Background: an optimization exercise with open tools, aiming at small area and a short achievable clock period. Do not read the settings as production practice. Where RTL was checked, it was by simulation tests only, not by an equivalence proof against the original. Some runs may be left out. An edit can pass the tests and still lose a function that they never use. No functional check of the RTL was part of runs 3 to 6.

--- flow/config.mk ---
export PLATFORM = sky130hd
export DESIGN_NAME = apb_top
export DESIGN_NICKNAME = apb_top
export VERILOG_FILES = /design/flow/design.v
export SDC_FILE = /design/flow/constraint.sdc
export NUM_CORES = 4
export LEC_CHECK = 0
export CAP_MARGIN = 20
export CORE_MARGIN = 2
export CORE_UTILIZATION = 40
export PLACE_DENSITY = 0.6
export SLEW_MARGIN = 20
--- flow/constraint.sdc ---
create_clock -name core_clock -period 5.0 [get_ports {PCLK}]
set_input_delay 1.0000 -clock core_clock [delete_from_list [all_inputs] [get_ports {PCLK}]]
set_output_delay 1.0000 -clock core_clock [all_outputs]
set_load 0.01 [all_outputs]
--- flow/run.sh ---
#!/bin/bash
# synth_recipe.tcl (not shown) runs the flow's synth.tcl, then flattens the netlist and writes it again
# the make line also repeats each setting of config.mk as NAME=value (left out here)
make -C /OpenROAD-flow-scripts/flow DESIGN_CONFIG=/design/flow/config.mk WORK_HOME=/design/flow/orfs CLKGATE_MAP_FILE= SYNTH_SCRIPT=/design/flow/synth_recipe.tcl finish
--- flow/design.v ---
module master_apb #(parameter ADDR_WIDTH=8, parameter DATA_WIDTH =8, parameter STATE=2 )(
input PCLK,
input PRESETn,
input [ADDR_WIDTH-1:0] apb_write_paddr,
input [DATA_WIDTH-1:0] apb_write_data,
input [ADDR_WIDTH-1:0] apb_read_paddr,
input READ_WRITE,
input PREADY,
input transfer,
input [DATA_WIDTH-1:0] PRDATA,
output PWRITE,
output reg PSEL,
output reg PENABLE,
output [ADDR_WIDTH-1:0] PADDR,
output reg[DATA_WIDTH-1:0] PWDATA,
output reg [DATA_WIDTH-1:0] apb_read_data_out
);
parameter IDLE=2'b00;
parameter SETUP=2'b01;
parameter ACCESS=2'b11;
reg [STATE-1:0] current_state,next_state;
wire [DATA_WIDTH-1:0] temp_read;
always @(posedge PCLK or negedge PRESETn)
begin
if(!PRESETn)
current_state<=IDLE;
else
current_state<=next_state;
end
always @(*)
begin
case (current_state)
IDLE: 
begin
if(transfer==1'b1)
next_state=SETUP;
else
next_state=IDLE;
end
SETUP:
begin
next_state=ACCESS;
end
ACCESS:
begin
if(PREADY==1'b1&&transfer==1'b1)
next_state=SETUP;
else if(PREADY==1'b1&&transfer==1'b0)
next_state=IDLE;
else
next_state=ACCESS;
end
default:
next_state=IDLE;
endcase
end
always@(*)
begin
PWDATA='b0;
case(current_state)
IDLE:
begin
PSEL=1'b0;
PENABLE=1'b0;
end
SETUP:
begin
PSEL=1'b1;
PENABLE=1'b0;
PWDATA=apb_write_data;
end
ACCESS:
begin
PSEL=1'b1;
PENABLE=1'b1;
PWDATA=apb_write_data;
end
default:
begin
PSEL=1'b0;
PENABLE=1'b0;
end
endcase
end
always @(posedge PCLK or negedge PRESETn)
begin
if(!PRESETn)
apb_read_data_out<='b0;
else if (current_state==ACCESS && PWRITE==1'b0)
apb_read_data_out<=PRDATA;
end
assign PWRITE=READ_WRITE;
assign PADDR= READ_WRITE?apb_write_paddr:apb_read_paddr;
endmodule
module RAM_slave #(parameter ADDRESS=8, parameter DATA=8, parameter LOCATION=64, parameter STATES=3)(
input PWRITE,PCLK,PRESETn,
input PSEL1,
input PENABLE,
input [ADDRESS-1:0] paddr,
input [DATA-1:0] pwdata,
output reg [DATA-1:0] prdata,
output reg PREADY
);
parameter IDLE=2'b00;
parameter TRANSFER=2'b01;
parameter WRITE=2'b11;
parameter READ=2'b10;
localparam AW=$clog2(LOCATION);
reg [STATES-1:0] current_state,next_state;
reg [DATA-1:0] memory [0:LOCATION-1];
integer i;
always @(posedge PCLK or negedge PRESETn )
begin
if(!PRESETn)
current_state<=IDLE;
else
current_state<=next_state;
end
always @(*)
begin
case (current_state)
IDLE: 
if(PSEL1==1'b1)
next_state=TRANSFER;
else 
next_state=IDLE;
TRANSFER:
next_state=IDLE;
default:
next_state=IDLE;
endcase
end
always @(*)
if(!PRESETn)
begin
prdata='b0;
PREADY=1'b0;
end
else
begin
    case(current_state)
    IDLE:
    begin
        prdata='b0;
        PREADY=1'b0;
    end
    TRANSFER:
    begin
        PREADY=1'b1;
	if(PWRITE==1'b0)
	if(paddr<LOCATION)
	prdata=memory[paddr[AW-1:0]];
	else
	prdata='b0;	
        else
	 prdata='b0;
    end
default:
begin
prdata='b0;
        PREADY=1'b0;
end
    endcase
end
always @(posedge PCLK or negedge PRESETn)
begin
if(!PRESETn)
begin
    for(i=0;i<LOCATION;i=i+1)
    memory[i]<='b0;
end
else if(current_state==TRANSFER&&PWRITE==1'b1&&paddr<LOCATION)
memory[paddr[AW-1:0]]<=pwdata;
end
endmodule
module apb_top #(parameter ADDRESS=8, parameter DATA =8, parameter LOCATION=64)(
input PCLK,PRESETn,transfer,READ_WRITE,
input [ADDRESS-1:0] apb_write_paddr,apb_read_paddr,
input [DATA-1:0] apb_write_data,
output [DATA-1:0] apb_read_data_out);
wire PWRITE;
wire PREADY;
wire PSEL1;
wire PENABLE;
wire [ADDRESS-1:0] paddr;
wire [DATA-1:0] pwdata,prdata;
master_apb #(.ADDR_WIDTH(ADDRESS),.DATA_WIDTH(DATA)) master(
.PCLK(PCLK),
.PRESETn(PRESETn),
.apb_write_paddr(apb_write_paddr),
.apb_write_data(apb_write_data),
.apb_read_paddr(apb_read_paddr),
.READ_WRITE(READ_WRITE),
.PREADY(PREADY),
.transfer(transfer),
.PRDATA(prdata),
.PWRITE(PWRITE),
.PSEL(PSEL1),
.PENABLE(PENABLE),
.PADDR(paddr),
.PWDATA(pwdata),
.apb_read_data_out(apb_read_data_out));
RAM_slave #(.ADDRESS(ADDRESS),.DATA(DATA), .LOCATION(LOCATION)) slave_dut (
.PWRITE(PWRITE),
.PCLK(PCLK),
.PRESETn(PRESETn),
.PSEL1(PSEL1),
.PENABLE(PENABLE),
.paddr(paddr),
.pwdata(pwdata),
.prdata(prdata),
.PREADY(PREADY)
);
endmodule
==> out/qor.yml, run 1 <==
timing:
  fin_hold_ws_ps: 342
  slew_viol_final: 0
  period_share_pct: 88.8
  fin_crit_ps: 4440
  rsz0062_at_grt: "false"
  final.setup_skew_ps: 17.7
  hold_viol_final: 0
worst_setup_path:
  cpMostUsedCell: "buf_4"
  path_cells: "clkdlybuf4s50_1 > buf_4 > or3b_1 > nand2_4 > buf_12 > buf_4 > a22oi_1 > o22ai_1 > nor3_1 > nand4_1 > o41a_1"
  cp_top_family: "simple AND/OR/NAND/NOR gates"
  crit_arrival_ps: 4960
  r2r-start: "master.current_state[0]"
  cp-start-kind: "primary input"
  crit_cells: 11
  crit_required_ps: 5520
  rr_worst_depth: 6
  critPathKind: "in -> reg"
  timing.rr.end: "master.apb_read_data_out[5]"
  critPathBufInv: 4
  slowest_delay_ps: 630
  endpoint: "master.apb_read_data_out[2]"
  crit_path_end_kind: "flop"
  reg2reg_slack_ps: 1500
  cp_max_fo: 23
route:
  drt-met1-wl_um: 41700
  drtPass1Iterations: 6
  viasPerCell: 6.25
  dr_wl_met3_um: 10400
  wl_met2_um: 44000
  antenna_left: 0
  vias: 20300
  post-route-drc-count: 0
  routed_wl_um: 103000
  drt-initial-drc-count: 2760
cts:
  root_buffer: "clkbuf_16"
  cts_inserted_buffers: 57
  htree_levels: 2
  clockBufferDepth: 3
  clock_sinks: 523
  cts.repair.resized: 0
  clkTransAtPathRegs_ps: 60
synth:
  synth_area_per_cell_um2: 9.41
  synth_area_um2: 22800
  yosys_warnings: 3
  synth-edff-count: 0
  ys_top_cells_by_count: "nand2_1 (640), o21ai_0 (528), dfrtp_1 (523)"
  yosysSeqAreaShare_pct: 57.3
  yosys_register_bits: 523
  synth_cell_types: 67
  async_reset_ff_share_pct: 100
  synthCells: 2427
  synth_most_common_cell: "nand2_1"
  ys.flop_type: "dfrtp_1"
global_route:
  grt.total_usage_pct: 35.1
  grt_pass1_vias: 19500
  antenna_found_initial: 3
  use_met1_pct: 47.5
  grt-ovfl-total: 0
  grt_pass1_wl_um: 147000
  grt_use_met3_pct: 8.88
die:
  rows: 87
  core_um2: 56400
  die_w_um: 243
  start_util_pct: 40.5
  design.portCount: 36
  dieArea_um2: 59000
layout:
  final_layout_size_suffix_gt1_share_pct: 10.1
  top_register: "slave_dut.memory"
  largest_register_ffs: 512
  final_nets: 2479
  instances_no_fill: 3253
  top_regs: "slave_dut.memory: 512 flops, master.apb_read_data_out: 8 flops, master.current_state: 2 flops"
  syn_to_final_growth_pct: 15.4
placed_design:
  placedCellCount: 3147
  placed_area_um2: 24400
  dp_worst_setup_slack_ps: 72.7
run:
  drv_cap: 0
run_status:
  status: "timing/DRC/antenna clean"
worst_hold_path:
  worstHoldPathType: "in -> async"
run 1: area by class of cell:
class	instances	area [um2]	area share, %
sequential	523	13100	49.7
multi-input combinational	1705	8940	33.9
antenna	3	7.51	0.0285
inverter	2	7.51	0.0285
clock buffer	81	1660	6.29
tap	756	946	3.59
clock inverter	21	239	0.907
timing repair buffer	162	1460	5.56
run 1: cells in the final DEF (no fill, tap or decap), drive strengths merged, types with 4 or more instances in the layout:
master / count
or3b: 7
dfrtp: 523
a21oi: 24
nand3b: 8
a32o: 21
a32oi: 28
o21ai: 532
clkdlybuf4s50: 34
buf: 128
clkbuf: 81
a21boi: 4
nand2: 643
nor4: 14
a221oi: 8
a311oi: 6
a221o: 5
and3: 10
and2: 12
o221ai: 5
o22ai: 35
a22o: 23
or3: 4
nand4: 32
nor2: 28
a222oi: 12
a22oi: 127
clkinv: 14
o2bb2ai: 7
nor3: 10
nand3: 57
bufinv: 4
run 1: cells by family (layout without fill, tap and decap cells):
family / after synthesis / count (layout) / share of synthesized area (%)
other cells: 0 / 3 / 0
buf+inv: 199 / 266 / 3.65
compound gates: 868 / 868 / 23.4
flops: 523 / 523 / 57.3
simple gates: 837 / 837 / 15.6
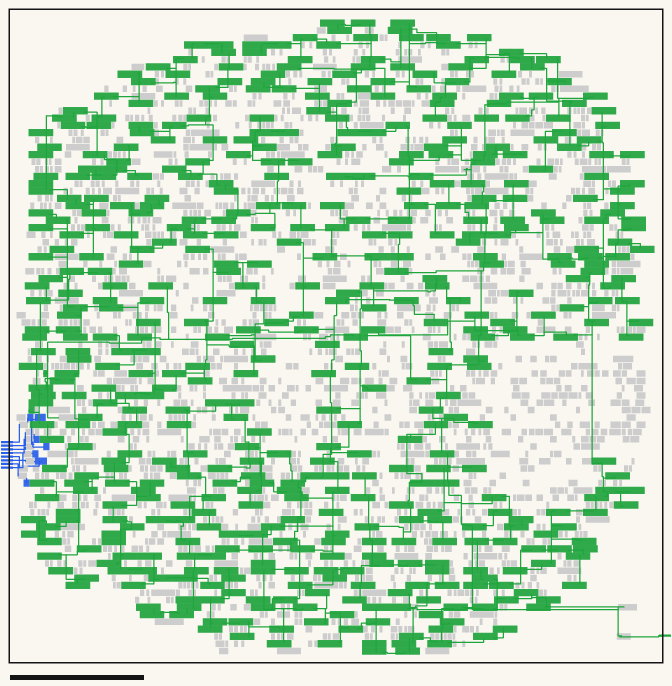
*Nets reached from selected ports, run 1*
The bar under the picture is 50 um long.
apb_write_data -> blue  # bits 8, direction input, edge left, end cells 8, buffers 8, wire 97.5 um
PRESETn -> green  # bits 1, direction input, edge right, end cells 525, buffers 5, wire 4860 um

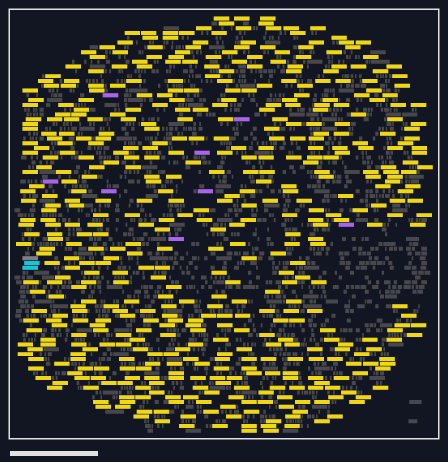
*Register map, names as in the netlist, run 1*
The bar under the picture is 50 um long.
slave_dut.memory -> yellow  # sequential cells 512, where all over the die
master.current_state -> cyan  # sequential cells 2
master.apb_read_data_out -> purple  # sequential cells 8
not colored = 1

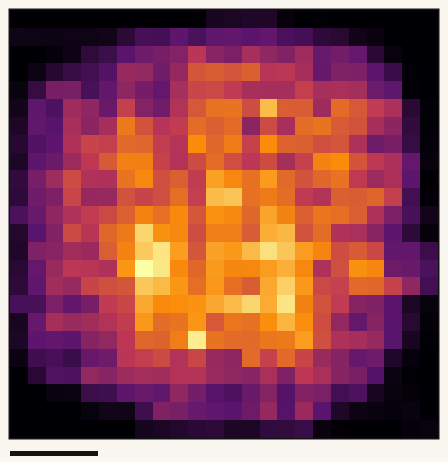
*Wiring heat map, run 1*
The bar under the picture is 50 um long. The die is cut into 24 by 24 equal tiles; black is low, pale yellow is high, scaled to the fullest tile. Values are wire area over tile area, all layers added.
tiles over half the peak = 37%
nearly empty tiles = 12%
densest ninth of the die = center
mean over tiles = 0.30

==> run 1 -> run 2 <==
--- a/flow/config.mk
+++ b/flow/config.mk
@@ -11,2 +11,3 @@
 export PLACE_DENSITY = 0.6
+export SETUP_SLACK_MARGIN = 2.5
 export SLEW_MARGIN = 20
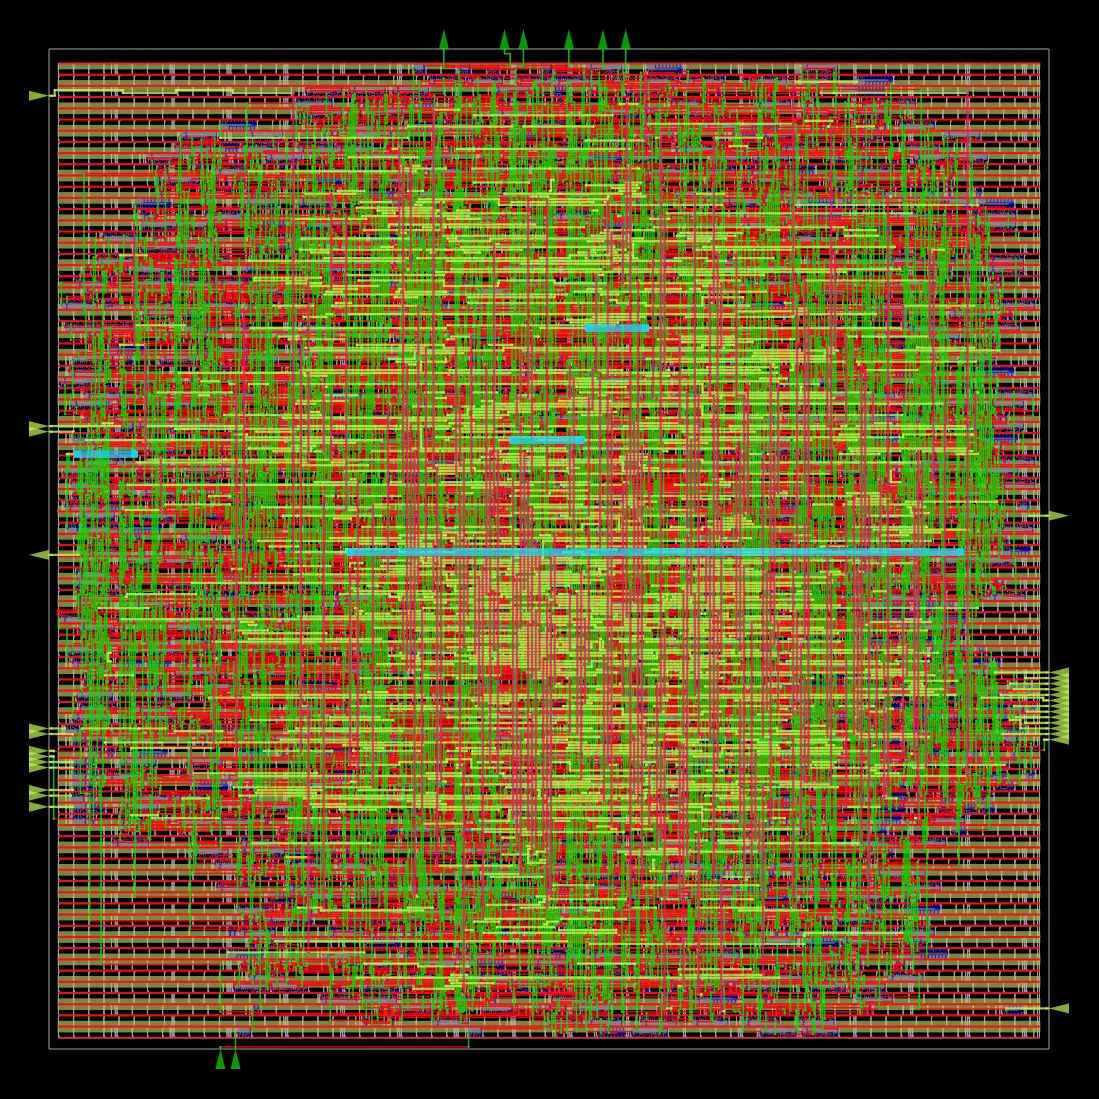
*The routed nets, run 2*
DR WL met2: 47300 um
WL met1: 44500 um

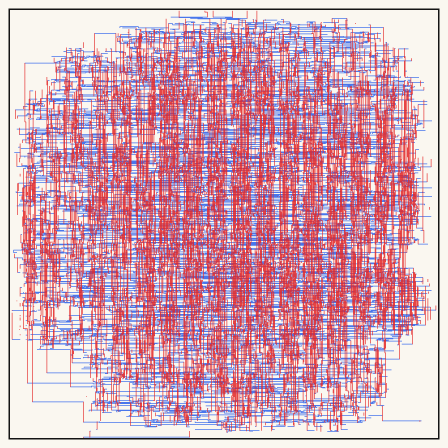
*Metal layers overlaid, run 2*
Only two layers are drawn.
M2 -> red  # wire length 47.3 mm
M1 -> blue  # wire length 44.5 mm

==> run 2 against run 1 <==
  * Still clean on timing, DRC and antenna
  * Cell area up 16%
  * Synthesized area unchanged
  * Synthesized cell count unchanged
  * Routed wire length increased by 12%
  * Setup slack improved by 1500 ps
  * Die area did not move
  * Non-clock buffer count grew 163
  * Flip-flop and latch count unchanged
  * First-iteration DRC count increased by 11%
  * Via count rose by 8.4%
  * Critical endpoint is now master.apb_read_data_out[3]
==> out/qor.yml, run 2 <==
run_status:
  status: "timing/DRC/antenna clean"
route:
  antenna_left: 0  # unchanged
  wl_per_cell_um: 33.7
  vias: 22000  # +8.4%
  drtPass1Iterations: 8  # +2
  drt-initial-drc-count: 3067  # +11%
  highest_layer: "met5"
  viasPerCell: 6.43  # +2.9%
  routed_wl_um: 115000  # +12%
  dr_wl_met3_um: 14800  # +42%
  post-route-drc-count: 0  # unchanged
die:
  start_util_pct: 40.5  # unchanged
  die_w_um: 243  # unchanged
  die_h_um: 243
  dieArea_um2: 59000  # unchanged
  core_um2: 56400  # unchanged
  design.portCount: 36  # unchanged
  rows: 87  # unchanged
worst_setup_path:
  crit_required_ps: 5530  # about the same
  cpMostUsedCell: "buf_4"
  critPathBufInv: 5  # +1
  cp_top_family: "buffers and inverters"
  cp_max_fo: 8  # -65%
  critPathKind: "in -> reg"
  cp-start-kind: "primary input"
  slowest_stage: "o41a_1"
  path_cells: "buf_2 > nand3b_1 > buf_6 > nand2_8 > buf_4 > buf_4 > a21oi_1 > nor2_1 > a311oi_2 > buf_4 > nand4_1 > o41a_1"
  crit_arrival_ps: 3470  # -1490 ps
  slowest_delay_ps: 430  # -200 ps
  crit_path_end_kind: "flop"
layout:
  layout_commonest_cell: "nand2_1"
  final_layout_size_suffix_gt1_share_pct: 26.1  # +16 points
  post-route-util_pct: 54.1
  multi_input_area_um2: 11100  # +24%
  final_nets: 2655  # +7.1%
  top_register: "slave_dut.memory"
  regArea_um2: 13100  # about the same
  syn_to_final_growth_pct: 33.5
  largest_register_ffs: 512  # unchanged
  layout_common_cells: "nand2_1 (564), dfrtp_1 (521), o21ai_0 (391)"
  instances_no_fill: 3426  # +5.3%
  fin_area_um2: 30500
  fillCellCount: 5100
  top_regs: "slave_dut.memory: 512 flops, master.apb_read_data_out: 8 flops, master.current_state: 2 flops"
global_route:
  antenna_found_initial: 5  # +2
  top_usage_layer: "met2"
  grt_use_met3_pct: 13.2  # +4.3 points
  grt_max_degree: 135
  grt_pass1_vias: 20700  # +6.3%
  grt-ovfl-total: 0  # unchanged
  grt.total_usage_pct: 38.5  # +3.4 points
  use_met2_pct: 54.5
  grt_pass1_wl_um: 161000  # +9.3%
  use_met1_pct: 51.2  # +3.6 points
timing:
  period_share_pct: 58.9  # -30 points
  slew_headroom_pct: 30.4
  tightestPinTransition_ps: 1040
  rsz0062_at_grt: "true"
  fmaxAchievable_mhz: 339
  final.setup_skew_ps: 26.5  # +8.80 ps
  fin_crit_ps: 2950  # -1490 ps
  fin_tns_setup_ps: 0
  hold_viol_final: 0  # unchanged
  layout_setup_ws_ps: 2050
  slew_viol_final: 0  # unchanged
  finalSetupViolations: 0
  fin_hold_ws_ps: 320  # -22.3 ps
synth:
  yosysSeqAreaShare_pct: 57.3  # unchanged
  yosys.area_share.adder_pct: 0  # unchanged
  synth_top_area_cell: "dfrtp_1"
  synthMuxAreaShare_pct: 0  # unchanged
  async_reset_ff_share_pct: 100  # unchanged
  synthCells: 2427  # unchanged
  synthSimpleGateAreaFrac_pct: 15.6  # unchanged
  synth_most_common_cell: "nand2_1"
  yosys_warnings: 3  # unchanged
  synth-edff-count: 0  # unchanged
  synth_xor_area_share_pct: 0  # unchanged
  synth_cell_types: 67  # unchanged
  synth_compound_area_share_pct: 23.4  # unchanged
  ys.flop_type: "dfrtp_1"
  synth_area_per_cell_um2: 9.41  # unchanged
  synth_top_family_by_area: "compound AO/OA/AOI/OAI gates"
  yosys_register_bits: 523  # unchanged
  synthTopCellsByArea: "dfrtp_1 (57%), o21ai_0 (12%), nand2_1 (11%), a22oi_1 (4.1%), clkbuf_1 (2.4%)"
  synth_area_um2: 22800  # unchanged
  synth_top_area_share_pct: 57.3
  ys_top_cells_by_count: "nand2_1 (640), o21ai_0 (528), dfrtp_1 (523)"
placed_design:
  place_congestion: 0.997
  dp_hpwl_um: 72900
  dp_worst_setup_slack_ps: -169  # -242 ps
  io_buffer_count: 35
  placed_area_um2: 24700  # +1.2%
  placedCellCount: 3139  # -0.25%
cts:
  clockBufferDepth: 3  # unchanged
  postCtsHoldBufs: 0
  clock_sinks: 523  # unchanged
  htree_levels: 2  # unchanged
  cts_inserted_buffers: 57  # unchanged
  root_buffer: "clkbuf_16"
  clkTransAtPathRegs_ps: 60  # about the same
  clkLatencyLatePin_ps: 650
  cts_tree: "done"
run:
  drv_cap: 0  # unchanged
worst_hold_path:
  worstHoldPathType: "in -> async"
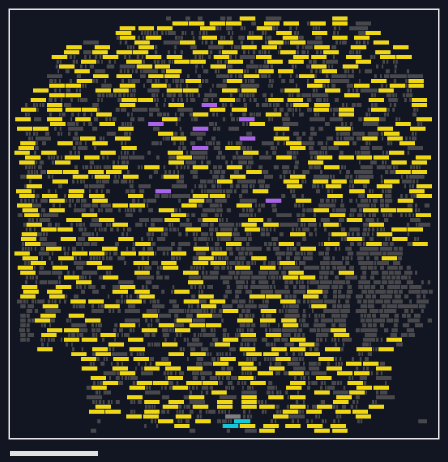
*Register map, names as in the netlist, run 2*
The bar under the picture is 50 um long.
master.current_state -> cyan  # sequential cells 2
slave_dut.memory -> yellow  # sequential cells 512, where all over the die
master.apb_read_data_out -> purple  # sequential cells 8

==> run 2: area by class of cell <==
type	instances	share of cell area (%)
Antenna cell	1	0.00821
Inverter	2	0.0246
Clock buffer	77	5.29
Multi-Input combinational cell	1718	36.5
Tap cell	756	3.10
Clock inverter	24	1.28
Sequential cell	523	42.9
Timing Repair Buffer	325	10.8
==> run 2: repair_timing <==
item                                   4_1_cts  5_1_grt
setup endpoints to repair                  528      350
resized for setup                          360      162
setup buffers                              112       52
cloned                                      15        6
pin swaps                                   76       79
endpoints found under the hold margin        0        0
==> run 2: worst paths after layout <==
path,from,end,slack (ps),cells after the start
setup / recovery,apb_write_paddr[0],master.apb_read_data_out[3],2050,12
hold / removal,PRESETn,slave_dut.memory[57][3],320,1
setup reg to reg,master.current_state[0],slave_dut.memory[32][5],2660,3
hold reg to reg,slave_dut.memory[27][7],slave_dut.memory[27][7],480,2
max in group asynchronous,PRESETn,slave_dut.memory[25][0],3010,3
min in group core_clock,slave_dut.memory[27][7],slave_dut.memory[27][7],480,2
==> run 2 -> run 3 <==
==> flow/design.v (replaced) <==
module master_apb #(parameter ADDR_WIDTH=8, parameter DATA_WIDTH =8)(
input PCLK,
input PRESETn,
input READ_WRITE,
input transfer,
input [DATA_WIDTH-1:0] PRDATA,
output reg PENABLE,
output reg [DATA_WIDTH-1:0] apb_read_data_out
);
reg setup_q;
always @(posedge PCLK or negedge PRESETn)
begin
if(!PRESETn)
begin
setup_q<=1'b0;
PENABLE<=1'b0;
end
else
begin
setup_q<=transfer&~setup_q;
PENABLE<=setup_q;
end
end
always @(posedge PCLK or negedge PRESETn)
begin
if(!PRESETn)
apb_read_data_out<='b0;
else if (PENABLE && !READ_WRITE)
apb_read_data_out<=PRDATA;
end
endmodule
module RAM_slave #(parameter ADDRESS=8, parameter DATA=8, parameter LOCATION=64)(
input PCLK,PRESETn,
input PENABLE,
input PWRITE,
input [ADDRESS-1:0] waddr,
input [ADDRESS-1:0] raddr,
input [DATA-1:0] pwdata,
output [DATA-1:0] prdata
);
localparam AW=$clog2(LOCATION);
reg [DATA-1:0] memory [0:LOCATION-1];
wire wr = PENABLE & PWRITE & (waddr < LOCATION);
genvar g;
generate
for (g=0; g<LOCATION; g=g+1) begin : loc
always @(posedge PCLK or negedge PRESETn)
begin
if(!PRESETn)
memory[g]<='b0;
else if(wr && waddr[AW-1:0]==g)
memory[g]<=pwdata;
end
end
endgenerate
assign prdata = (raddr < LOCATION) ? memory[raddr[AW-1:0]] : {DATA{1'b0}};
endmodule
module apb_top #(parameter ADDRESS=8, parameter DATA =8, parameter LOCATION=64)(
input PCLK,PRESETn,transfer,READ_WRITE,
input [ADDRESS-1:0] apb_write_paddr,apb_read_paddr,
input [DATA-1:0] apb_write_data,
output [DATA-1:0] apb_read_data_out);
wire PENABLE;
wire [DATA-1:0] prdata;
master_apb #(.ADDR_WIDTH(ADDRESS),.DATA_WIDTH(DATA)) master(
.PCLK(PCLK),
.PRESETn(PRESETn),
.READ_WRITE(READ_WRITE),
.transfer(transfer),
.PRDATA(prdata),
.PENABLE(PENABLE),
.apb_read_data_out(apb_read_data_out));
RAM_slave #(.ADDRESS(ADDRESS),.DATA(DATA), .LOCATION(LOCATION)) slave_dut (
.PCLK(PCLK),
.PRESETn(PRESETn),
.PENABLE(PENABLE),
.PWRITE(READ_WRITE),
.waddr(apb_write_paddr),
.raddr(apb_read_paddr),
.pwdata(apb_write_data),
.prdata(prdata)
);
endmodule
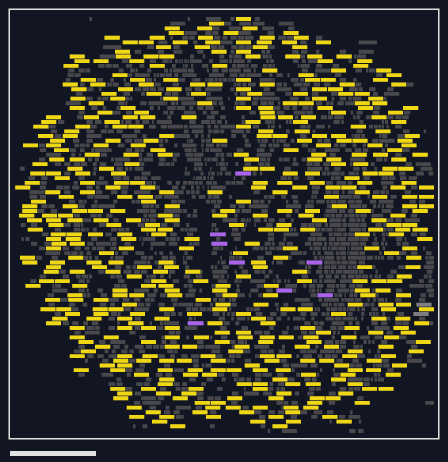
*Register map, names as in the netlist, run 3*
The bar under the picture is 50 um long.
slave_dut.memory -> yellow  # sequential cells 512, where all over the die
master.apb_read_data_out -> purple  # sequential cells 8, where center

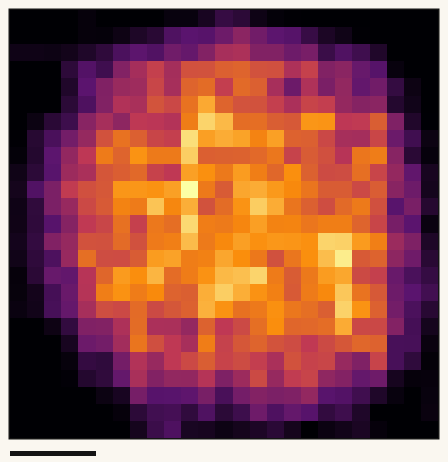
*Wiring heat map, run 3*
The bar under the picture is 50 um long. The die is cut into 25 by 25 equal tiles; black is low, pale yellow is high, scaled to the fullest tile. Values are wire area over tile area, all layers added.
mean over tiles = 0.32
fullest tile = 0.82
nearly empty tiles = 16%

==> run 3 against run 2 <==
  * Final cell count is 16% lower
  * Cell area shrank 0.39%
  * Flip-flop and latch count is 1 lower
  * Sequential share of layout area up 0.11 points
  * Count of clock-buffer cells in the layout up 5
==> out/qor.yml, run 3 <==
run_status:
  status: "timing/DRC/antenna clean"
layout:
  post-route-util_pct: 51.3  # -2.7 points
  top_register: "slave_dut.memory"
  buffer_area_share_pct: 8.64  # -2.2 points
  top_regs: "slave_dut.memory: 512 flops, master.apb_read_data_out: 8 flops"
  multi_input_area_share_pct: 38.6  # +2.1 points
  fillCellCount: 5007  # -1.8%
  layout_commonest_cell: "dfrtp_1"
  final_layout_size_suffix_gt1_share_pct: 51.9  # +26 points
  instances_no_fill: 2861  # -16%
  multi_input_area_um2: 11700  # +5.2%
synth:
  ys.flop_type: "dfrtp_1"
  synthMuxAreaShare_pct: 24.3  # +24 points
  synthTopCellsByArea: "dfrtp_1 (55%), mux2_2 (24%), nand3_1 (2.8%), a32oi_1 (2.7%), clkbuf_1 (1.6%)"
  synth-edff-count: 0  # unchanged
cts:
  clkTransAtPathRegs_ps: 70  # about the same
  cts.repair.resized: 259  # -28%
  htree_levels: 2  # unchanged
  clock_sinks: 522  # -0.19%
  root_buffer: "clkbuf_16"
worst_setup_path:
  crit_cells: 12  # unchanged
  reg2reg_slack_ps: 2720  # +60 ps
  crit_required_ps: 5510  # -20 ps
  crit_arrival_ps: 3140  # -330 ps
  slowest_delay_ps: 380  # -50 ps
  cp_top_family: "simple AND/OR/NAND/NOR gates"
route:
  drt-initial-drc-count: 2585  # -16%
  antenna_left: 0  # unchanged
global_route:
  antenna_found_initial: 3  # -2
timing:
  fin_hold_ws_ps: 385  # +65.7 ps
  rsz0062_at_grt: "true"
  finalSetupViolations: 0  # unchanged
  slew_headroom_pct: 24.2  # -6.3 points
  layout_setup_ws_ps: 2370  # +317 ps
  tightestPinTransition_ps: 1140  # +93.8 ps
  fin_crit_ps: 2630  # -317 ps
run:
  drv_cap: 0  # unchanged
placed_design:
  placedCellCount: 2633  # -16%
die:
  dieArea_um2: 61800  # +4.8%
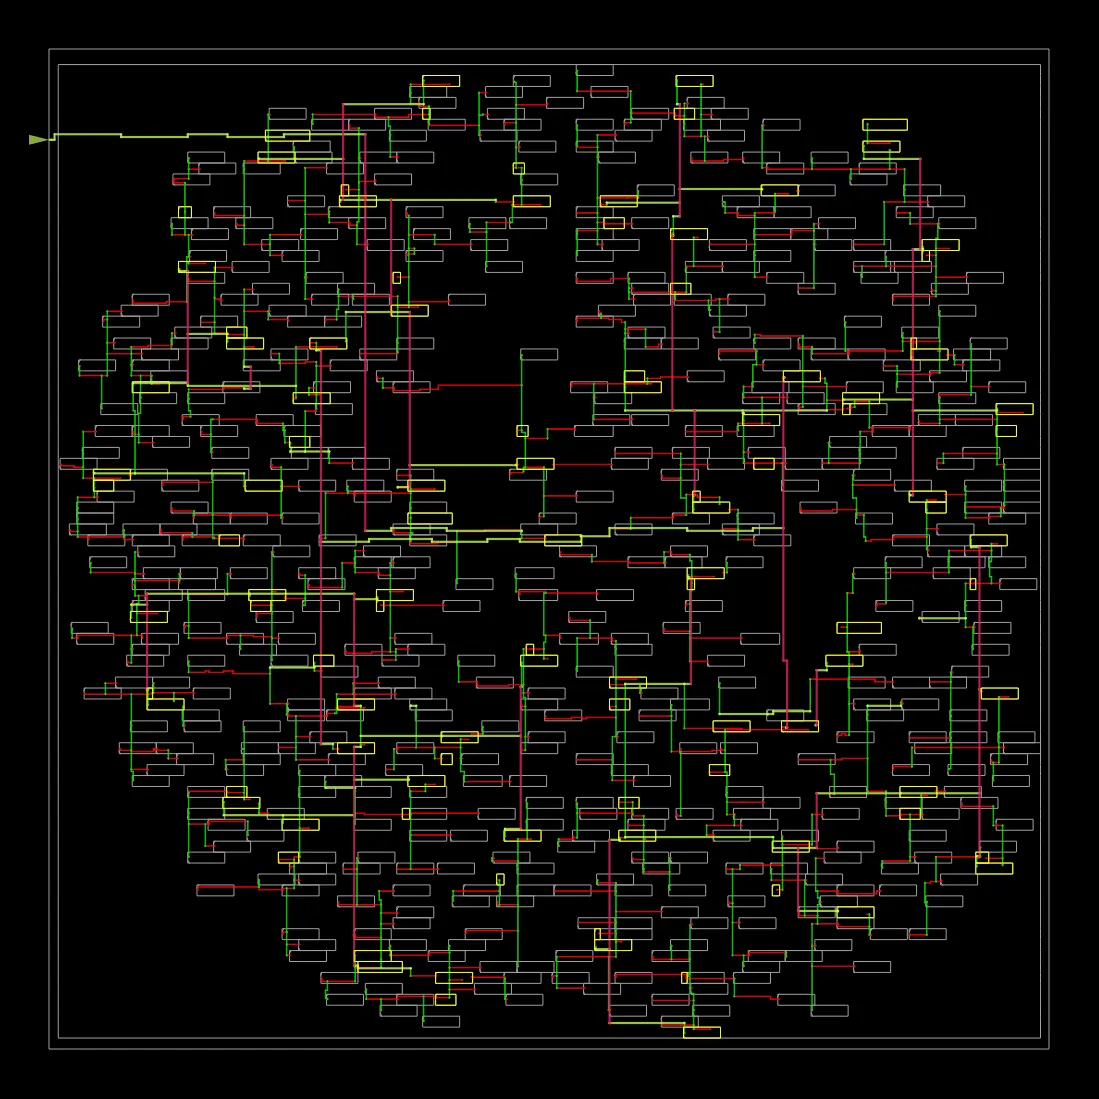
*The clock network, run 3*
clock skew: 29.4 ps
CLK BUF: 82

## run 3: cell types whose count changed in the layout (fill, tap and decap cells not counted), moves of 23 or more
cell	change
o21ai_1	-131
a22oi_2	-30
nand3_4	-23
a32oi_1	+39
mux2_4	+27
and3_1	+42
a22oi_1	-51
buf_4	-45
nand3_1	+89
mux2_2	+488
nand2_1	-532
o21ai_0	-382
## run 3: metal layers
layer | share of wire [%] | wire, um | global-route usage [%] | vias to the layer above
li1 | - | - | - | 7413
met1 | 38 | 42200 | 46.2 | 10000
met2 | 42 | 46000 | 50.6 | 1362
met3 | 12 | 12900 | 10.2 | 425
met4 | 8.2 | 9070 | 22.6 | 4
met5 | 0.026 | 29 | 0 | -
## run 3: worst paths after layout
| kind | from | end |
|---|---|---|
| max in group asynchronous | PRESETn | slave_dut.memory[0][2] |
| worst min register to register | master.setup_q | master.PENABLE |
| worst max register to register | slave_dut.memory[30][1] | master.apb_read_data_out[1] |
| worst max-delay path | apb_read_paddr[5] | master.apb_read_data_out[1] |
| min in group asynchronous | PRESETn | slave_dut.memory[7][5] |
| worst min-delay path | master.setup_q | master.PENABLE |
==> run 3 -> run 4 <==
--- a/flow/design.v
+++ b/flow/design.v
@@ -42,3 +42,17 @@
 reg [DATA-1:0] memory [0:LOCATION-1];
-wire wr = PENABLE & PWRITE & (waddr < LOCATION);
+reg wr_pend;
+reg [AW-1:0] wr_addr;
+reg [DATA-1:0] wr_data;
+always @(posedge PCLK or negedge PRESETn)
+begin
+if(!PRESETn)
+wr_pend<=1'b0;
+else
+wr_pend<=PENABLE & PWRITE & (waddr < LOCATION);
+end
+always @(posedge PCLK)
+begin
+wr_addr<=waddr[AW-1:0];
+wr_data<=pwdata;
+end
 genvar g;
@@ -50,4 +64,4 @@
 memory[g]<='b0;
-else if(wr && waddr[AW-1:0]==g)
-memory[g]<=pwdata;
+else if(wr_pend && wr_addr==g)
+memory[g]<=wr_data;
 end
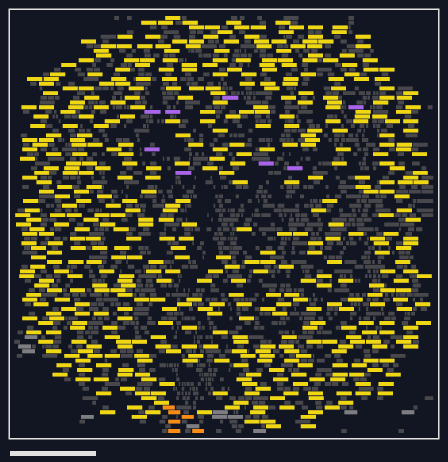
*Register map, names as in the netlist, run 4*
The bar under the picture is 50 um long.
slave_dut.memory -> yellow  # sequential cells 512, where all over the die
master.apb_read_data_out -> purple  # sequential cells 8, where top center
slave_dut.wr_addr -> orange  # sequential cells 6, where bottom center
not colored = 11

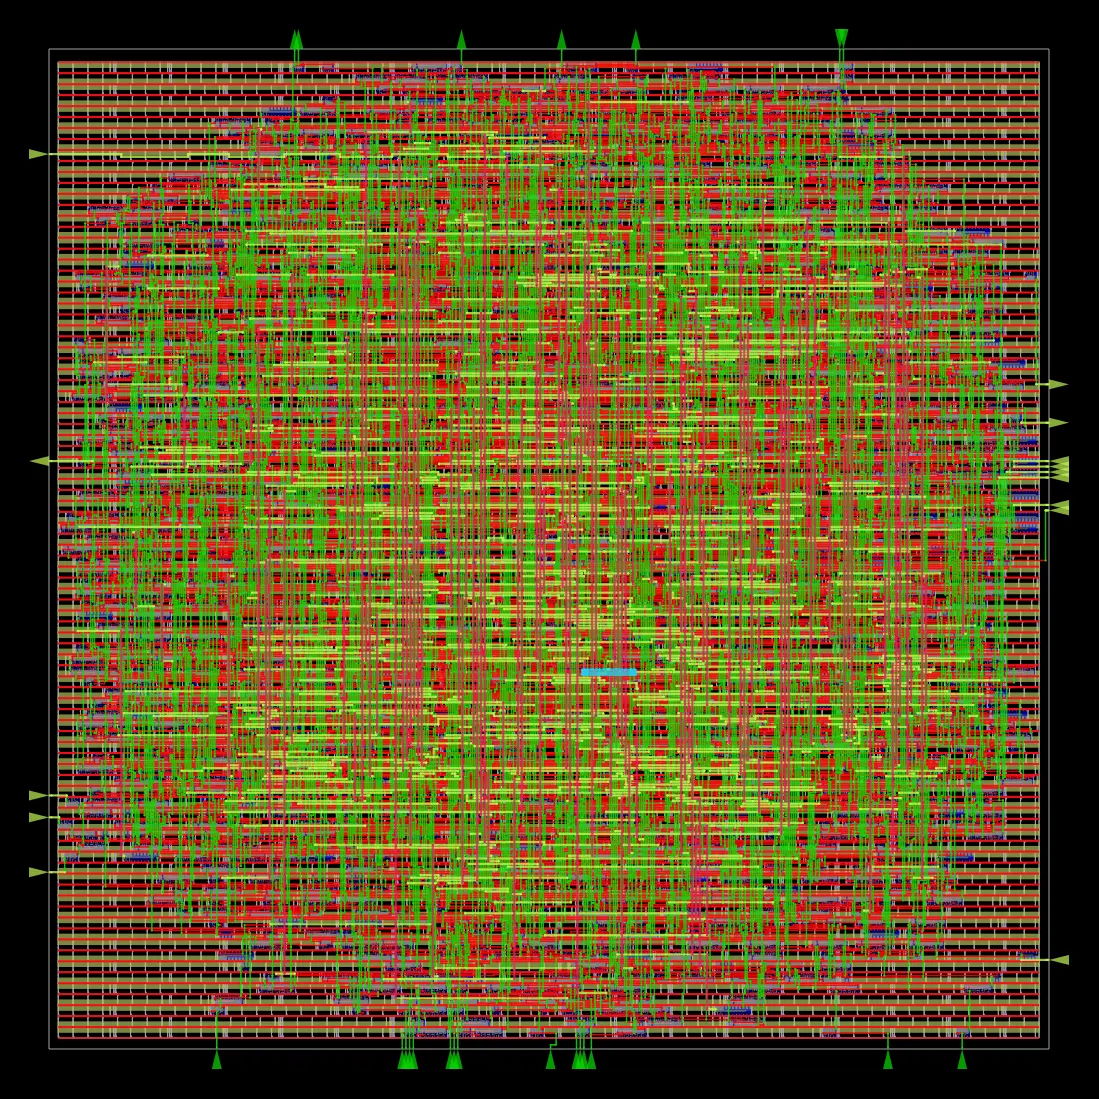
*The routed nets, run 4*
DR WL met2: 47800 um
drt wl/cell: 39.7 um

==> run 4 against run 3 <==
  * Setup slack better by 9.7 ps
  * Synthesized cell count down 2.3%
  * Register-to-register slack worse by 280 ps
  * Synthesized area down 0.47%
  * Global-route usage up 1.2 points
  * Maximum frequency up 0.37%
  * Final cell count down 2.8%
  * Die area down 0.46%
  * Via count down 3.8%
  * Largest cell class unchanged
==> out/qor.yml, run 4 <==
timing:
  slew_viol_final: 0
  fin_hold_ws_ps: 363  # -22.7 ps
  fmaxAchievable_mhz: 382
  hold_viol_final: 0
  fin_tns_setup_ps: 0
  rsz0062_at_grt: "true"
  period_share_pct: 52.4
  final.setup_skew_ps: 19.7  # -9.76 ps
  tightestPinTransition_ps: 1170  # +35.7 ps
  fin_crit_ps: 2620  # -9.68 ps
  slew_headroom_pct: 21.7  # -2.5 points
  layout_setup_ws_ps: 2380  # +9.68 ps
  finalSetupViolations: 0  # unchanged
route:
  drtPass1Iterations: 6
  highest_layer: "met5"
  post-route-drc-count: 0
  dr_wl_met3_um: 10100  # -22%
  drt-met1-wl_um: 44800  # +6.1%
  drt-initial-drc-count: 2450  # -5.2%
  vias: 18500
  antenna_left: 0  # unchanged
layout:
  final_layout_size_suffix_gt1_share_pct: 46.2  # -5.8 points
  final_nets: 1991
  top_register: "slave_dut.memory"
  syn_to_final_growth_pct: 21.6
  layout_common_cells: "dfrtp_1 (520), mux2_2 (515), buf_4 (119)"
  layout_commonest_cell: "dfrtp_1"
  fin_area_um2: 29000
  instances_no_fill: 2782  # -2.8%
  top_regs: "slave_dut.memory: 512 flops, master.apb_read_data_out: 8 flops, slave_dut.wr_data: 8 flops"
  post-route-util_pct: 49.2  # -2.1 points
worst_setup_path:
  crit_required_ps: 5510  # about the same
  critPathKind: "in -> reg"
  slowest_delay_ps: 490  # +110 ps
  path_cells: "buf_12 > buf_16 > nand4b_1 > nor2_4 > a22oi_2 > nand4_1 > or4_4 > o31a_1"
  crit_path_end_kind: "flop"
  cp_top_family: "simple AND/OR/NAND/NOR gates"
  cp-start-kind: "primary input"
  critPathBufInv: 2
  crit_arrival_ps: 3130  # about the same
  cp_max_fo: 8
synth:
  synth_top_family_by_area: "multiplexers"
  synth_cell_types: 56
  synth_xor_area_share_pct: 0
  ys_top_cells_by_count: "dfrtp_1 (523), mux2_2 (515), nand2_1 (97)"
  yosysSeqAreaShare_pct: 56.1
  synth-edff-count: 0  # unchanged
  synthCells: 1838
  synth_most_common_cell: "dfrtp_1"
  synth_top_area_share_pct: 54.9
  synth_area_per_cell_um2: 13.0
  yosys.area_share.adder_pct: 0
  ys.flop_type: "dfrtp_1"
  yosys_register_bits: 537
  synthMuxAreaShare_pct: 24.5  # +0.20 points
  synth_compound_area_share_pct: 7.62
  async_reset_ff_share_pct: 97.4
  synth_area_um2: 23800
  synthTopCellsByArea: "dfrtp_1 (55%), mux2_2 (24%), a22oi_1 (3.0%), a32oi_1 (2.8%), nand3_1 (1.7%)"
cts:
  clkLatencyLatePin_ps: 640
  htree_levels: 2  # unchanged
  cts_inserted_buffers: 58
  cts_tree: "done"
  cts.repair.resized: 196  # -24%
  clkTransAtPathRegs_ps: 60  # about the same
  postCtsHoldBufs: 0
  clock_sinks: 537  # +2.9%
  root_buffer: "clkbuf_16"
run:
  drv_cap: 0  # unchanged
run_status:
  status: "timing/DRC/antenna clean"
global_route:
  grt_max_degree: 92
  grt_use_met3_pct: 7.28  # -3.0 points
  grt_pass1_vias: 18200
  use_met1_pct: 49.2  # +3.0 points
  use_met2_pct: 54.3  # +3.7 points
  top_usage_layer: "met2"
  grt-ovfl-total: 0
  antenna_found_initial: 3  # unchanged
placed_design:
  placedCellCount: 2600  # -1.3%
  placed_area_um2: 25500
  dp_worst_setup_slack_ps: 341
  dp_hpwl_um: 73700
  place_congestion: 1.01
die:
  die_w_um: 248
  start_util_pct: 40.5
  rows: 89
  core_um2: 58900
  dieArea_um2: 61600  # -0.46%
  die_h_um: 248
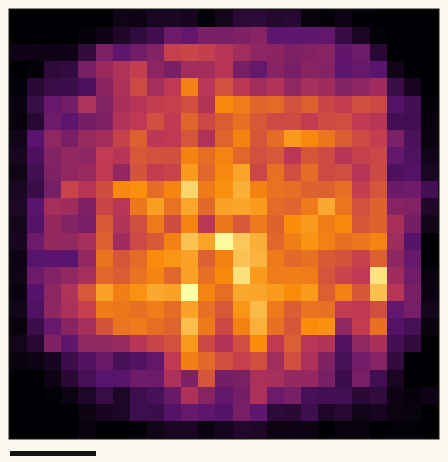
*Wiring heat map, run 4*
The bar under the picture is 50 um long. The die is cut into 25 by 25 equal tiles; black is low, pale yellow is high, scaled to the fullest tile. Values are wire area over tile area, all layers added.
tiles over half the peak = 39%
fullest tile = 0.79
nearly empty tiles = 10%
densest ninth of the die = center

==> run 4: cell count changes after synthesis, moves of 10 or more <==
cell      delta
clkbuf_1    -13
nand2_1     +27
and3_1      -12
a32o_1      -11
dfxtp_1     +14
a22oi_1     +49
nand3_1     -53
buf_2       -13
nor2b_1     -10
==> run 4: path summary, 6_finish.rpt <==
check | start | endpoint | slack, ps | depth (start not counted)
min in group asynchronous | PRESETn | slave_dut.memory[48][2] | 390 | 1
setup / recovery | apb_read_paddr[1] | master.apb_read_data_out[3] | 2380 | 8
max in group asynchronous | PRESETn | master.apb_read_data_out[0] | 3230 | 2
setup reg to reg | slave_dut.wr_addr[1] | slave_dut.memory[2][1] | 2440 | 4
hold / removal | master.setup_q | master.PENABLE | 360 | 0
hold reg to reg | master.setup_q | master.PENABLE | 360 | 0
==> run 4: area by class of cell <==
class | count | area, um2
Multi-Input combinational cell | 1172 | 10700
Sequential cell | 537 | 13400
Timing Repair Buffer | 194 | 2030
Clock inverter | 21 | 221
Fill cell | 5145 | 29900
Clock buffer | 84 | 1710
Antenna cell | 1 | 2.50
Tap cell | 773 | 967
==> run 4: cell families after synthesis <==
group / Yosys count
buf+inv: 130
compound gates: 228
simple gates: 423
mux: 520
flops: 537
==> run 4 -> run 5 <==
--- a/flow/config.mk
+++ b/flow/config.mk
@@ -7,2 +7,3 @@
 export LEC_CHECK = 0
+export ABC_CLOCK_PERIOD_IN_PS = 1500
 export CAP_MARGIN = 20
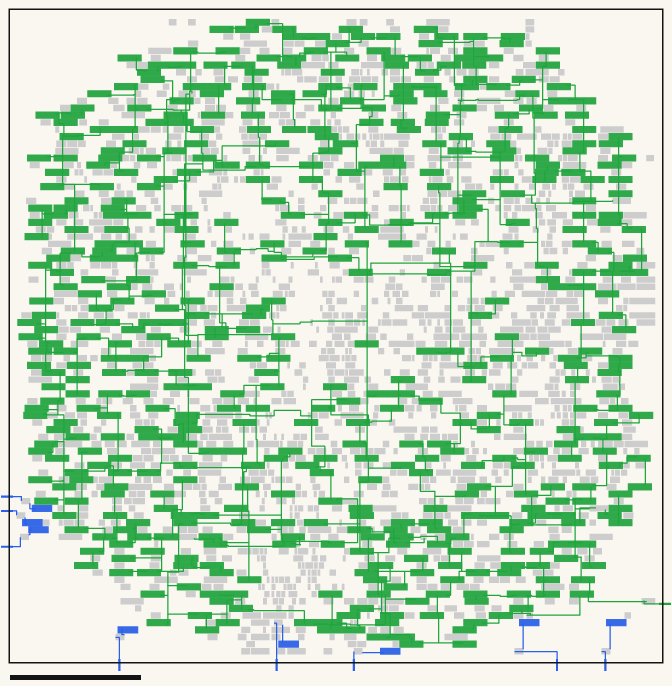
*Nets reached from selected ports, run 5*
The bar under the picture is 50 um long.
apb_write_data -> blue  # bits 8, direction input, edge 5 bottom, 3 left, end cells 8, buffers 8, wire 118 um
PRESETn -> green  # bits 1, direction input, edge right, end cells 523, buffers 9, wire 5340 um

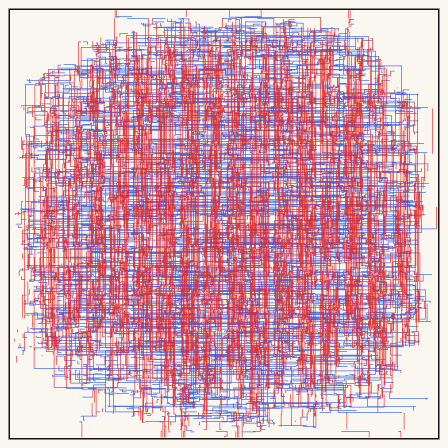
*Metal layers overlaid, run 5*
Only two layers are drawn.
Routed WL: 110000 um
Vias: 18500

==> run 5 against run 4 <==
  * Non-clock buffer count is the same
  * Synthesized area is the same
  * Still clean
  * Die area is the same
  * Critical path depth unchanged
  * Via count unchanged
  * Largest cell class unchanged
==> out/qor.yml, run 5 <==
layout:
  syn_to_final_growth_pct: 21.6  # unchanged
  layout_commonest_cell: "dfrtp_1"
  instances_no_fill: 2782  # unchanged
  final_nets: 1991  # unchanged
  final_layout_size_suffix_gt1_share_pct: 46.2  # unchanged
  fillCellCount: 5145  # unchanged
  layout_common_cells: "dfrtp_1 (520), mux2_2 (515), buf_4 (119)"
  top_regs: "slave_dut.memory: 512 flops, master.apb_read_data_out: 8 flops, slave_dut.wr_data: 8 flops"
  top_register: "slave_dut.memory"
global_route:
  grt-ovfl-total: 0  # unchanged
  antenna_found_initial: 3  # unchanged
  grt_max_degree: 92  # unchanged
  top_usage_layer: "met2"
  use_met1_pct: 49.2  # unchanged
  grt_use_met3_pct: 7.28  # unchanged
  grt_pass1_vias: 18200  # unchanged
  use_met2_pct: 54.3  # unchanged
worst_setup_path:
  cp-start-kind: "primary input"
  cp_top_family: "simple AND/OR/NAND/NOR gates"
  critPathKind: "in -> reg"
  endpoint: "master.apb_read_data_out[3]"
  crit_cells: 8  # unchanged
  slowest_delay_ps: 490  # about the same
  timing.rr.end: "slave_dut.memory[2][1]"
  r2r-start: "slave_dut.wr_addr[1]"
  cp_max_fo: 8  # unchanged
  path_cells: "buf_12 > buf_16 > nand4b_1 > nor2_4 > a22oi_2 > nand4_1 > or4_4 > o31a_1"
  crit_path_end_kind: "flop"
  crit_required_ps: 5510  # about the same
  crit_arrival_ps: 3130  # about the same
  reg2reg_slack_ps: 2440  # about the same
  critPathBufInv: 2  # unchanged
  rr_worst_depth: 4  # unchanged
  cp-startpoint: "apb_read_paddr[1]"
synth:
  synth_top_family_by_area: "multiplexers"
  yosysSeqAreaShare_pct: 56.1  # unchanged
  synth_area_um2: 23800  # unchanged
  synth_cell_types: 56  # unchanged
  synthCells: 1838  # unchanged
  yosys_register_bits: 537  # unchanged
  synth_compound_area_share_pct: 7.62  # unchanged
  synth_top_area_share_pct: 54.9  # unchanged
  synth-edff-count: 0  # unchanged
  yosys.area_share.adder_pct: 0  # unchanged
  synth_area_per_cell_um2: 13.0  # unchanged
  ys_top_cells_by_count: "dfrtp_1 (523), mux2_2 (515), nand2_1 (97)"
  synth_most_common_cell: "dfrtp_1"
  ys.flop_type: "dfrtp_1"
  synthTopCellsByArea: "dfrtp_1 (55%), mux2_2 (24%), a22oi_1 (3.0%), a32oi_1 (2.8%), nand3_1 (1.7%)"
  synth_xor_area_share_pct: 0  # unchanged
  synth_top_area_cell: "dfrtp_1"
  async_reset_ff_share_pct: 97.4  # unchanged
  synthMuxAreaShare_pct: 24.5  # unchanged
timing:
  tightestPinTransition_ps: 1170  # unchanged
  period_share_pct: 52.4  # unchanged
  slew_viol_final: 0  # unchanged
  slew_headroom_pct: 21.7  # unchanged
  final.setup_skew_ps: 19.7  # unchanged
  finalSetupViolations: 0  # unchanged
  layout_setup_ws_ps: 2380  # unchanged
  hold_viol_final: 0  # unchanged
  fin_hold_ws_ps: 363  # unchanged
  fin_tns_setup_ps: 0  # unchanged
  fmaxAchievable_mhz: 382  # unchanged
  fin_crit_ps: 2620  # unchanged
  rsz0062_at_grt: "true"
route:
  drtPass1Iterations: 6  # unchanged
  highest_layer: "met5"
  wl_met2_um: 47800  # unchanged
  dr_wl_met3_um: 10100  # unchanged
  antenna_left: 0  # unchanged
  drt-initial-drc-count: 2450  # unchanged
  wl_per_cell_um: 39.7  # unchanged
  post-route-drc-count: 0  # unchanged
  drt-met1-wl_um: 44800  # unchanged
cts:
  clkTransAtPathRegs_ps: 60  # about the same
  root_buffer: "clkbuf_16"
  htree_levels: 2  # unchanged
  postCtsHoldBufs: 0  # unchanged
  cts_tree: "done"
  cts_inserted_buffers: 58  # unchanged
  clockBufferDepth: 3
worst_hold_path:
  whs_path_depth: 0  # unchanged
  hold_end: "master.PENABLE"
  hold_start: "master.setup_q"
die:
  die_w_um: 248  # unchanged
  rows: 89  # unchanged
  dieArea_um2: 61600  # unchanged
  start_util_pct: 40.5  # unchanged
  core_um2: 58900  # unchanged
  die_h_um: 248  # unchanged
run:
  drv_cap: 0  # unchanged
placed_design:
  dp_hpwl_um: 73700  # unchanged
  placedCellCount: 2600  # unchanged
  place_congestion: 1.01  # unchanged
run_status:
  status: "timing/DRC/antenna clean"
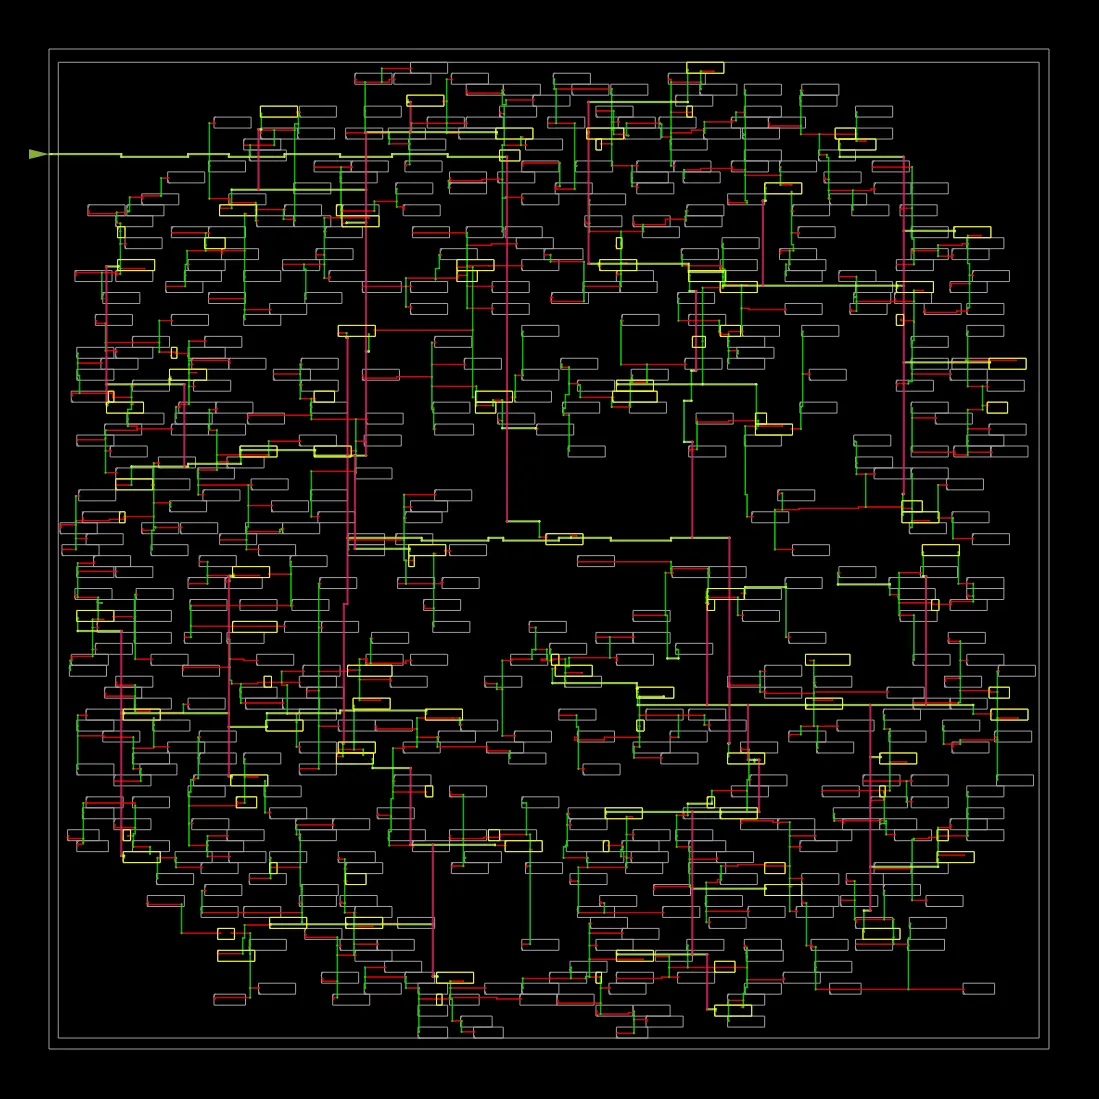
*The clock network, run 5*
CTS Sinks: 537
CLK BUF: 84
Clk Latency, worst-skew pair: 640 ps

[run 5: metrics by stage]
| step | utilization (%) | instance area (um2) |
|---|---|---|
| final | 49.2 | 29000 |
| after global routing | 49.2 | 29000 |
| after CTS | 48.8 | 28800 |
| after detailed placement | 43.3 | 25500 |
| after global placement | 43.2 | 25500 |
| after floorplan | - | 24000 |
[run 5: logic make-up (layout without fill, tap and decap cells)]
group,Yosys count,after routing
AO/OA/AOI/OAI,228,228
buffers and inverters,130,299
flip-flops,537,537
multiplexers,520,520
other,0,1
AND/OR/NAND/NOR,423,424
[run 5: what timing repair did]
item                       4_1_cts  5_1_grt
pin swaps                       44       23
gates cloned                     9        0
buffers inserted                58        9
setup endpoints to repair      126       61
gates resized for setup        196       38
hold endpoints to repair         0        0
[run 5: area by class of cell]
cell class	instances	area (um2)	area share, %
tap	773	967	3.34
clock buffer	84	1710	5.90
clock inverter	21	221	0.764
multi-input combinational	1172	10700	36.8
sequential	537	13400	46.2
antenna	1	2.50	0.00863
timing repair buffer	194	2030	7.01
==> run 5 -> run 6 <==
--- a/flow/config.mk
+++ b/flow/config.mk
@@ -7,3 +7,2 @@
 export LEC_CHECK = 0
-export ABC_CLOCK_PERIOD_IN_PS = 1500
 export CAP_MARGIN = 20
@@ -12,3 +11,3 @@
 export PLACE_DENSITY = 0.6
-export SETUP_SLACK_MARGIN = 2.5
+export SETUP_SLACK_MARGIN = 3.0
 export SLEW_MARGIN = 20
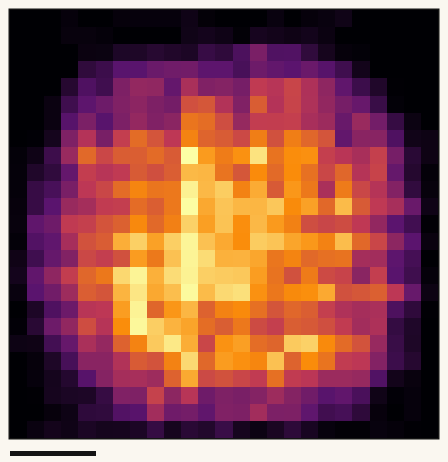
*Wiring heat map, run 6*
The bar under the picture is 50 um long. The die is cut into 25 by 25 equal tiles; black is low, pale yellow is high, scaled to the fullest tile. Values are wire area over tile area, all layers added.
drt wl/cell: 37.7 um
Routed WL: 105000 um
Vias: 18500
Total GRT Usage: 34.2%

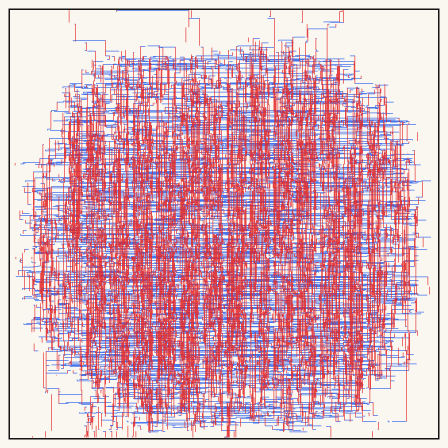
*Metal layers overlaid, run 6*
Only two layers are drawn.
M1 -> blue  # wire length 40.3 mm
M2 -> red  # wire length 44.3 mm

==> run 6 against run 5 <==
  * Still clean
  * Maximum frequency up 0.75%
  * Critical path depth up 3
  * Clock skew down 0.55 ps
  * Global-route usage down 2.1 points
  * Via count up 0.31%
  * Count of clock-buffer cells in the layout up 9
==> out/qor.yml, run 6 <==
run:
  drv_cap: 0  # unchanged
global_route:
  grt-ovfl-total: 0  # unchanged
  antenna_found_initial: 3  # unchanged
  use_met1_pct: 44.7  # -4.5 points
  grt_pass1_vias: 18200  # -0.13%
  grt_use_met3_pct: 11.1  # +3.8 points
  grt_max_degree: 110  # +20%
worst_setup_path:
  r2r-start: "slave_dut.wr_addr[3]"
  crit_arrival_ps: 3090  # -40 ps
  crit_path_end_kind: "flop"
  critPathBufInv: 5  # +3
  crit_required_ps: 5490  # -20 ps
  reg2reg_slack_ps: 2970  # +530 ps
  critPathKind: "in -> reg"
  cp-start-kind: "primary input"
  slowest_delay_ps: 440  # -50 ps
cts:
  cts_inserted_buffers: 57  # -1.7%
  postCtsHoldBufs: 0  # unchanged
  clkTransAtPathRegs_ps: 60  # about the same
  clockBufferDepth: 3  # unchanged
  htree_levels: 2  # unchanged
  clock_sinks: 537  # unchanged
  clkLatencyLatePin_ps: 630  # about the same
synth:
  synth_xor_area_share_pct: 0  # unchanged
  synth-edff-count: 0  # unchanged
  synth_top_area_share_pct: 54.9  # unchanged
  async_reset_ff_share_pct: 97.4  # unchanged
  yosysSeqAreaShare_pct: 56.1  # unchanged
  synth_cell_types: 56  # unchanged
  synth_area_per_cell_um2: 13.0  # unchanged
  synthMuxAreaShare_pct: 24.5  # unchanged
  synth_most_common_cell: "dfrtp_1"
  synth_compound_area_share_pct: 7.62  # unchanged
  synth_top_area_cell: "dfrtp_1"
  ys.flop_type: "dfrtp_1"
layout:
  final_layout_size_suffix_gt1_share_pct: 49.2  # +3.1 points
  top_register: "slave_dut.memory"
  top_regs: "slave_dut.memory: 512 flops, master.apb_read_data_out: 8 flops, slave_dut.wr_data: 8 flops"
  post-route-util_pct: 50.1  # +0.87 points
timing:
  rsz0062_at_grt: "true"
  fmaxAchievable_mhz: 384  # +0.75%
  finalSetupViolations: 0  # unchanged
  hold_viol_final: 0  # unchanged
  slew_viol_final: 0  # unchanged
  period_share_pct: 52.0  # -0.39 points
  fin_crit_ps: 2600  # -19.6 ps
  fin_tns_setup_ps: 0  # unchanged
die:
  start_util_pct: 40.5  # unchanged
  die_h_um: 248  # unchanged
  die_w_um: 248  # unchanged
  rows: 89  # unchanged
placed_design:
  place_congestion: 1.04  # +3.1%
run_status:
  status: "timing/DRC/antenna clean"
route:
  antenna_left: 0  # unchanged
  highest_layer: "met5"
  drt-met1-wl_um: 40300  # -10%
  wl_met2_um: 44300  # -7.3%
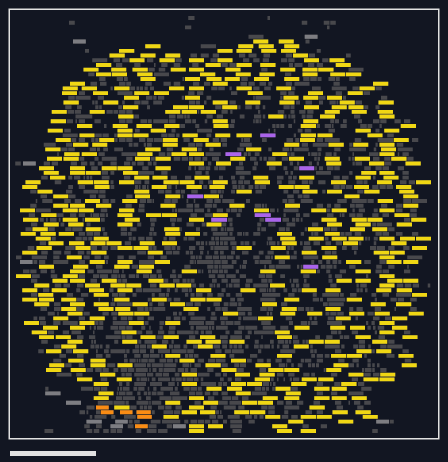
*Register map, names as in the netlist, run 6*
The bar under the picture is 50 um long.
slave_dut.wr_addr -> orange  # sequential cells 6
master.apb_read_data_out -> purple  # sequential cells 8, where center
slave_dut.memory -> yellow  # sequential cells 512, where all over the die

## run 6: cell counts after synthesis
Identical to the previous run, type by type.
## run 6: layout make-up
class                      count  area [um2]  share of cell area [%]
tap                          773         967                    3.28
antenna                        4        10.0                  0.0339
timing repair buffer         194        2130                    7.22
sequential                   537       13400                    45.4
clock buffer                  93        1770                    6.02
multi-input combinational   1175       11000                    37.4
clock inverter                14         183                   0.619
## run 6: worst max path at each step
stage                      start                          end  cells after the start
6_report       apb_read_paddr[4]  master.apb_read_data_out[7]                     11
5_1_grt        apb_read_paddr[0]  master.apb_read_data_out[1]                      8
4_1_cts        apb_read_paddr[0]  master.apb_read_data_out[3]                      9
3_5_place_dp   apb_read_paddr[4]  master.apb_read_data_out[3]                      9
3_3_place_gp   apb_read_paddr[4]  master.apb_read_data_out[3]                      9
2_1_floorplan  apb_read_paddr[3]  master.apb_read_data_out[3]                      7
## run 6: through the flow
stage                     instances  cell area (um2)  setup WS [ps]
final                          2790            29500           2400
after global routing           2786            29500           2410
after CTS                      2759            28800           2470
after detailed placement       2586            25400            491
after global placement         2586            25400            466
after floorplan                1838            24000           2330
==> run 6 -> run 7 <==
--- a/flow/design.v
+++ b/flow/design.v
@@ -40,6 +40,5 @@
 );
-localparam AW=$clog2(LOCATION);
-reg [DATA-1:0] memory [0:LOCATION-1];
+reg [DATA-1:0] memory [0:63];
 reg wr_pend;
-reg [AW-1:0] wr_addr;
+reg [5:0] wr_addr;
 reg [DATA-1:0] wr_data;
@@ -54,8 +53,20 @@
 begin
-wr_addr<=waddr[AW-1:0];
+wr_addr<=waddr[5:0];
 wr_data<=pwdata;
 end
-genvar g;
+wire [7:0] w_row, w_bank;
+onehot8 w_row_dec (.en(wr_pend), .a(wr_addr[2:0]), .y(w_row));
+onehot8 w_bank_dec (.en(1'b1), .a(wr_addr[5:3]), .y(w_bank));
+wire [7:0] r_row, r_bank;
+onehot8 r_row_dec (.en(1'b1), .a(raddr[2:0]), .y(r_row));
+onehot8 r_bank_dec (.en(raddr[ADDRESS-1:6] == 0), .a(raddr[5:3]), .y(r_bank));
+genvar g, b;
 generate
-for (g=0; g<LOCATION; g=g+1) begin : loc
+for (g=0; g<64; g=g+1) begin : loc
+wire we = w_bank[g/8] & w_row[g%8];
+wire nwe = ~(w_bank[g/8] & w_row[g%8]);
+wire [DATA-1:0] d;
+for (b=0; b<DATA; b=b+1) begin : bc
+ram_bit_next nxt (.we(we), .nwe(nwe), .wd(wr_data[b]), .q(memory[g][b]), .d(d[b]));
+end
 always @(posedge PCLK or negedge PRESETn)
@@ -64,8 +75,38 @@
 memory[g]<='b0;
-else if(wr_pend && wr_addr==g)
-memory[g]<=wr_data;
+else
+memory[g]<=d;
 end
 end
+for (b=0; b<DATA; b=b+1) begin : rbit
+wire [7:0] bank_data;
+for (g=0; g<8; g=g+1) begin : bank
+sel8 s (.sel(r_row), .d({memory[8*g+7][b], memory[8*g+6][b], memory[8*g+5][b], memory[8*g+4][b],
+                         memory[8*g+3][b], memory[8*g+2][b], memory[8*g+1][b], memory[8*g][b]}),
+        .y(bank_data[g]));
+end
+sel8 s (.sel(r_bank), .d(bank_data), .y(prdata[b]));
+end
 endgenerate
-assign prdata = (raddr < LOCATION) ? memory[raddr[AW-1:0]] : {DATA{1'b0}};
+endmodule
+module ram_bit_next (
+input we, nwe,
+input wd,
+input q,
+output d
+);
+assign d = (q & nwe) | (wd & we);
+endmodule
+module onehot8 (
+input en,
+input [2:0] a,
+output [7:0] y
+);
+assign y = en ? (8'b1 << a) : 8'b0;
+endmodule
+module sel8 (
+input [7:0] sel,
+input [7:0] d,
+output y
+);
+assign y = |(sel & d);
 endmodule
--- a/flow/config.mk
+++ b/flow/config.mk
@@ -10,4 +10,6 @@
 export CORE_UTILIZATION = 40
+export CTS_BUF_LIST = sky130_fd_sc_hd__clkbuf_4 sky130_fd_sc_hd__clkbuf_8
 export PLACE_DENSITY = 0.6
-export SETUP_SLACK_MARGIN = 3.0
+export SETUP_SLACK_MARGIN = 2.5
 export SLEW_MARGIN = 20
+export SYNTH_HIERARCHICAL = 1
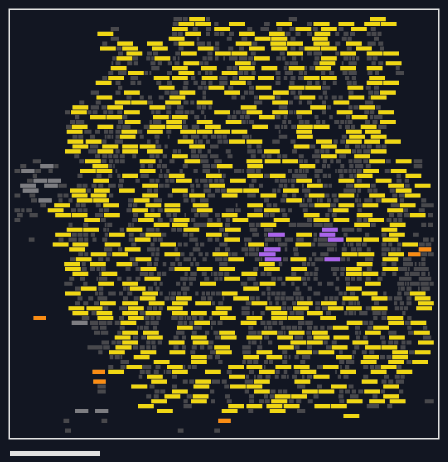
*Register map, names as in the netlist, run 7*
The bar under the picture is 50 um long.
master.apb_read_data_out -> purple  # sequential cells 8
slave_dut.memory -> yellow  # sequential cells 512, where all over the die
slave_dut.wr_addr -> orange  # sequential cells 6

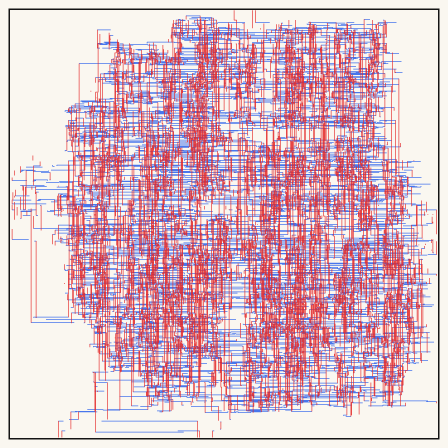
*Metal layers overlaid, run 7*
Only two layers are drawn.
M2 -> red  # wire length 32.8 mm
M1 -> blue  # wire length 32.3 mm

==> run 7 against run 6 <==
  * Global-route usage down 7.7 points
  * Setup slack gained 46 ps
  * Clock skew is 17 ps higher
  * Count of clock-buffer cells in the layout is 50 higher
  * Maximum frequency is 1.8% higher
  * Die area shrank 8.3%
  * Worst hold slack about the same
  * Routed wire length fell by 29%
  * Final cell count shrank 9.6%
  * Highest routed layer is now met4
==> out/qor.yml, run 7 <==
timing:
  period_share_pct: 51.1  # -0.92 points
  layout_setup_ws_ps: 2440  # +45.9 ps
  slew_viol_final: 0  # unchanged
  finalSetupViolations: 0  # unchanged
  fin_tns_setup_ps: 0  # unchanged
  rsz0062_at_grt: "false"
  hold_viol_final: 0  # unchanged
  fmaxAchievable_mhz: 391  # +1.8%
layout:
  regArea_um2: 13400  # -0.10%
  multi_input_area_um2: 8560  # -22%
  n_all_buffers: 67  # -65%
  instances_no_fill: 2523  # -9.6%
  largest_class: "sequential cells"
  inverters: 0  # unchanged
  n_antenna_cell: 0  # -4
  post-route-util_pct: 47.1  # -3.0 points
  top_regs: "slave_dut.memory: 512 flops, master.apb_read_data_out: 8 flops, slave_dut.wr_data: 8 flops"
  top_register: "slave_dut.memory"
  fin_area_um2: 25400  # -14%
  seq_area_share_pct: 52.7  # +7.3 points
  final-clk-cell-share_pct: 7.51  # +0.87 points
  nMultiInputCombCells: 1066  # -9.3%
  clockBufferCount: 143  # +54%
  buffer_area_share_pct: 2.69  # -4.5 points
  multi_input_area_share_pct: 33.7  # -3.7 points
  final_layout_size_suffix_gt1_share_pct: 14.4  # -35 points
worst_setup_path:
  crit_path_end_kind: "flop"
  endpoint: "master.apb_read_data_out[4]"
  slowest_delay_ps: 390  # -50 ps
  cp-start-kind: "primary input"
  crit_cells: 8  # -3
  critPathKind: "in -> reg"
  reg2reg_slack_ps: 2720  # -250 ps
  cp_max_fo: 35
  crit_arrival_ps: 3130  # +40 ps
  r2r-start: "slave_dut.wr_addr[1]"
  cp-startpoint: "apb_read_paddr[1]"
run:
  drv_cap: 0  # unchanged
synth:
  synth_xor_area_share_pct: 0  # unchanged
  synth_area_per_cell_um2: 13.7  # +5.3%
  synth_compound_area_share_pct: 30.4  # +23 points
  synth_top_area_cell: "dfrtp_1"
  synth-edff-count: 0  # unchanged
  synth_most_common_cell: "dfrtp_1"
  synth_top_area_share_pct: 59.9  # +5.0 points
  ys.flop_type: "dfrtp_1"
  synthMuxAreaShare_pct: 0.550  # -24 points
  yosysSeqAreaShare_pct: 61.2  # +5.1 points
die:
  die_h_um: 238  # -4.2%
  rows: 85  # -4.5%
  die_w_um: 238  # -4.2%
  start_util_pct: 40.5  # about the same
  nWellTaps: 696  # -10%
cts:
  clockBufferDepth: 3  # unchanged
  postCtsHoldBufs: 0  # unchanged
  clkTransAtPathRegs_ps: 60  # about the same
  htree_levels: 3  # +1
  cts_inserted_buffers: 90  # +58%
  clkLatencyLatePin_ps: 710  # +80 ps
  clock_sinks: 537  # unchanged
global_route:
  grt_max_degree: 120  # +9.1%
  antenna_found_initial: 1  # -2
  grt-ovfl-total: 0  # unchanged
  grt_pass1_wl_um: 112000
  grt.total_usage_pct: 26.4  # -7.7 points
placed_design:
  placed_area_um2: 23200  # -8.6%
  place_congestion: 0.890  # -15%
  dp_worst_setup_slack_ps: 942  # +451 ps
route:
  vias: 17100  # -8.0%
  wl_per_cell_um: 29.6  # -22%
  routed_wl_um: 74600  # -29%
  antenna_left: 0  # unchanged
run_status:
  status: "timing/DRC/antenna clean"
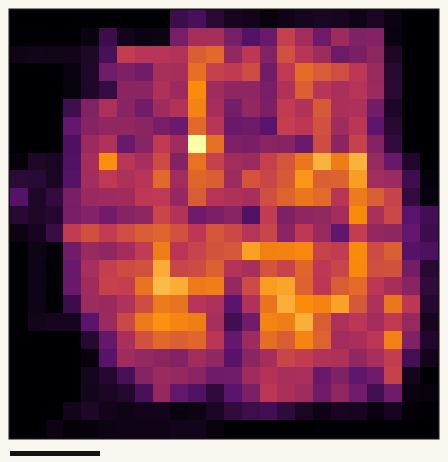
*Wiring heat map, run 7*
The bar under the picture is 50 um long. The die is cut into 24 by 24 equal tiles; black is low, pale yellow is high, scaled to the fullest tile. Values are wire area over tile area, all layers added.
fullest tile = 0.68
tiles over half the peak = 26%
densest ninth of the die = center

[run 7: timing repair]
item                                    in CTS  in global routing
buffers inserted                             5                  3
gates resized for setup                     55                 10
pin swaps                                    8                  3
endpoints found under the setup margin      16                  7
gates cloned                                 5                  1
hold endpoints to repair                     0                  0
[run 7: per-layer routing]
| layer | up-vias | track usage [%] | part of all wire (%) |
|---|---|---|---|
| met1 | 8945 | 38.0 | 43 |
| met2 | 888 | 38.5 | 44 |
| li1 | 7067 | - | - |
| met5 | - | 0 | 0 |
| met3 | 157 | 6.68 | 8.9 |
| met4 | 0 | 10.1 | 3.7 |
[run 7: kinds of logic after synthesis]
kind of cell / after synthesis
AND/OR/NAND/NOR: 236
flip-flops: 537
multiplexers: 8
other: 1
AO/OA/AOI/OAI: 800
buffers and inverters: 17
[run 7: Yosys stat by module, one instance, submodules excluded, excerpt]
| module | flip-flops and latches | area [um2] | copies in the design | cells |
|---|---|---|---|---|
| onehot8 | 0 | 95.1 | 4 | 8 |
| sel8 | 0 | 36.3 | 72 | 5 |
| ram_bit_next | 0 | 8.76 | 512 | 1 |
==> run 7 -> run 8 <==
--- a/flow/config.mk
+++ b/flow/config.mk
@@ -10,5 +10,4 @@
 export CORE_UTILIZATION = 40
-export CTS_BUF_LIST = sky130_fd_sc_hd__clkbuf_4 sky130_fd_sc_hd__clkbuf_8
 export PLACE_DENSITY = 0.6
-export SETUP_SLACK_MARGIN = 2.5
+export SETUP_SLACK_MARGIN = 2.8
 export SLEW_MARGIN = 20
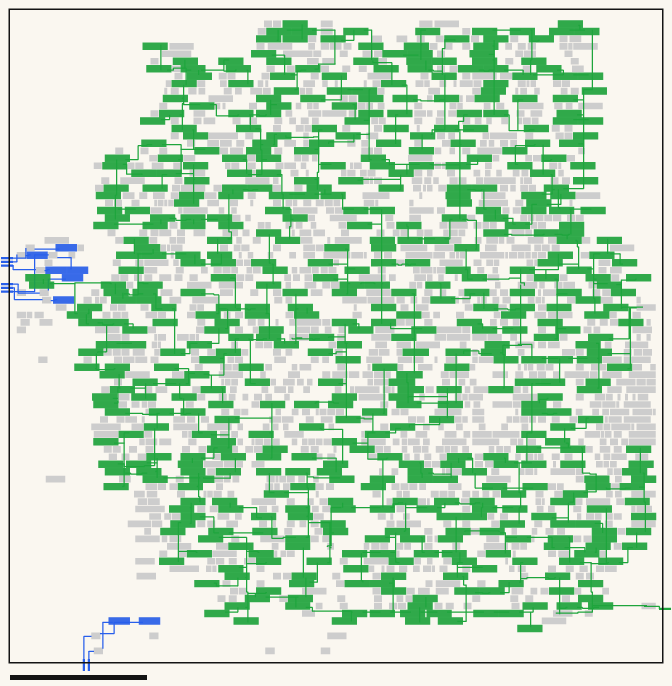
*Nets reached from selected ports, run 8*
The bar under the picture is 50 um long.
apb_write_data -> blue  # bits 8, direction input, edge 6 left, 2 bottom, end cells 8, buffers 8, wire 165 um
PRESETn -> green  # bits 1, direction input, edge right, end cells 523, buffers 7, wire 3750 um

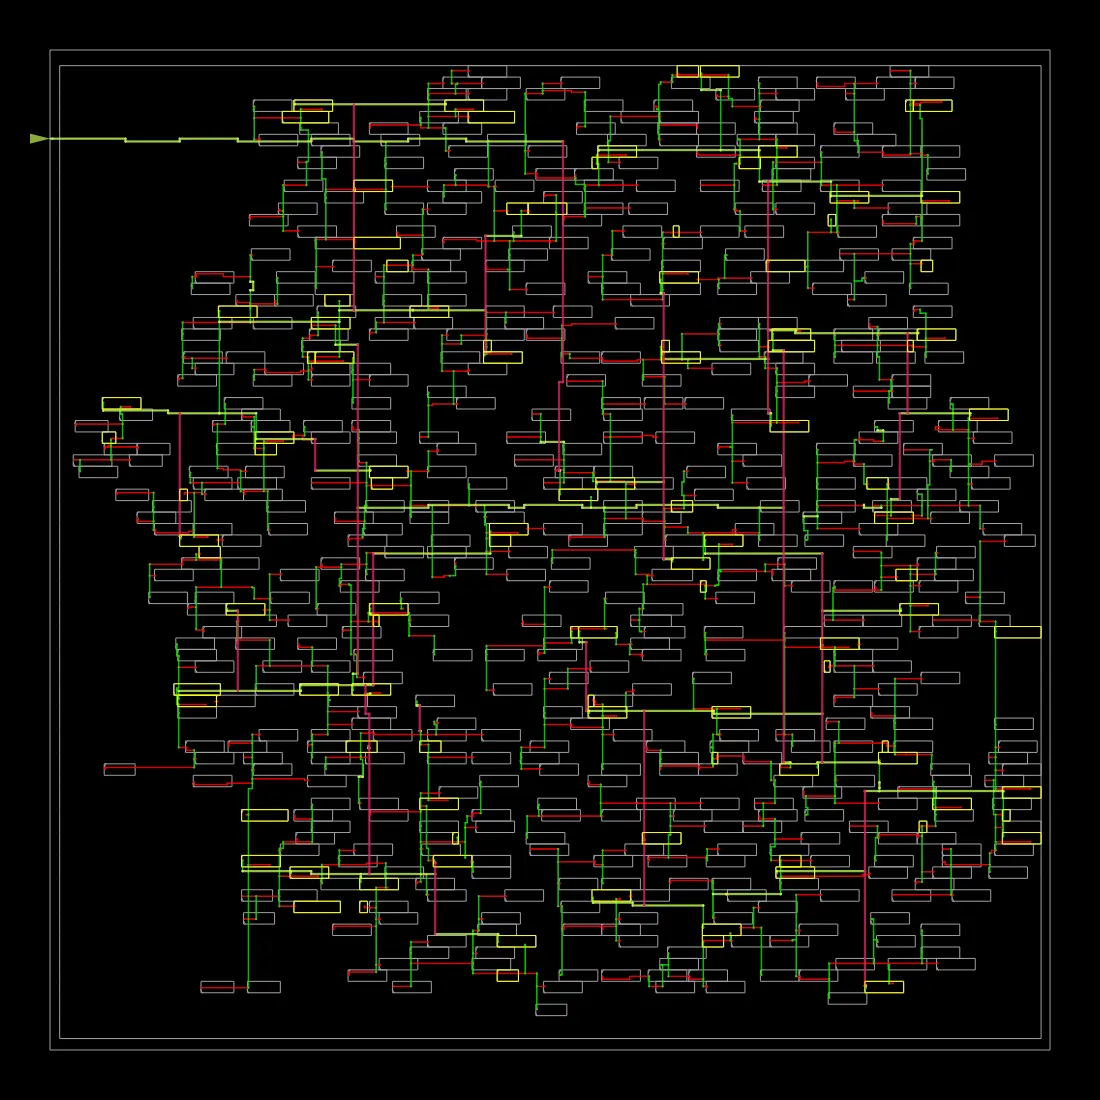
*The clock network, run 8*
CTS buffer count: 57
CLK BUF: 83
clock skew: 35.6 ps

==> run 8 against run 7 <==
  * First-iteration DRC count rose by 2.9%
  * Global-route usage rose by 1.4 points
  * Synthesized area did not move
  * Count of clock-buffer cells in the layout fell by 60
==> out/qor.yml, run 8 <==
synth:
  ys_top_cells_by_count: "dfrtp_1 (523), a22o_1 (512), a22oi_1 (288)"
  synth_area_per_cell_um2: 13.7  # unchanged
  synth_top_area_share_pct: 59.9  # unchanged
  synth_top_area_cell: "dfrtp_1"
  ys.flop_type: "dfrtp_1"
  synth_most_common_cell: "dfrtp_1"
  yosysSeqAreaShare_pct: 61.2  # unchanged
  async_reset_ff_share_pct: 97.4
  synth-edff-count: 0  # unchanged
run_status:
  status: "timing/DRC/antenna clean"
die:
  die_h_um: 238  # unchanged
  die_w_um: 238  # unchanged
  start_util_pct: 40.5  # unchanged
  rows: 85  # unchanged
run:
  drv_cap: 0  # unchanged
worst_setup_path:
  reg2reg_slack_ps: 2860  # +140 ps
  endpoint: "master.apb_read_data_out[5]"
  cp-startpoint: "apb_read_paddr[2]"
  crit_path_end_kind: "flop"
  crit_arrival_ps: 2870  # -260 ps
  r2r-start: "slave_dut.wr_addr[4]"
  slowest_delay_ps: 350  # -40 ps
  critPathKind: "in -> reg"
  crit_cells: 9  # +1
cts:
  clock_sinks: 537  # unchanged
  cts_setup_buffers: 29  # +24
  clockBufferDepth: 3  # unchanged
  cts.repair.resized: 206  # +270%
  clkTransAtPathRegs_ps: 70  # about the same
  clkLatencyLatePin_ps: 640  # -70 ps
  htree_levels: 2  # -1
timing:
  period_share_pct: 46.9  # -4.2 points
  slew_viol_final: 0  # unchanged
  rsz0062_at_grt: "true"
  fin_tns_setup_ps: 0  # unchanged
  fmaxAchievable_mhz: 426  # +8.9%
layout:
  final_layout_size_suffix_gt1_share_pct: 18.3  # +3.8 points
  top_regs: "slave_dut.memory: 512 flops, master.apb_read_data_out: 8 flops, slave_dut.wr_data: 8 flops"
  top_register: "slave_dut.memory"
  post-route-util_pct: 49.8  # +2.7 points
  fin_area_um2: 26900  # +5.7%
  n_antenna_cell: 0  # unchanged
global_route:
  top_usage_layer: "met2"
  grt_use_met3_pct: 6.07  # -0.60 points
  grt-ovfl-total: 0  # unchanged
  grt_max_degree: 120  # unchanged
  use_met2_pct: 41.4  # +3.0 points
  grt_pass1_wl_um: 117000  # +4.7%
  antenna_found_initial: 1  # unchanged
  use_met1_pct: 39.9  # +1.9 points
placed_design:
  placed_area_um2: 23200  # unchanged
route:
  dr_wl_met3_um: 7800  # +17%
  wl_met2_um: 34800  # +6.2%
  drt-met1-wl_um: 33000  # +2.1%
  routed_wl_um: 78900  # +5.8%
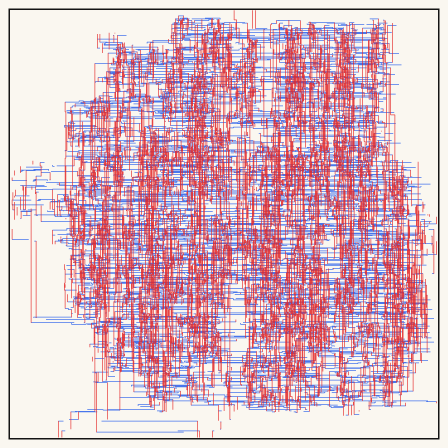
*Metal layers overlaid, run 8*
Only two layers are drawn.
M1 -> blue  # wire length 33.0 mm
M2 -> red  # wire length 34.8 mm

[run 8: changes by cell type in the layout (fill, tap and decap cells not counted), moves of 5 or more]
cell       before  now
a22oi_1       269  195
a22oi_2        19   93
buf_12          7   20
buf_16          0   20
buf_4          24   29
bufinv_16       1    8
clkbuf_1        0   10
clkbuf_16       0   59
clkbuf_4       31    0
clkbuf_8      112   15
[run 8: layout make-up]
class,instances,area [um2]
Fill cell,4568,27100
Sequential cell,537,13400
Multi-Input combinational cell,1067,8960
Clock buffer,83,1700
Timing Repair Buffer,109,1610
Tap cell,696,871
Clock inverter,22,343
[run 8: cell families (layout without fill, tap and decap cells)]
logic type	after synthesis	after routing	synth area share, %
other cells	1	16	0.0172
buf+inv	17	214	0.877
mux	8	8	0.550
flops	537	537	61.2
compound gates	800	800	30.4
simple gates	236	243	6.89
[run 8: stage by stage]
| stage | setup WS (ps) | hold slack (ps) |
|---|---|---|
| CTS | 2710 | 396 |
| global placement | 977 | 367 |
| finish | 2650 | 391 |
| floorplan | 1640 | 354 |
| global route | 2670 | 413 |
| detailed placement | 942 | 384 |
==> run 8 -> run 9 <==
--- a/flow/config.mk
+++ b/flow/config.mk
@@ -11,3 +11,3 @@
 export PLACE_DENSITY = 0.6
-export SETUP_SLACK_MARGIN = 2.8
+export SETUP_SLACK_MARGIN = 3.2
 export SLEW_MARGIN = 20
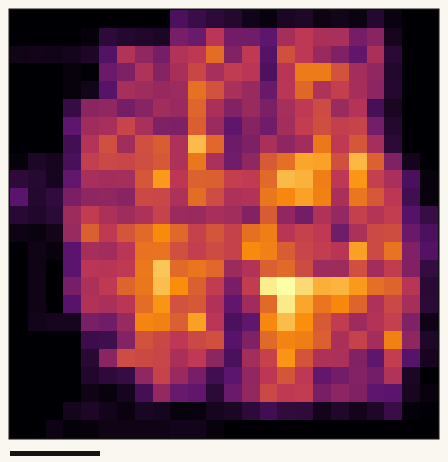
*Wiring heat map, run 9*
The bar under the picture is 50 um long. The die is cut into 24 by 24 equal tiles; black is low, pale yellow is high, scaled to the fullest tile. Values are wire area over tile area, all layers added.
mean over tiles = 0.22
fullest tile = 0.65
densest ninth of the die = center
tiles over half the peak = 30%

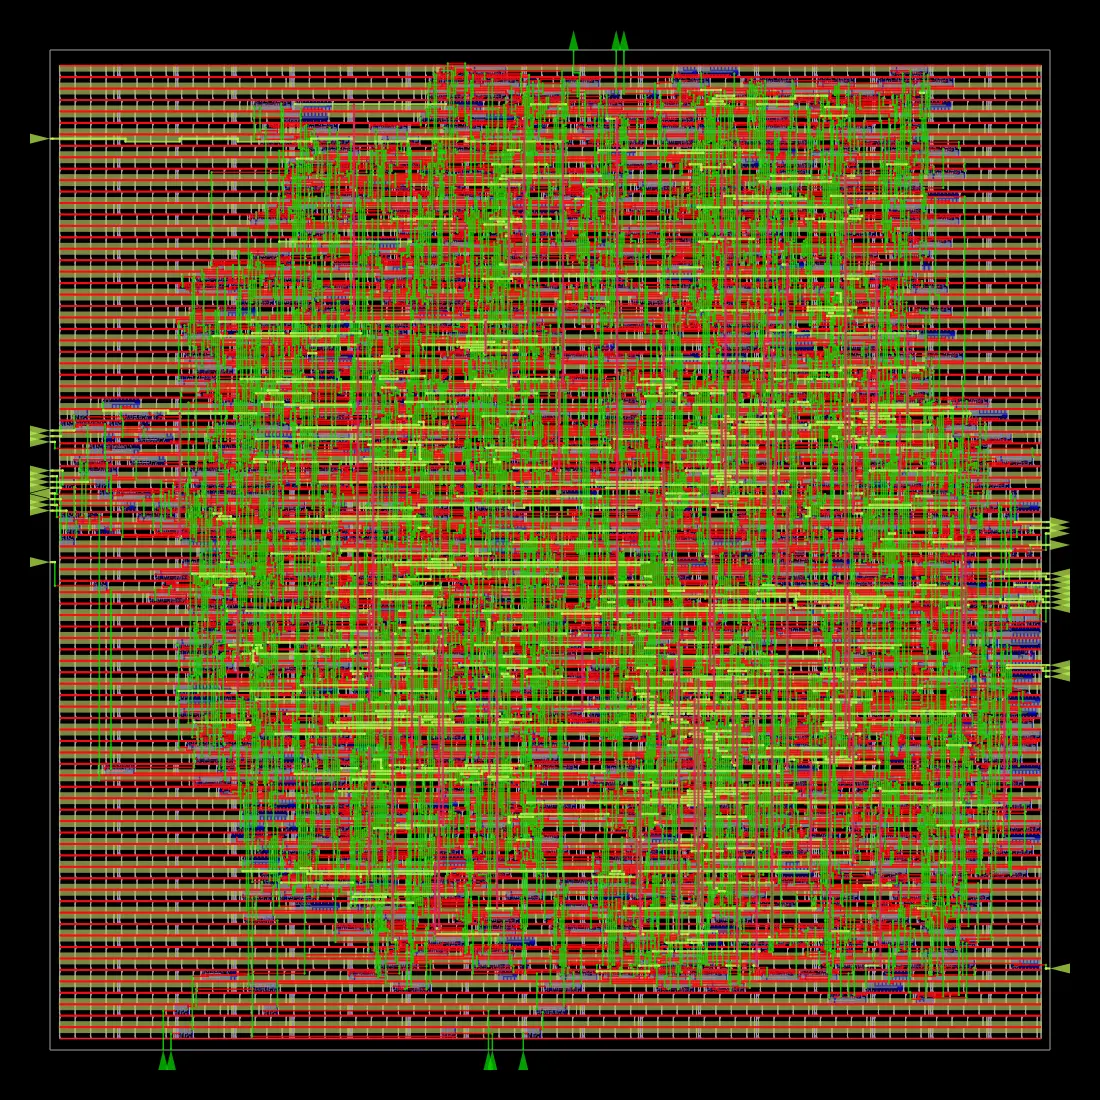
*The routed nets, run 9*
DR WL met2: 33700 um
met3 WL: 6130 um
uppermost layer routed: met4
drt wl/cell: 30.2 um
WL met1: 33100 um

==> run 9 against run 8 <==
  * Still clean on timing, DRC and antenna
  * Global-route usage down 1.1 points
  * Maximum frequency is 1.3% lower
  * Setup slack lost 31 ps
==> out/qor.yml, run 9 <==
layout:
  multi_input_area_um2: 8930  # -0.42%
  clockBufferCount: 83  # unchanged
  n_antenna_cell: 2  # +2
  buffer_area_share_pct: 4.74  # -1.2 points
  top_regs: "slave_dut.memory: 512 flops, master.apb_read_data_out: 8 flops, slave_dut.wr_data: 8 flops"
  post-route-util_pct: 49.1  # -0.68 points
  fillCellCount: 4589  # +0.46%
  top_register: "slave_dut.memory"
  fin_area_um2: 26500  # -1.4%
  n_all_buffers: 97  # -11%
  final-clk-cell-share_pct: 7.69  # +0.11 points
  multi_input_area_share_pct: 33.7  # +0.32 points
  nMultiInputCombCells: 1067  # unchanged
  largest_class: "sequential cells"
  seq_cells: 537  # unchanged
  regArea_um2: 13400  # +0.12%
global_route:
  grt_max_degree: 120  # unchanged
  grt_pass1_wl_um: 114000  # -3.2%
  grt_pass1_vias: 16800
  grt-ovfl-total: 0  # unchanged
  antenna_found_initial: 0  # -1
timing:
  layout_setup_ws_ps: 2620  # -30.9 ps
  fin_hold_ws_ps: 337  # -53.4 ps
  slew_viol_final: 0  # unchanged
  rsz0062_at_grt: "true"
  final.setup_skew_ps: 32.8  # -2.85 ps
  tightestPinTransition_ps: 1060
  fin_tns_setup_ps: 0  # unchanged
synth:
  yosys.area_share.adder_pct: 0  # unchanged
  synth_top_area_share_pct: 59.9  # unchanged
  synth_top_area_cell: "dfrtp_1"
  yosys_register_bits: 537
  synth_compound_area_share_pct: 30.4  # unchanged
  async_reset_ff_share_pct: 97.4  # unchanged
  ys.flop_type: "dfrtp_1"
  synth_area_per_cell_um2: 13.7  # unchanged
  synthSimpleGateAreaFrac_pct: 6.89  # unchanged
  synth_xor_area_share_pct: 0  # unchanged
  ys_top_cells_by_count: "dfrtp_1 (523), a22o_1 (512), a22oi_1 (288)"
  synth_top_family_by_area: "compound AO/OA/AOI/OAI gates"
  synth-edff-count: 0  # unchanged
  yosysSeqAreaShare_pct: 61.2  # unchanged
die:
  die_w_um: 238  # unchanged
  die_h_um: 238  # unchanged
  nWellTaps: 696  # unchanged
  start_util_pct: 40.5  # unchanged
  rows: 85  # unchanged
cts:
  clkTransAtPathRegs_ps: 60  # about the same
  clockBufferDepth: 3  # unchanged
  clock_sinks: 537  # unchanged
  cts_inserted_buffers: 57  # unchanged
  clkLatencyLatePin_ps: 630  # about the same
  htree_levels: 2  # unchanged
run:
  drv_cap: 0  # unchanged
worst_setup_path:
  crit_cells: 8  # -1
  cp-startpoint: "apb_read_paddr[1]"
  crit_arrival_ps: 2900  # +30 ps
  slowest_delay_ps: 340  # about the same
  r2r-start: "slave_dut.wr_addr[2]"
  crit_path_end_kind: "flop"
  reg2reg_slack_ps: 3190  # +330 ps
  critPathKind: "in -> reg"
route:
  drt-initial-drc-count: 2518
  viasPerCell: 6.85
placed_design:
  dp_worst_setup_slack_ps: 942  # unchanged
  placed_area_um2: 23200  # unchanged
run_status:
  status: "timing/DRC/antenna clean"
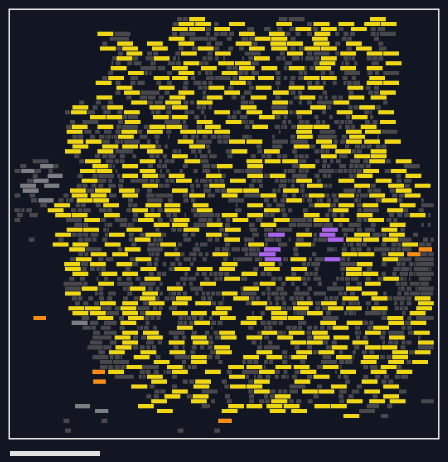
*Register map, names as in the netlist, run 9*
The bar under the picture is 50 um long.
slave_dut.wr_addr -> orange  # sequential cells 6
master.apb_read_data_out -> purple  # sequential cells 8
slave_dut.memory -> yellow  # sequential cells 512, where all over the die

-- run 9: repair_timing --
item	CTS	global route
gates resized for setup	198	23
hold endpoints to repair	0	0
pin swaps	42	23
cloned	12	0
setup buffers	24	9
endpoints found under the setup margin	528	341
-- run 9: modules after synthesis (local to each module, per instance), a selection --
module        cells  flip-flops and latches
onehot8           8                       0
ram_bit_next      1                       0
sel8              5                       0
-- run 9: layer usage --
layer  track usage [%]  vias up  share of wire, %
met5                 0        -                 0
met4              10.0        0               3.5
met3              5.14      153               8.1
met2              40.0      944                45
met1              38.7     8991                44
li1                  -     7052                 -
-- run 9: worst register-to-register path: cells and delay by family (launching register included) --
family | cells | cell delay (ps)
AND/OR/NAND/NOR | 2 | 870
AO/OA/AOI/OAI | 1 | 300
flip-flops | 1 | 520
==> run 9 -> run 10 <==
--- a/flow/config.mk
+++ b/flow/config.mk
@@ -11,3 +11,3 @@
 export PLACE_DENSITY = 0.6
-export SETUP_SLACK_MARGIN = 3.2
+export SETUP_SLACK_MARGIN = 2.5
 export SLEW_MARGIN = 20
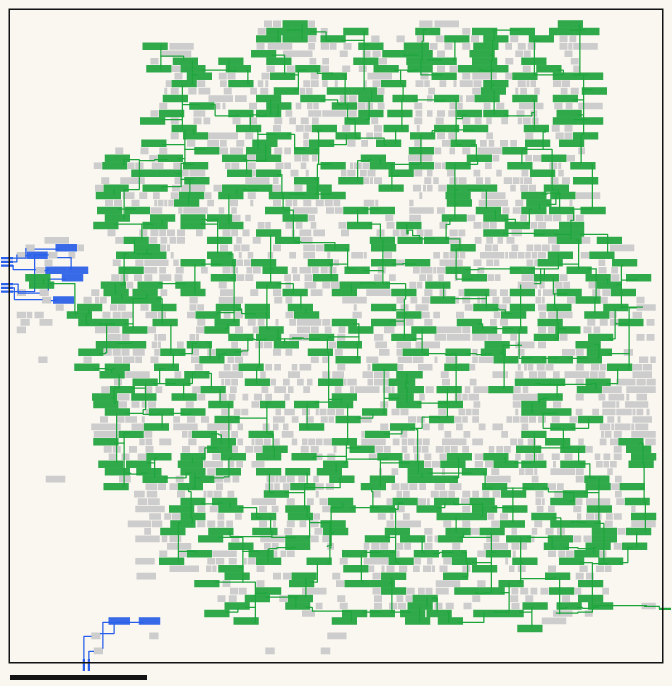
*Nets reached from selected ports, run 10*
The bar under the picture is 50 um long.
apb_write_data -> blue  # bits 8, direction input, edge 6 left, 2 bottom, end cells 8, buffers 8, wire 165 um
PRESETn -> green  # bits 1, direction input, edge right, end cells 523, buffers 7, wire 3720 um

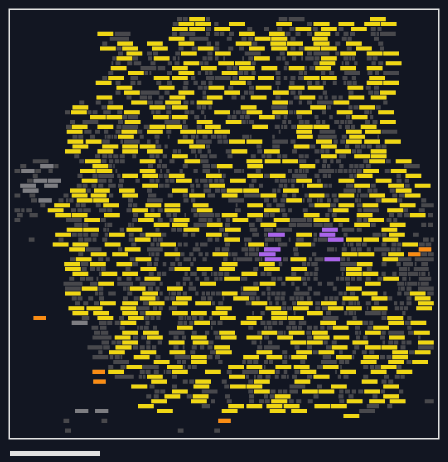
*Register map, names as in the netlist, run 10*
The bar under the picture is 50 um long.
slave_dut.memory -> yellow  # sequential cells 512, where all over the die
master.apb_read_data_out -> purple  # sequential cells 8
slave_dut.wr_addr -> orange  # sequential cells 6
not colored = 11

==> run 10 against run 9 <==
  * Count of clock-buffer cells in the layout did not move
  * Synthesized cell count did not move
  * First-iteration DRC count fell by 7.1%
  * Largest cell class unchanged
==> out/qor.yml, run 10 <==
synth:
  async_reset_ff_share_pct: 97.4  # unchanged
  ys.flop_type: "dfrtp_1"
  yosysSeqAreaShare_pct: 61.2  # unchanged
  yosys_register_bits: 537  # unchanged
  synth_top_area_cell: "dfrtp_1"
  synth_xor_area_share_pct: 0  # unchanged
  synthSimpleGateAreaFrac_pct: 6.89  # unchanged
  synth-edff-count: 0  # unchanged
  synth_area_per_cell_um2: 13.7  # unchanged
  ys_top_cells_by_count: "dfrtp_1 (523), a22o_1 (512), a22oi_1 (288)"
  synth_top_family_by_area: "compound AO/OA/AOI/OAI gates"
cts:
  cts_setup_buffers: 7  # -71%
  cts.repair.resized: 62  # -69%
  cts_inserted_buffers: 57  # unchanged
die:
  die_w_um: 238  # unchanged
  rows: 85  # unchanged
  start_util_pct: 40.5  # unchanged
timing:
  fin_hold_ws_ps: 390  # +53.0 ps
  fin_tns_setup_ps: 0  # unchanged
  final.setup_skew_ps: 36.5  # +3.77 ps
  rsz0062_at_grt: "false"
  slew_viol_final: 0  # unchanged
worst_setup_path:
  crit_path_end_kind: "flop"
  crit_arrival_ps: 3050  # +150 ps
global_route:
  grt_pass1_wl_um: 111000  # -2.5%
  grt_pass1_vias: 16600  # -1.5%
  grt-ovfl-total: 0  # unchanged
  use_met1_pct: 38.0  # -0.67 points
  grt_max_degree: 120  # unchanged
  use_met2_pct: 38.4  # -1.7 points
  grt_use_met3_pct: 5.30  # +0.15 points
layout:
  top_register: "slave_dut.memory"
  n_antenna_cell: 0  # -2
  post-route-util_pct: 47.5  # -1.6 points
  top_regs: "slave_dut.memory: 512 flops, master.apb_read_data_out: 8 flops, slave_dut.wr_data: 8 flops"
route:
  highest_layer: "met4"
  drt-met1-wl_um: 32500  # -1.8%
  dr_wl_met3_um: 6000  # -2.2%
  viasPerCell: 6.80  # -0.67%
  drt-initial-drc-count: 2339  # -7.1%
run_status:
  status: "timing/DRC/antenna clean"
run:
  drv_cap: 0  # unchanged
placed_design:
  dp_worst_setup_slack_ps: 942  # unchanged
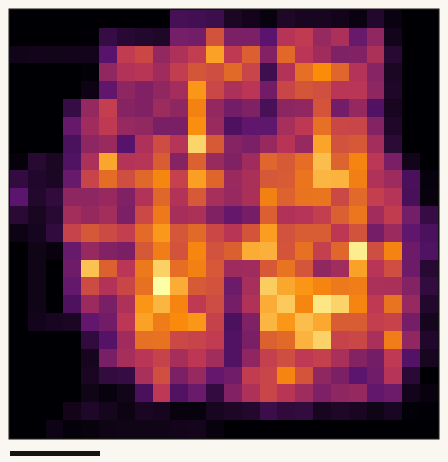
*Wiring heat map, run 10*
The bar under the picture is 50 um long. The die is cut into 24 by 24 equal tiles; black is low, pale yellow is high, scaled to the fullest tile. Values are wire area over tile area, all layers added.
nearly empty tiles = 17%
tiles over half the peak = 32%
fullest tile = 0.62

-- run 10: changes by cell type in the layout (fill, tap and decap cells not counted), sizes merged --
cell / previous run / this run
buf: 74 / 38
and4bb: 17 / 16
diode: 2 / 0
clkdlybuf4s50: 20 / 23
dlygate4sd2: 3 / 8
-- run 10: worst paths after layout --
| path | start | endpoint | slack (ps) | depth (start not counted) |
|---|---|---|---|---|
| setup / recovery | apb_read_paddr[2] | master.apb_read_data_out[1] | 2470 | 8 |
| hold / removal | master.setup_q | master.PENABLE | 390 | 0 |
| setup reg to reg | slave_dut.wr_addr[1] | slave_dut.memory[2][5] | 2720 | 3 |
| hold reg to reg | master.setup_q | master.PENABLE | 390 | 0 |
| max in group asynchronous | PRESETn | slave_dut.memory[27][0] | 3380 | 2 |
| min in group asynchronous | PRESETn | slave_dut.memory[19][0] | 480 | 1 |
-- run 10: cell type report --
type	instances	area, um2
timing repair buffer	69	711
tap	696	871
sequential	537	13400
fill	4691	28300
multi-input combinational	1066	8620
clock inverter	22	343
clock buffer	83	1700
==> run 10 -> run 11 <==
--- a/flow/config.mk
+++ b/flow/config.mk
@@ -10,4 +10,6 @@
 export CORE_UTILIZATION = 40
+export CTS_CLUSTER_DIAMETER = 100
+export CTS_CLUSTER_SIZE = 30
 export PLACE_DENSITY = 0.6
-export SETUP_SLACK_MARGIN = 2.5
+export SETUP_SLACK_MARGIN = 2.8
 export SLEW_MARGIN = 20
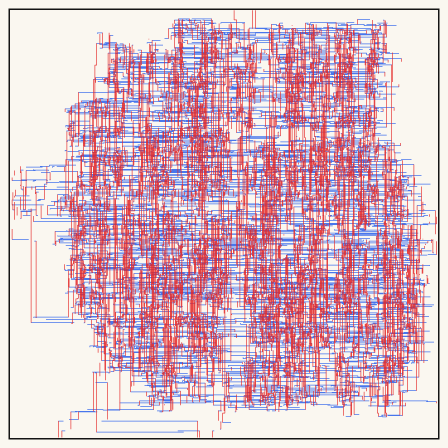
*Metal layers overlaid, run 11*
Only two layers are drawn.
M2 -> red  # wire length 33.4 mm
M1 -> blue  # wire length 33.5 mm

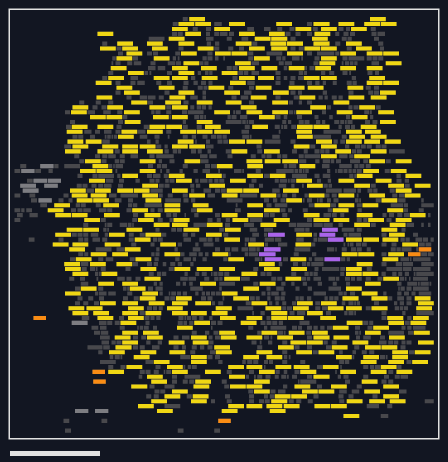
*Register map, names as in the netlist, run 11*
The bar under the picture is 50 um long.
slave_dut.wr_addr -> orange  # sequential cells 6
master.apb_read_data_out -> purple  # sequential cells 8
slave_dut.memory -> yellow  # sequential cells 512, where all over the die
not colored = 11

==> run 11 against run 10 <==
  * Final cell count is 1.6% lower
  * Count of clock-buffer cells in the layout fell by 56
  * Maximum frequency is 4.5% higher
  * Highest routed layer unchanged
  * Routed wire length increased by 2.1%
  * Clock skew fell by 9.3 ps
  * Sequential share of layout area grew 0.79 points
  * Setup slack better by 110 ps
==> out/qor.yml, run 11 <==
run_status:
  status: "timing/DRC/antenna clean"
synth:
  synthTopCellsByArea: "dfrtp_1 (60%), a22o_1 (21%), a22oi_1 (9.9%), nand4_1 (2.1%), and2_1 (1.8%)"
  yosys_warnings: 10
  synth_top_area_cell: "dfrtp_1"
  async_reset_ff_share_pct: 97.4  # unchanged
  synth-edff-count: 0  # unchanged
  synth_top_family_by_area: "compound AO/OA/AOI/OAI gates"
  synthCells: 1599
  synth_area_um2: 21800
  ys_top_cells_by_count: "dfrtp_1 (523), a22o_1 (512), a22oi_1 (288)"
  ys.flop_type: "dfrtp_1"
  synthSimpleGateAreaFrac_pct: 6.89  # unchanged
  synthMuxAreaShare_pct: 0.550
  synth_area_per_cell_um2: 13.7  # unchanged
  synth_xor_area_share_pct: 0  # unchanged
  synth_top_area_share_pct: 59.9
  yosysSeqAreaShare_pct: 61.2  # unchanged
  yosys_register_bits: 537  # unchanged
worst_setup_path:
  critPathKind: "in -> reg"
  crit_arrival_ps: 2900  # -150 ps
  slowest_stage: "a22oi_2"
  crit_path_end_kind: "flop"
  reg2reg_slack_ps: 2890  # +170 ps
  crit_required_ps: 5480
  path_cells: "buf_16 > and4b_4 > buf_12 > buf_12 > buf_16 > a22oi_2 > nand4_1 > a22oi_2 > nand4_1 > mux2_4"
  cp-start-kind: "primary input"
  cp-startpoint: "apb_read_paddr[1]"
  crit_cells: 10  # +2
  cp_top_family: "compound AO/OA/AOI/OAI gates"
  r2r-start: "slave_dut.wr_addr[5]"
  rr_worst_depth: 3  # unchanged
  timing.rr.end: "slave_dut.memory[2][2]"
  cp_max_fo: 6
  endpoint: "master.apb_read_data_out[4]"
  slowest_delay_ps: 290
timing:
  rsz0062_at_grt: "true"
  fmaxAchievable_mhz: 413
  hold_viol_final: 0
  fin_hold_ws_ps: 401  # +10.9 ps
  slew_headroom_pct: 27.7
  finalSetupViolations: 0
  tightestPinTransition_ps: 1080
  period_share_pct: 48.4
  fin_crit_ps: 2420
  layout_setup_ws_ps: 2580
  slew_viol_final: 0  # unchanged
  fin_tns_setup_ps: 0  # unchanged
  final.setup_skew_ps: 27.3  # -9.28 ps
global_route:
  grt-ovfl-total: 0  # unchanged
  grt_pass1_wl_um: 113000  # +1.8%
  grt_pass1_vias: 16300  # -1.3%
  grt.total_usage_pct: 26.5
  grt_max_degree: 120  # unchanged
layout:
  top_regs: "slave_dut.memory: 512 flops, master.apb_read_data_out: 8 flops, slave_dut.wr_data: 8 flops"
  layout_commonest_cell: "dfrtp_1"
  top_register: "slave_dut.memory"
  fillCellCount: 4743  # +1.1%
  largest_register_ffs: 512
  post-route-util_pct: 46.8  # -0.71 points
  final_nets: 1757
  layout_common_cells: "dfrtp_1 (519), a22o_1 (512), a22oi_1 (196)"
  syn_to_final_growth_pct: 15.6
  instances_no_fill: 2434
placed_design:
  io_buffer_count: 35
  dp_hpwl_um: 44200
  dp_worst_setup_slack_ps: 942  # unchanged
  place_congestion: 0.890
die:
  dieArea_um2: 56500
  core_um2: 53900
  die_h_um: 238
  start_util_pct: 40.5  # unchanged
  design.portCount: 36
  die_w_um: 238  # unchanged
  rows: 85  # unchanged
cts:
  cts_inserted_buffers: 23  # -60%
  cts_tree: "done"
  cts.repair.resized: 196  # +220%
  clkLatencyLatePin_ps: 600
  clkTransAtPathRegs_ps: 110
  cts_setup_buffers: 27  # +20
  clock_sinks: 537
worst_hold_path:
  whs_path_depth: 0  # unchanged
  worstHoldPathType: "reg -> reg"
  hold_end: "master.PENABLE"
  hold_start: "master.setup_q"
run:
  drv_cap: 0  # unchanged
route:
  drt-initial-drc-count: 2411  # +3.1%
  routed_wl_um: 75500
  viasPerCell: 6.96  # +2.4%
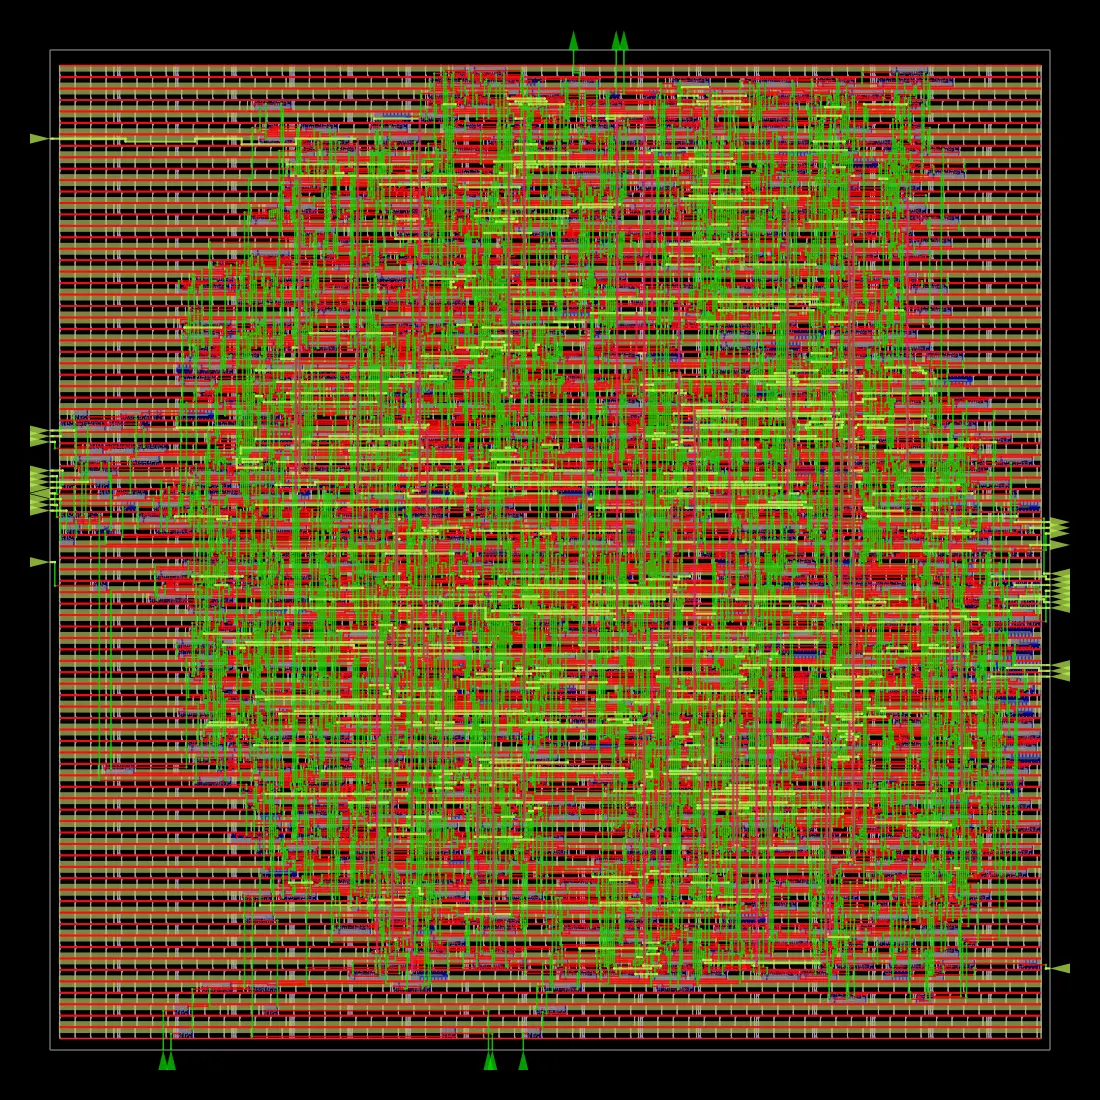
*The routed nets, run 11*
Vias: 16900
drt wl/cell: 31.0 um
WL met1: 33500 um

-- run 11: cell counts after synthesis --
No cell type changed its count.
-- run 11: logic make-up (layout without fill, tap and decap cells) --
kind of cell    Yosys count  after routing
compound gates          800            800
flops                   537            537
simple gates            236            242
buf+inv                  17            134
mux                       8              8
other cells               1             17
-- run 11: layout make-up --
class / instances / area, um2 / share of cell area, %
antenna: 1 / 2.50 / 0.00991
multi-input combinational: 1066 / 8950 / 35.4
clock buffer: 27 / 591 / 2.34
sequential: 537 / 13400 / 53.0
timing repair buffer: 101 / 1370 / 5.42
tap: 696 / 871 / 3.45
clock inverter: 6 / 81.3 / 0.322
-- run 11: modules after synthesis (local to each module, per instance), excerpt --
module | flops+latches | cells | cell area, um2 | copies in the design
sel8 | 0 | 5 | 36.3 | 72
ram_bit_next | 0 | 1 | 8.76 | 512
onehot8 | 0 | 8 | 95.1 | 4
-- run 11: layer usage --
layer  up-vias  GRT usage [%]  share of wire [%]
met2       851           40.3                 44
li1       6941              -                  -
met3       130           3.44                7.9
met1      9026           39.8                 44
met5         -              0                  0
met4         0           7.60                3.5
==> run 11 -> run 12 <==
==> flow/flow/run.sh (new file) <==
#!/bin/bash
# The standard layout (standard.sh, synthesis unchanged) with three changes
# to how the layout is made:
#  - the resizer may pick any size of a cell, not only cells of the same footprint
#  - ports are buffered with buf_2 instead of the delay buffer buffer_ports picks
#  - larger clock-sink clusters and no CTS dummy loads
# Each tool's output stays in orfs/logs/; make's output goes to standard.log.
set -e
bash standard.sh \
  MATCH_CELL_FOOTPRINT=0 \
  "BUFFER_PORTS_ARGS=-buffer_cell sky130_fd_sc_hd__buf_2" \
  "CTS_ARGS=-sink_clustering_enable -repair_clock_nets -sink_clustering_size 25 -sink_clustering_max_diameter 100 -dont_use_dummy_load" \
  finish > standard.log 2>&1
==> flow/standard.sh (new file) <==
#!/bin/bash
# synth_recipe.tcl (not shown) runs the flow's synth.tcl, then flattens the netlist and writes it again
# the make line also repeats each setting of config.mk as NAME=value (left out here)
make -C /OpenROAD-flow-scripts/flow DESIGN_CONFIG=/design/flow/config.mk WORK_HOME=/design/flow/orfs CLKGATE_MAP_FILE= SYNTH_SCRIPT=/design/flow/synth_recipe.tcl "${@:-finish}"
--- a/flow/config.mk
+++ b/flow/config.mk
@@ -10,4 +10,2 @@
 export CORE_UTILIZATION = 40
-export CTS_CLUSTER_DIAMETER = 100
-export CTS_CLUSTER_SIZE = 30
 export PLACE_DENSITY = 0.6
removed: flow/run.sh
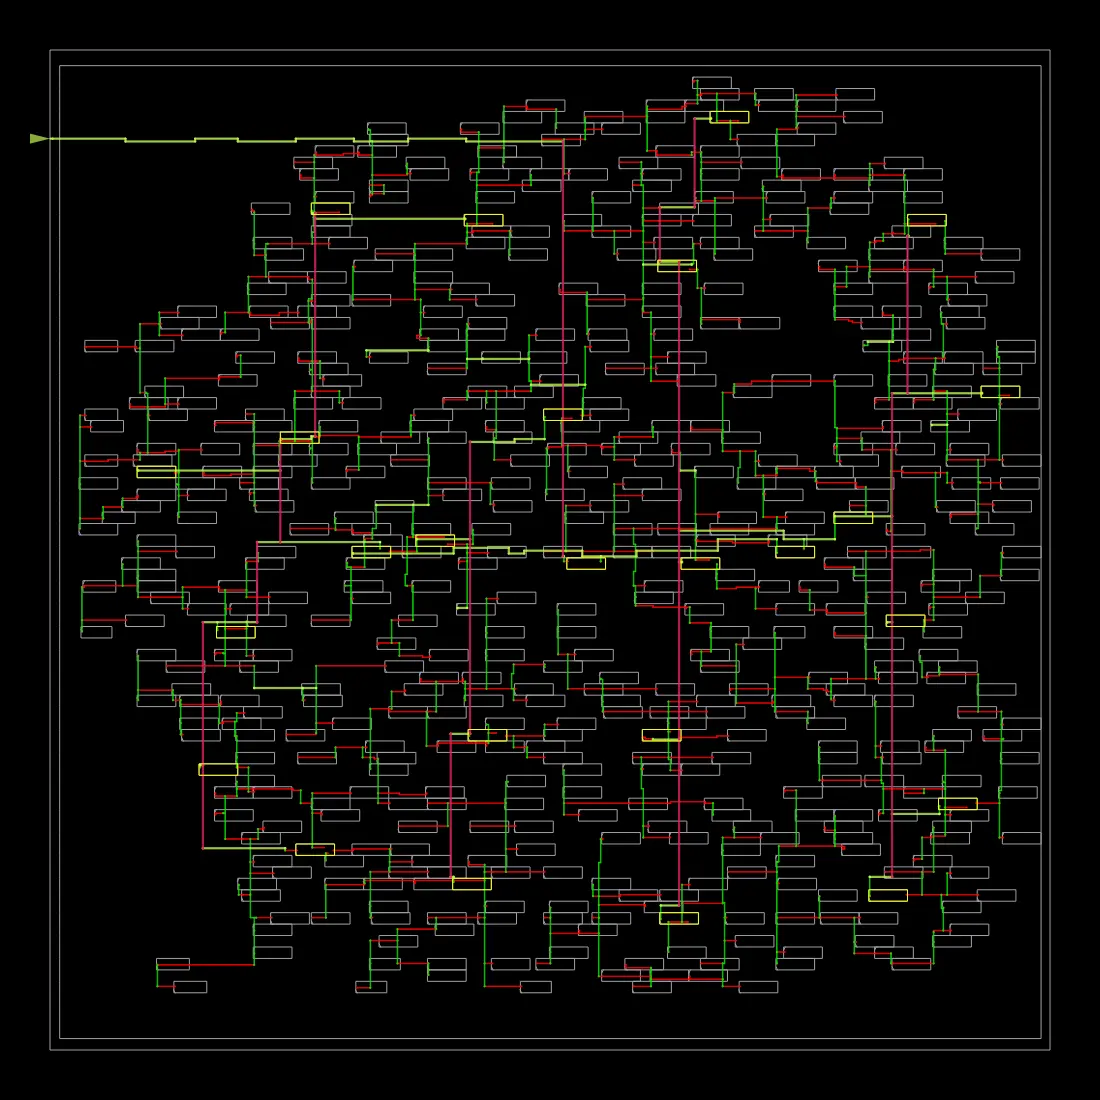
*The clock network, run 12*
FFs & Latches: 537
clock skew: 52.8 ps
CLK BUF: 25

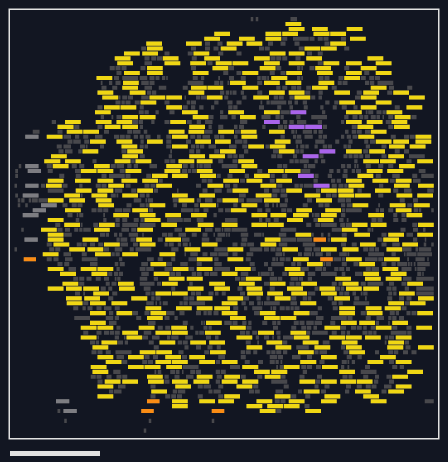
*Register map, names as in the netlist, run 12*
The bar under the picture is 50 um long.
slave_dut.wr_addr -> orange  # sequential cells 6
master.apb_read_data_out -> purple  # sequential cells 8
slave_dut.memory -> yellow  # sequential cells 512, where all over the die
not colored = 11

==> run 12 against run 11 <==
  * Still clean
  * Utilization decreased by 0.39 points
  * Count of clock-buffer cells in the layout decreased by 2
  * Critical endpoint is now master.apb_read_data_out[3]
  * Highest routed layer is now met5
==> out/qor.yml, run 12 <==
synth:
  synthSimpleGateAreaFrac_pct: 6.89  # unchanged
  synth_xor_area_share_pct: 0  # unchanged
  yosys_register_bits: 537  # unchanged
  async_reset_ff_share_pct: 97.4  # unchanged
  synth_top_area_share_pct: 59.9  # unchanged
  synthCells: 1599  # unchanged
  synth_top_family_by_area: "compound AO/OA/AOI/OAI gates"
  synth-edff-count: 0  # unchanged
  synth_area_um2: 21800  # unchanged
  yosysSeqAreaShare_pct: 61.2  # unchanged
timing:
  fin_tns_setup_ps: 0  # unchanged
  fin_hold_ws_ps: 399  # -1.75 ps
  slew_viol_final: 0  # unchanged
  rsz0062_at_grt: "true"
  finalSetupViolations: 0  # unchanged
  slew_headroom_pct: 21.2  # -6.5 points
  period_share_pct: 48.1  # -0.29 points
  hold_viol_final: 0  # unchanged
global_route:
  grt_max_degree: 117  # -2.5%
  top_usage_layer: "met2"
  grt-ovfl-total: 0  # unchanged
  use_met1_pct: 40.6  # +0.76 points
  grt_pass1_wl_um: 117000  # +3.3%
  use_met2_pct: 41.1  # +0.80 points
  grt_use_met3_pct: 5.55  # +2.1 points
cts:
  clkLatencyLatePin_ps: 590  # about the same
  clock_sinks: 537  # unchanged
  cts_inserted_buffers: 25  # +8.7%
die:
  nWellTaps: 696  # unchanged
  core_um2: 53900  # unchanged
  start_util_pct: 40.5  # unchanged
  die_w_um: 238  # unchanged
layout:
  multi_input_area_share_pct: 36.1  # +0.70 points
  final_nets: 1761  # +0.23%
  n_all_buffers: 96  # -5.0%
  final-clk-cell-share_pct: 2.50  # -0.16 points
  seq_area_share_pct: 53.5  # +0.44 points
  nMultiInputCombCells: 1073  # +0.66%
  multi_input_area_um2: 9050  # +1.1%
  layout_commonest_cell: "dfrtp_1"
  syn_to_final_growth_pct: 14.6
  top_regs: "slave_dut.memory: 512 flops, master.apb_read_data_out: 8 flops, slave_dut.wr_data: 8 flops"
  buffer_area_share_pct: 4.41  # -1.0 points
  largest_class: "sequential cells"
  fillCellCount: 4757  # +0.30%
  n_antenna_cell: 1  # unchanged
  top_register: "slave_dut.memory"
placed_design:
  place_congestion: 0.916  # +3.0%
  dp_hpwl_um: 44500  # +0.69%
worst_setup_path:
  crit_arrival_ps: 2890  # about the same
  cp-start-kind: "primary input"
  slowest_delay_ps: 470  # +180 ps
  critPathKind: "in -> reg"
  slowest_stage: "a22oi_1"
route:
  routed_wl_um: 78100  # +3.5%
  highest_layer: "met5"
  drt-initial-drc-count: 2489  # +3.2%
  wl_met2_um: 34700  # +3.9%
  dr_wl_met3_um: 6810  # +15%
  wl_per_cell_um: 32.2  # +3.7%
  drt-met1-wl_um: 34100  # +1.7%
run:
  drv_cap: 0  # unchanged
worst_hold_path:
  worstHoldPathType: "reg -> reg"
run_status:
  status: "timing/DRC/antenna clean"
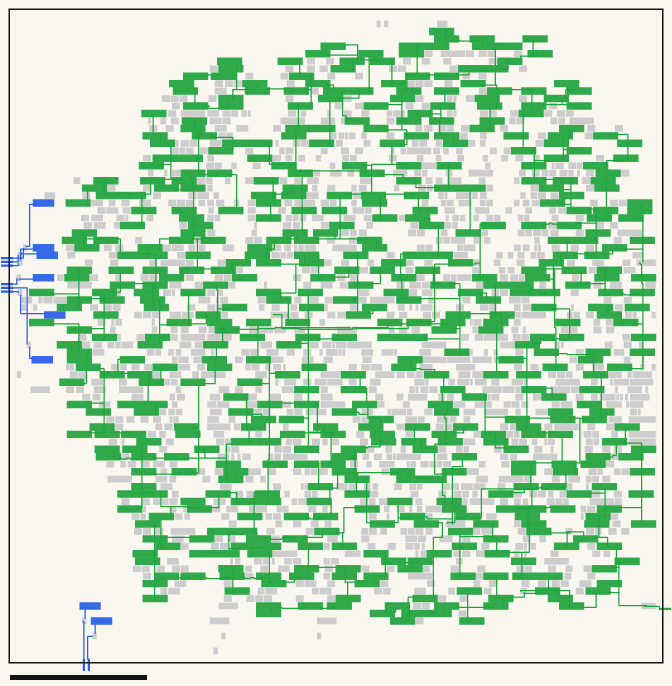
*Nets reached from selected ports, run 12*
The bar under the picture is 50 um long.
apb_write_data -> blue  # bits 8, direction input, edge 6 left, 2 bottom, end cells 8, buffers 8, wire 151 um
PRESETn -> green  # bits 1, direction input, edge right, end cells 523, buffers 7, wire 3950 um

## run 12: cell counts after synthesis
No cell type changed its count.
## run 12: path summary, 6_finish.rpt
check                                      from  cells after the start                     endpoint  slack, ps
max                           apb_read_paddr[1]                      8  master.apb_read_data_out[3]       2590
min                              master.setup_q                      0               master.PENABLE        400
max reg2reg                slave_dut.wr_addr[2]                      3      slave_dut.memory[20][0]       2850
min reg2reg                      master.setup_q                      0               master.PENABLE        400
max in group asynchronous               PRESETn                      2      slave_dut.memory[60][2]       3270
min in group asynchronous               PRESETn                      1      slave_dut.memory[18][5]        450
## run 12: stage by stage
stage / util [%] / cells / instance area, um2 / setup WS, ps
3_3_place_gp: 42.7 / 2351 / 23000 / 1370
6_report: 46.4 / 2428 / 25000 / 2590
4_1_cts: 46.0 / 2420 / 24800 / 2700
5_1_grt: 46.4 / 2428 / 25000 / 2650
2_1_floorplan: - / 1614 / 21900 / 1640
3_5_place_dp: 42.7 / 2351 / 23000 / 1310
## run 12: what timing repair did
action / 4_1_cts / 5_1_grt
setup buffers: 17 / 5
setup endpoints to repair: 208 / 97
pin swaps: 55 / 43
gates resized for setup: 141 / 24
gates cloned: 27 / 2

afterwards: timing with drivers on the ports:
In the flow no input, the clock included, has a driving cell. The finished layouts below were timed again as built, in two steps. Step 1 (the two cells are an assumption about what drives the block):
set clk [get_ports {PCLK}]
set_driving_cell -lib_cell sky130_fd_sc_hd__clkbuf_16 $clk
set_driving_cell -lib_cell sky130_fd_sc_hd__buf_2 [delete_from_list [all_inputs] $clk]
Step 2 times the ports against the registers' clock, not the clock port: input delays grow and output delays shrink by t, the midpoint of the rising clock arrivals with the driver on. Slacks: ideal ports / drivers / drivers and shift; pairs: ideal ports / drivers.
| run | shift t [ns] | slack for setup (ns) | worst register clock-pin slew, ns | worst slew at a driven data input, ns |
|---|---|---|---|---|
| run 1 | 0.693 | 0.560 / 0.585 / -0.108 | 0.07 / 0.07 | 0.05 |
| run 2 | 0.705 | 2.053 / 2.057 / 1.352 | 0.07 / 0.07 | 0.09 |
| run 3 | 0.686 | 2.370 / 2.378 / 1.692 | 0.07 / 0.07 | 0.07 |
| run 4 | 0.687 | 2.379 / 2.307 / 1.620 | 0.07 / 0.07 | 0.19 |
| run 5 | 0.687 | 2.379 / 2.307 / 1.620 | 0.07 / 0.07 | 0.19 |
| run 6 | 0.690 | 2.399 / 2.398 / 1.708 | 0.07 / 0.07 | 0.07 |
| run 7 | 0.740 | 2.445 / 2.471 / 1.730 | 0.07 / 0.07 | 0.05 |
| run 8 | 0.676 | 2.653 / 2.547 / 1.871 | 0.07 / 0.07 | 0.16 |
| run 9 | 0.672 | 2.622 / 2.599 / 1.927 | 0.06 / 0.06 | 0.10 |
| run 10 | 0.671 | 2.471 / 2.484 / 1.812 | 0.07 / 0.07 | 0.05 |
| run 11 | 0.640 | 2.580 / 2.518 / 1.878 | 0.12 / 0.12 | 0.16 |
| run 12 | 0.629 | 2.595 / 2.442 / 1.813 | 0.11 / 0.11 | 0.26 |
With both steps, setup timing fails in run 1, where it was met with ideal ports.
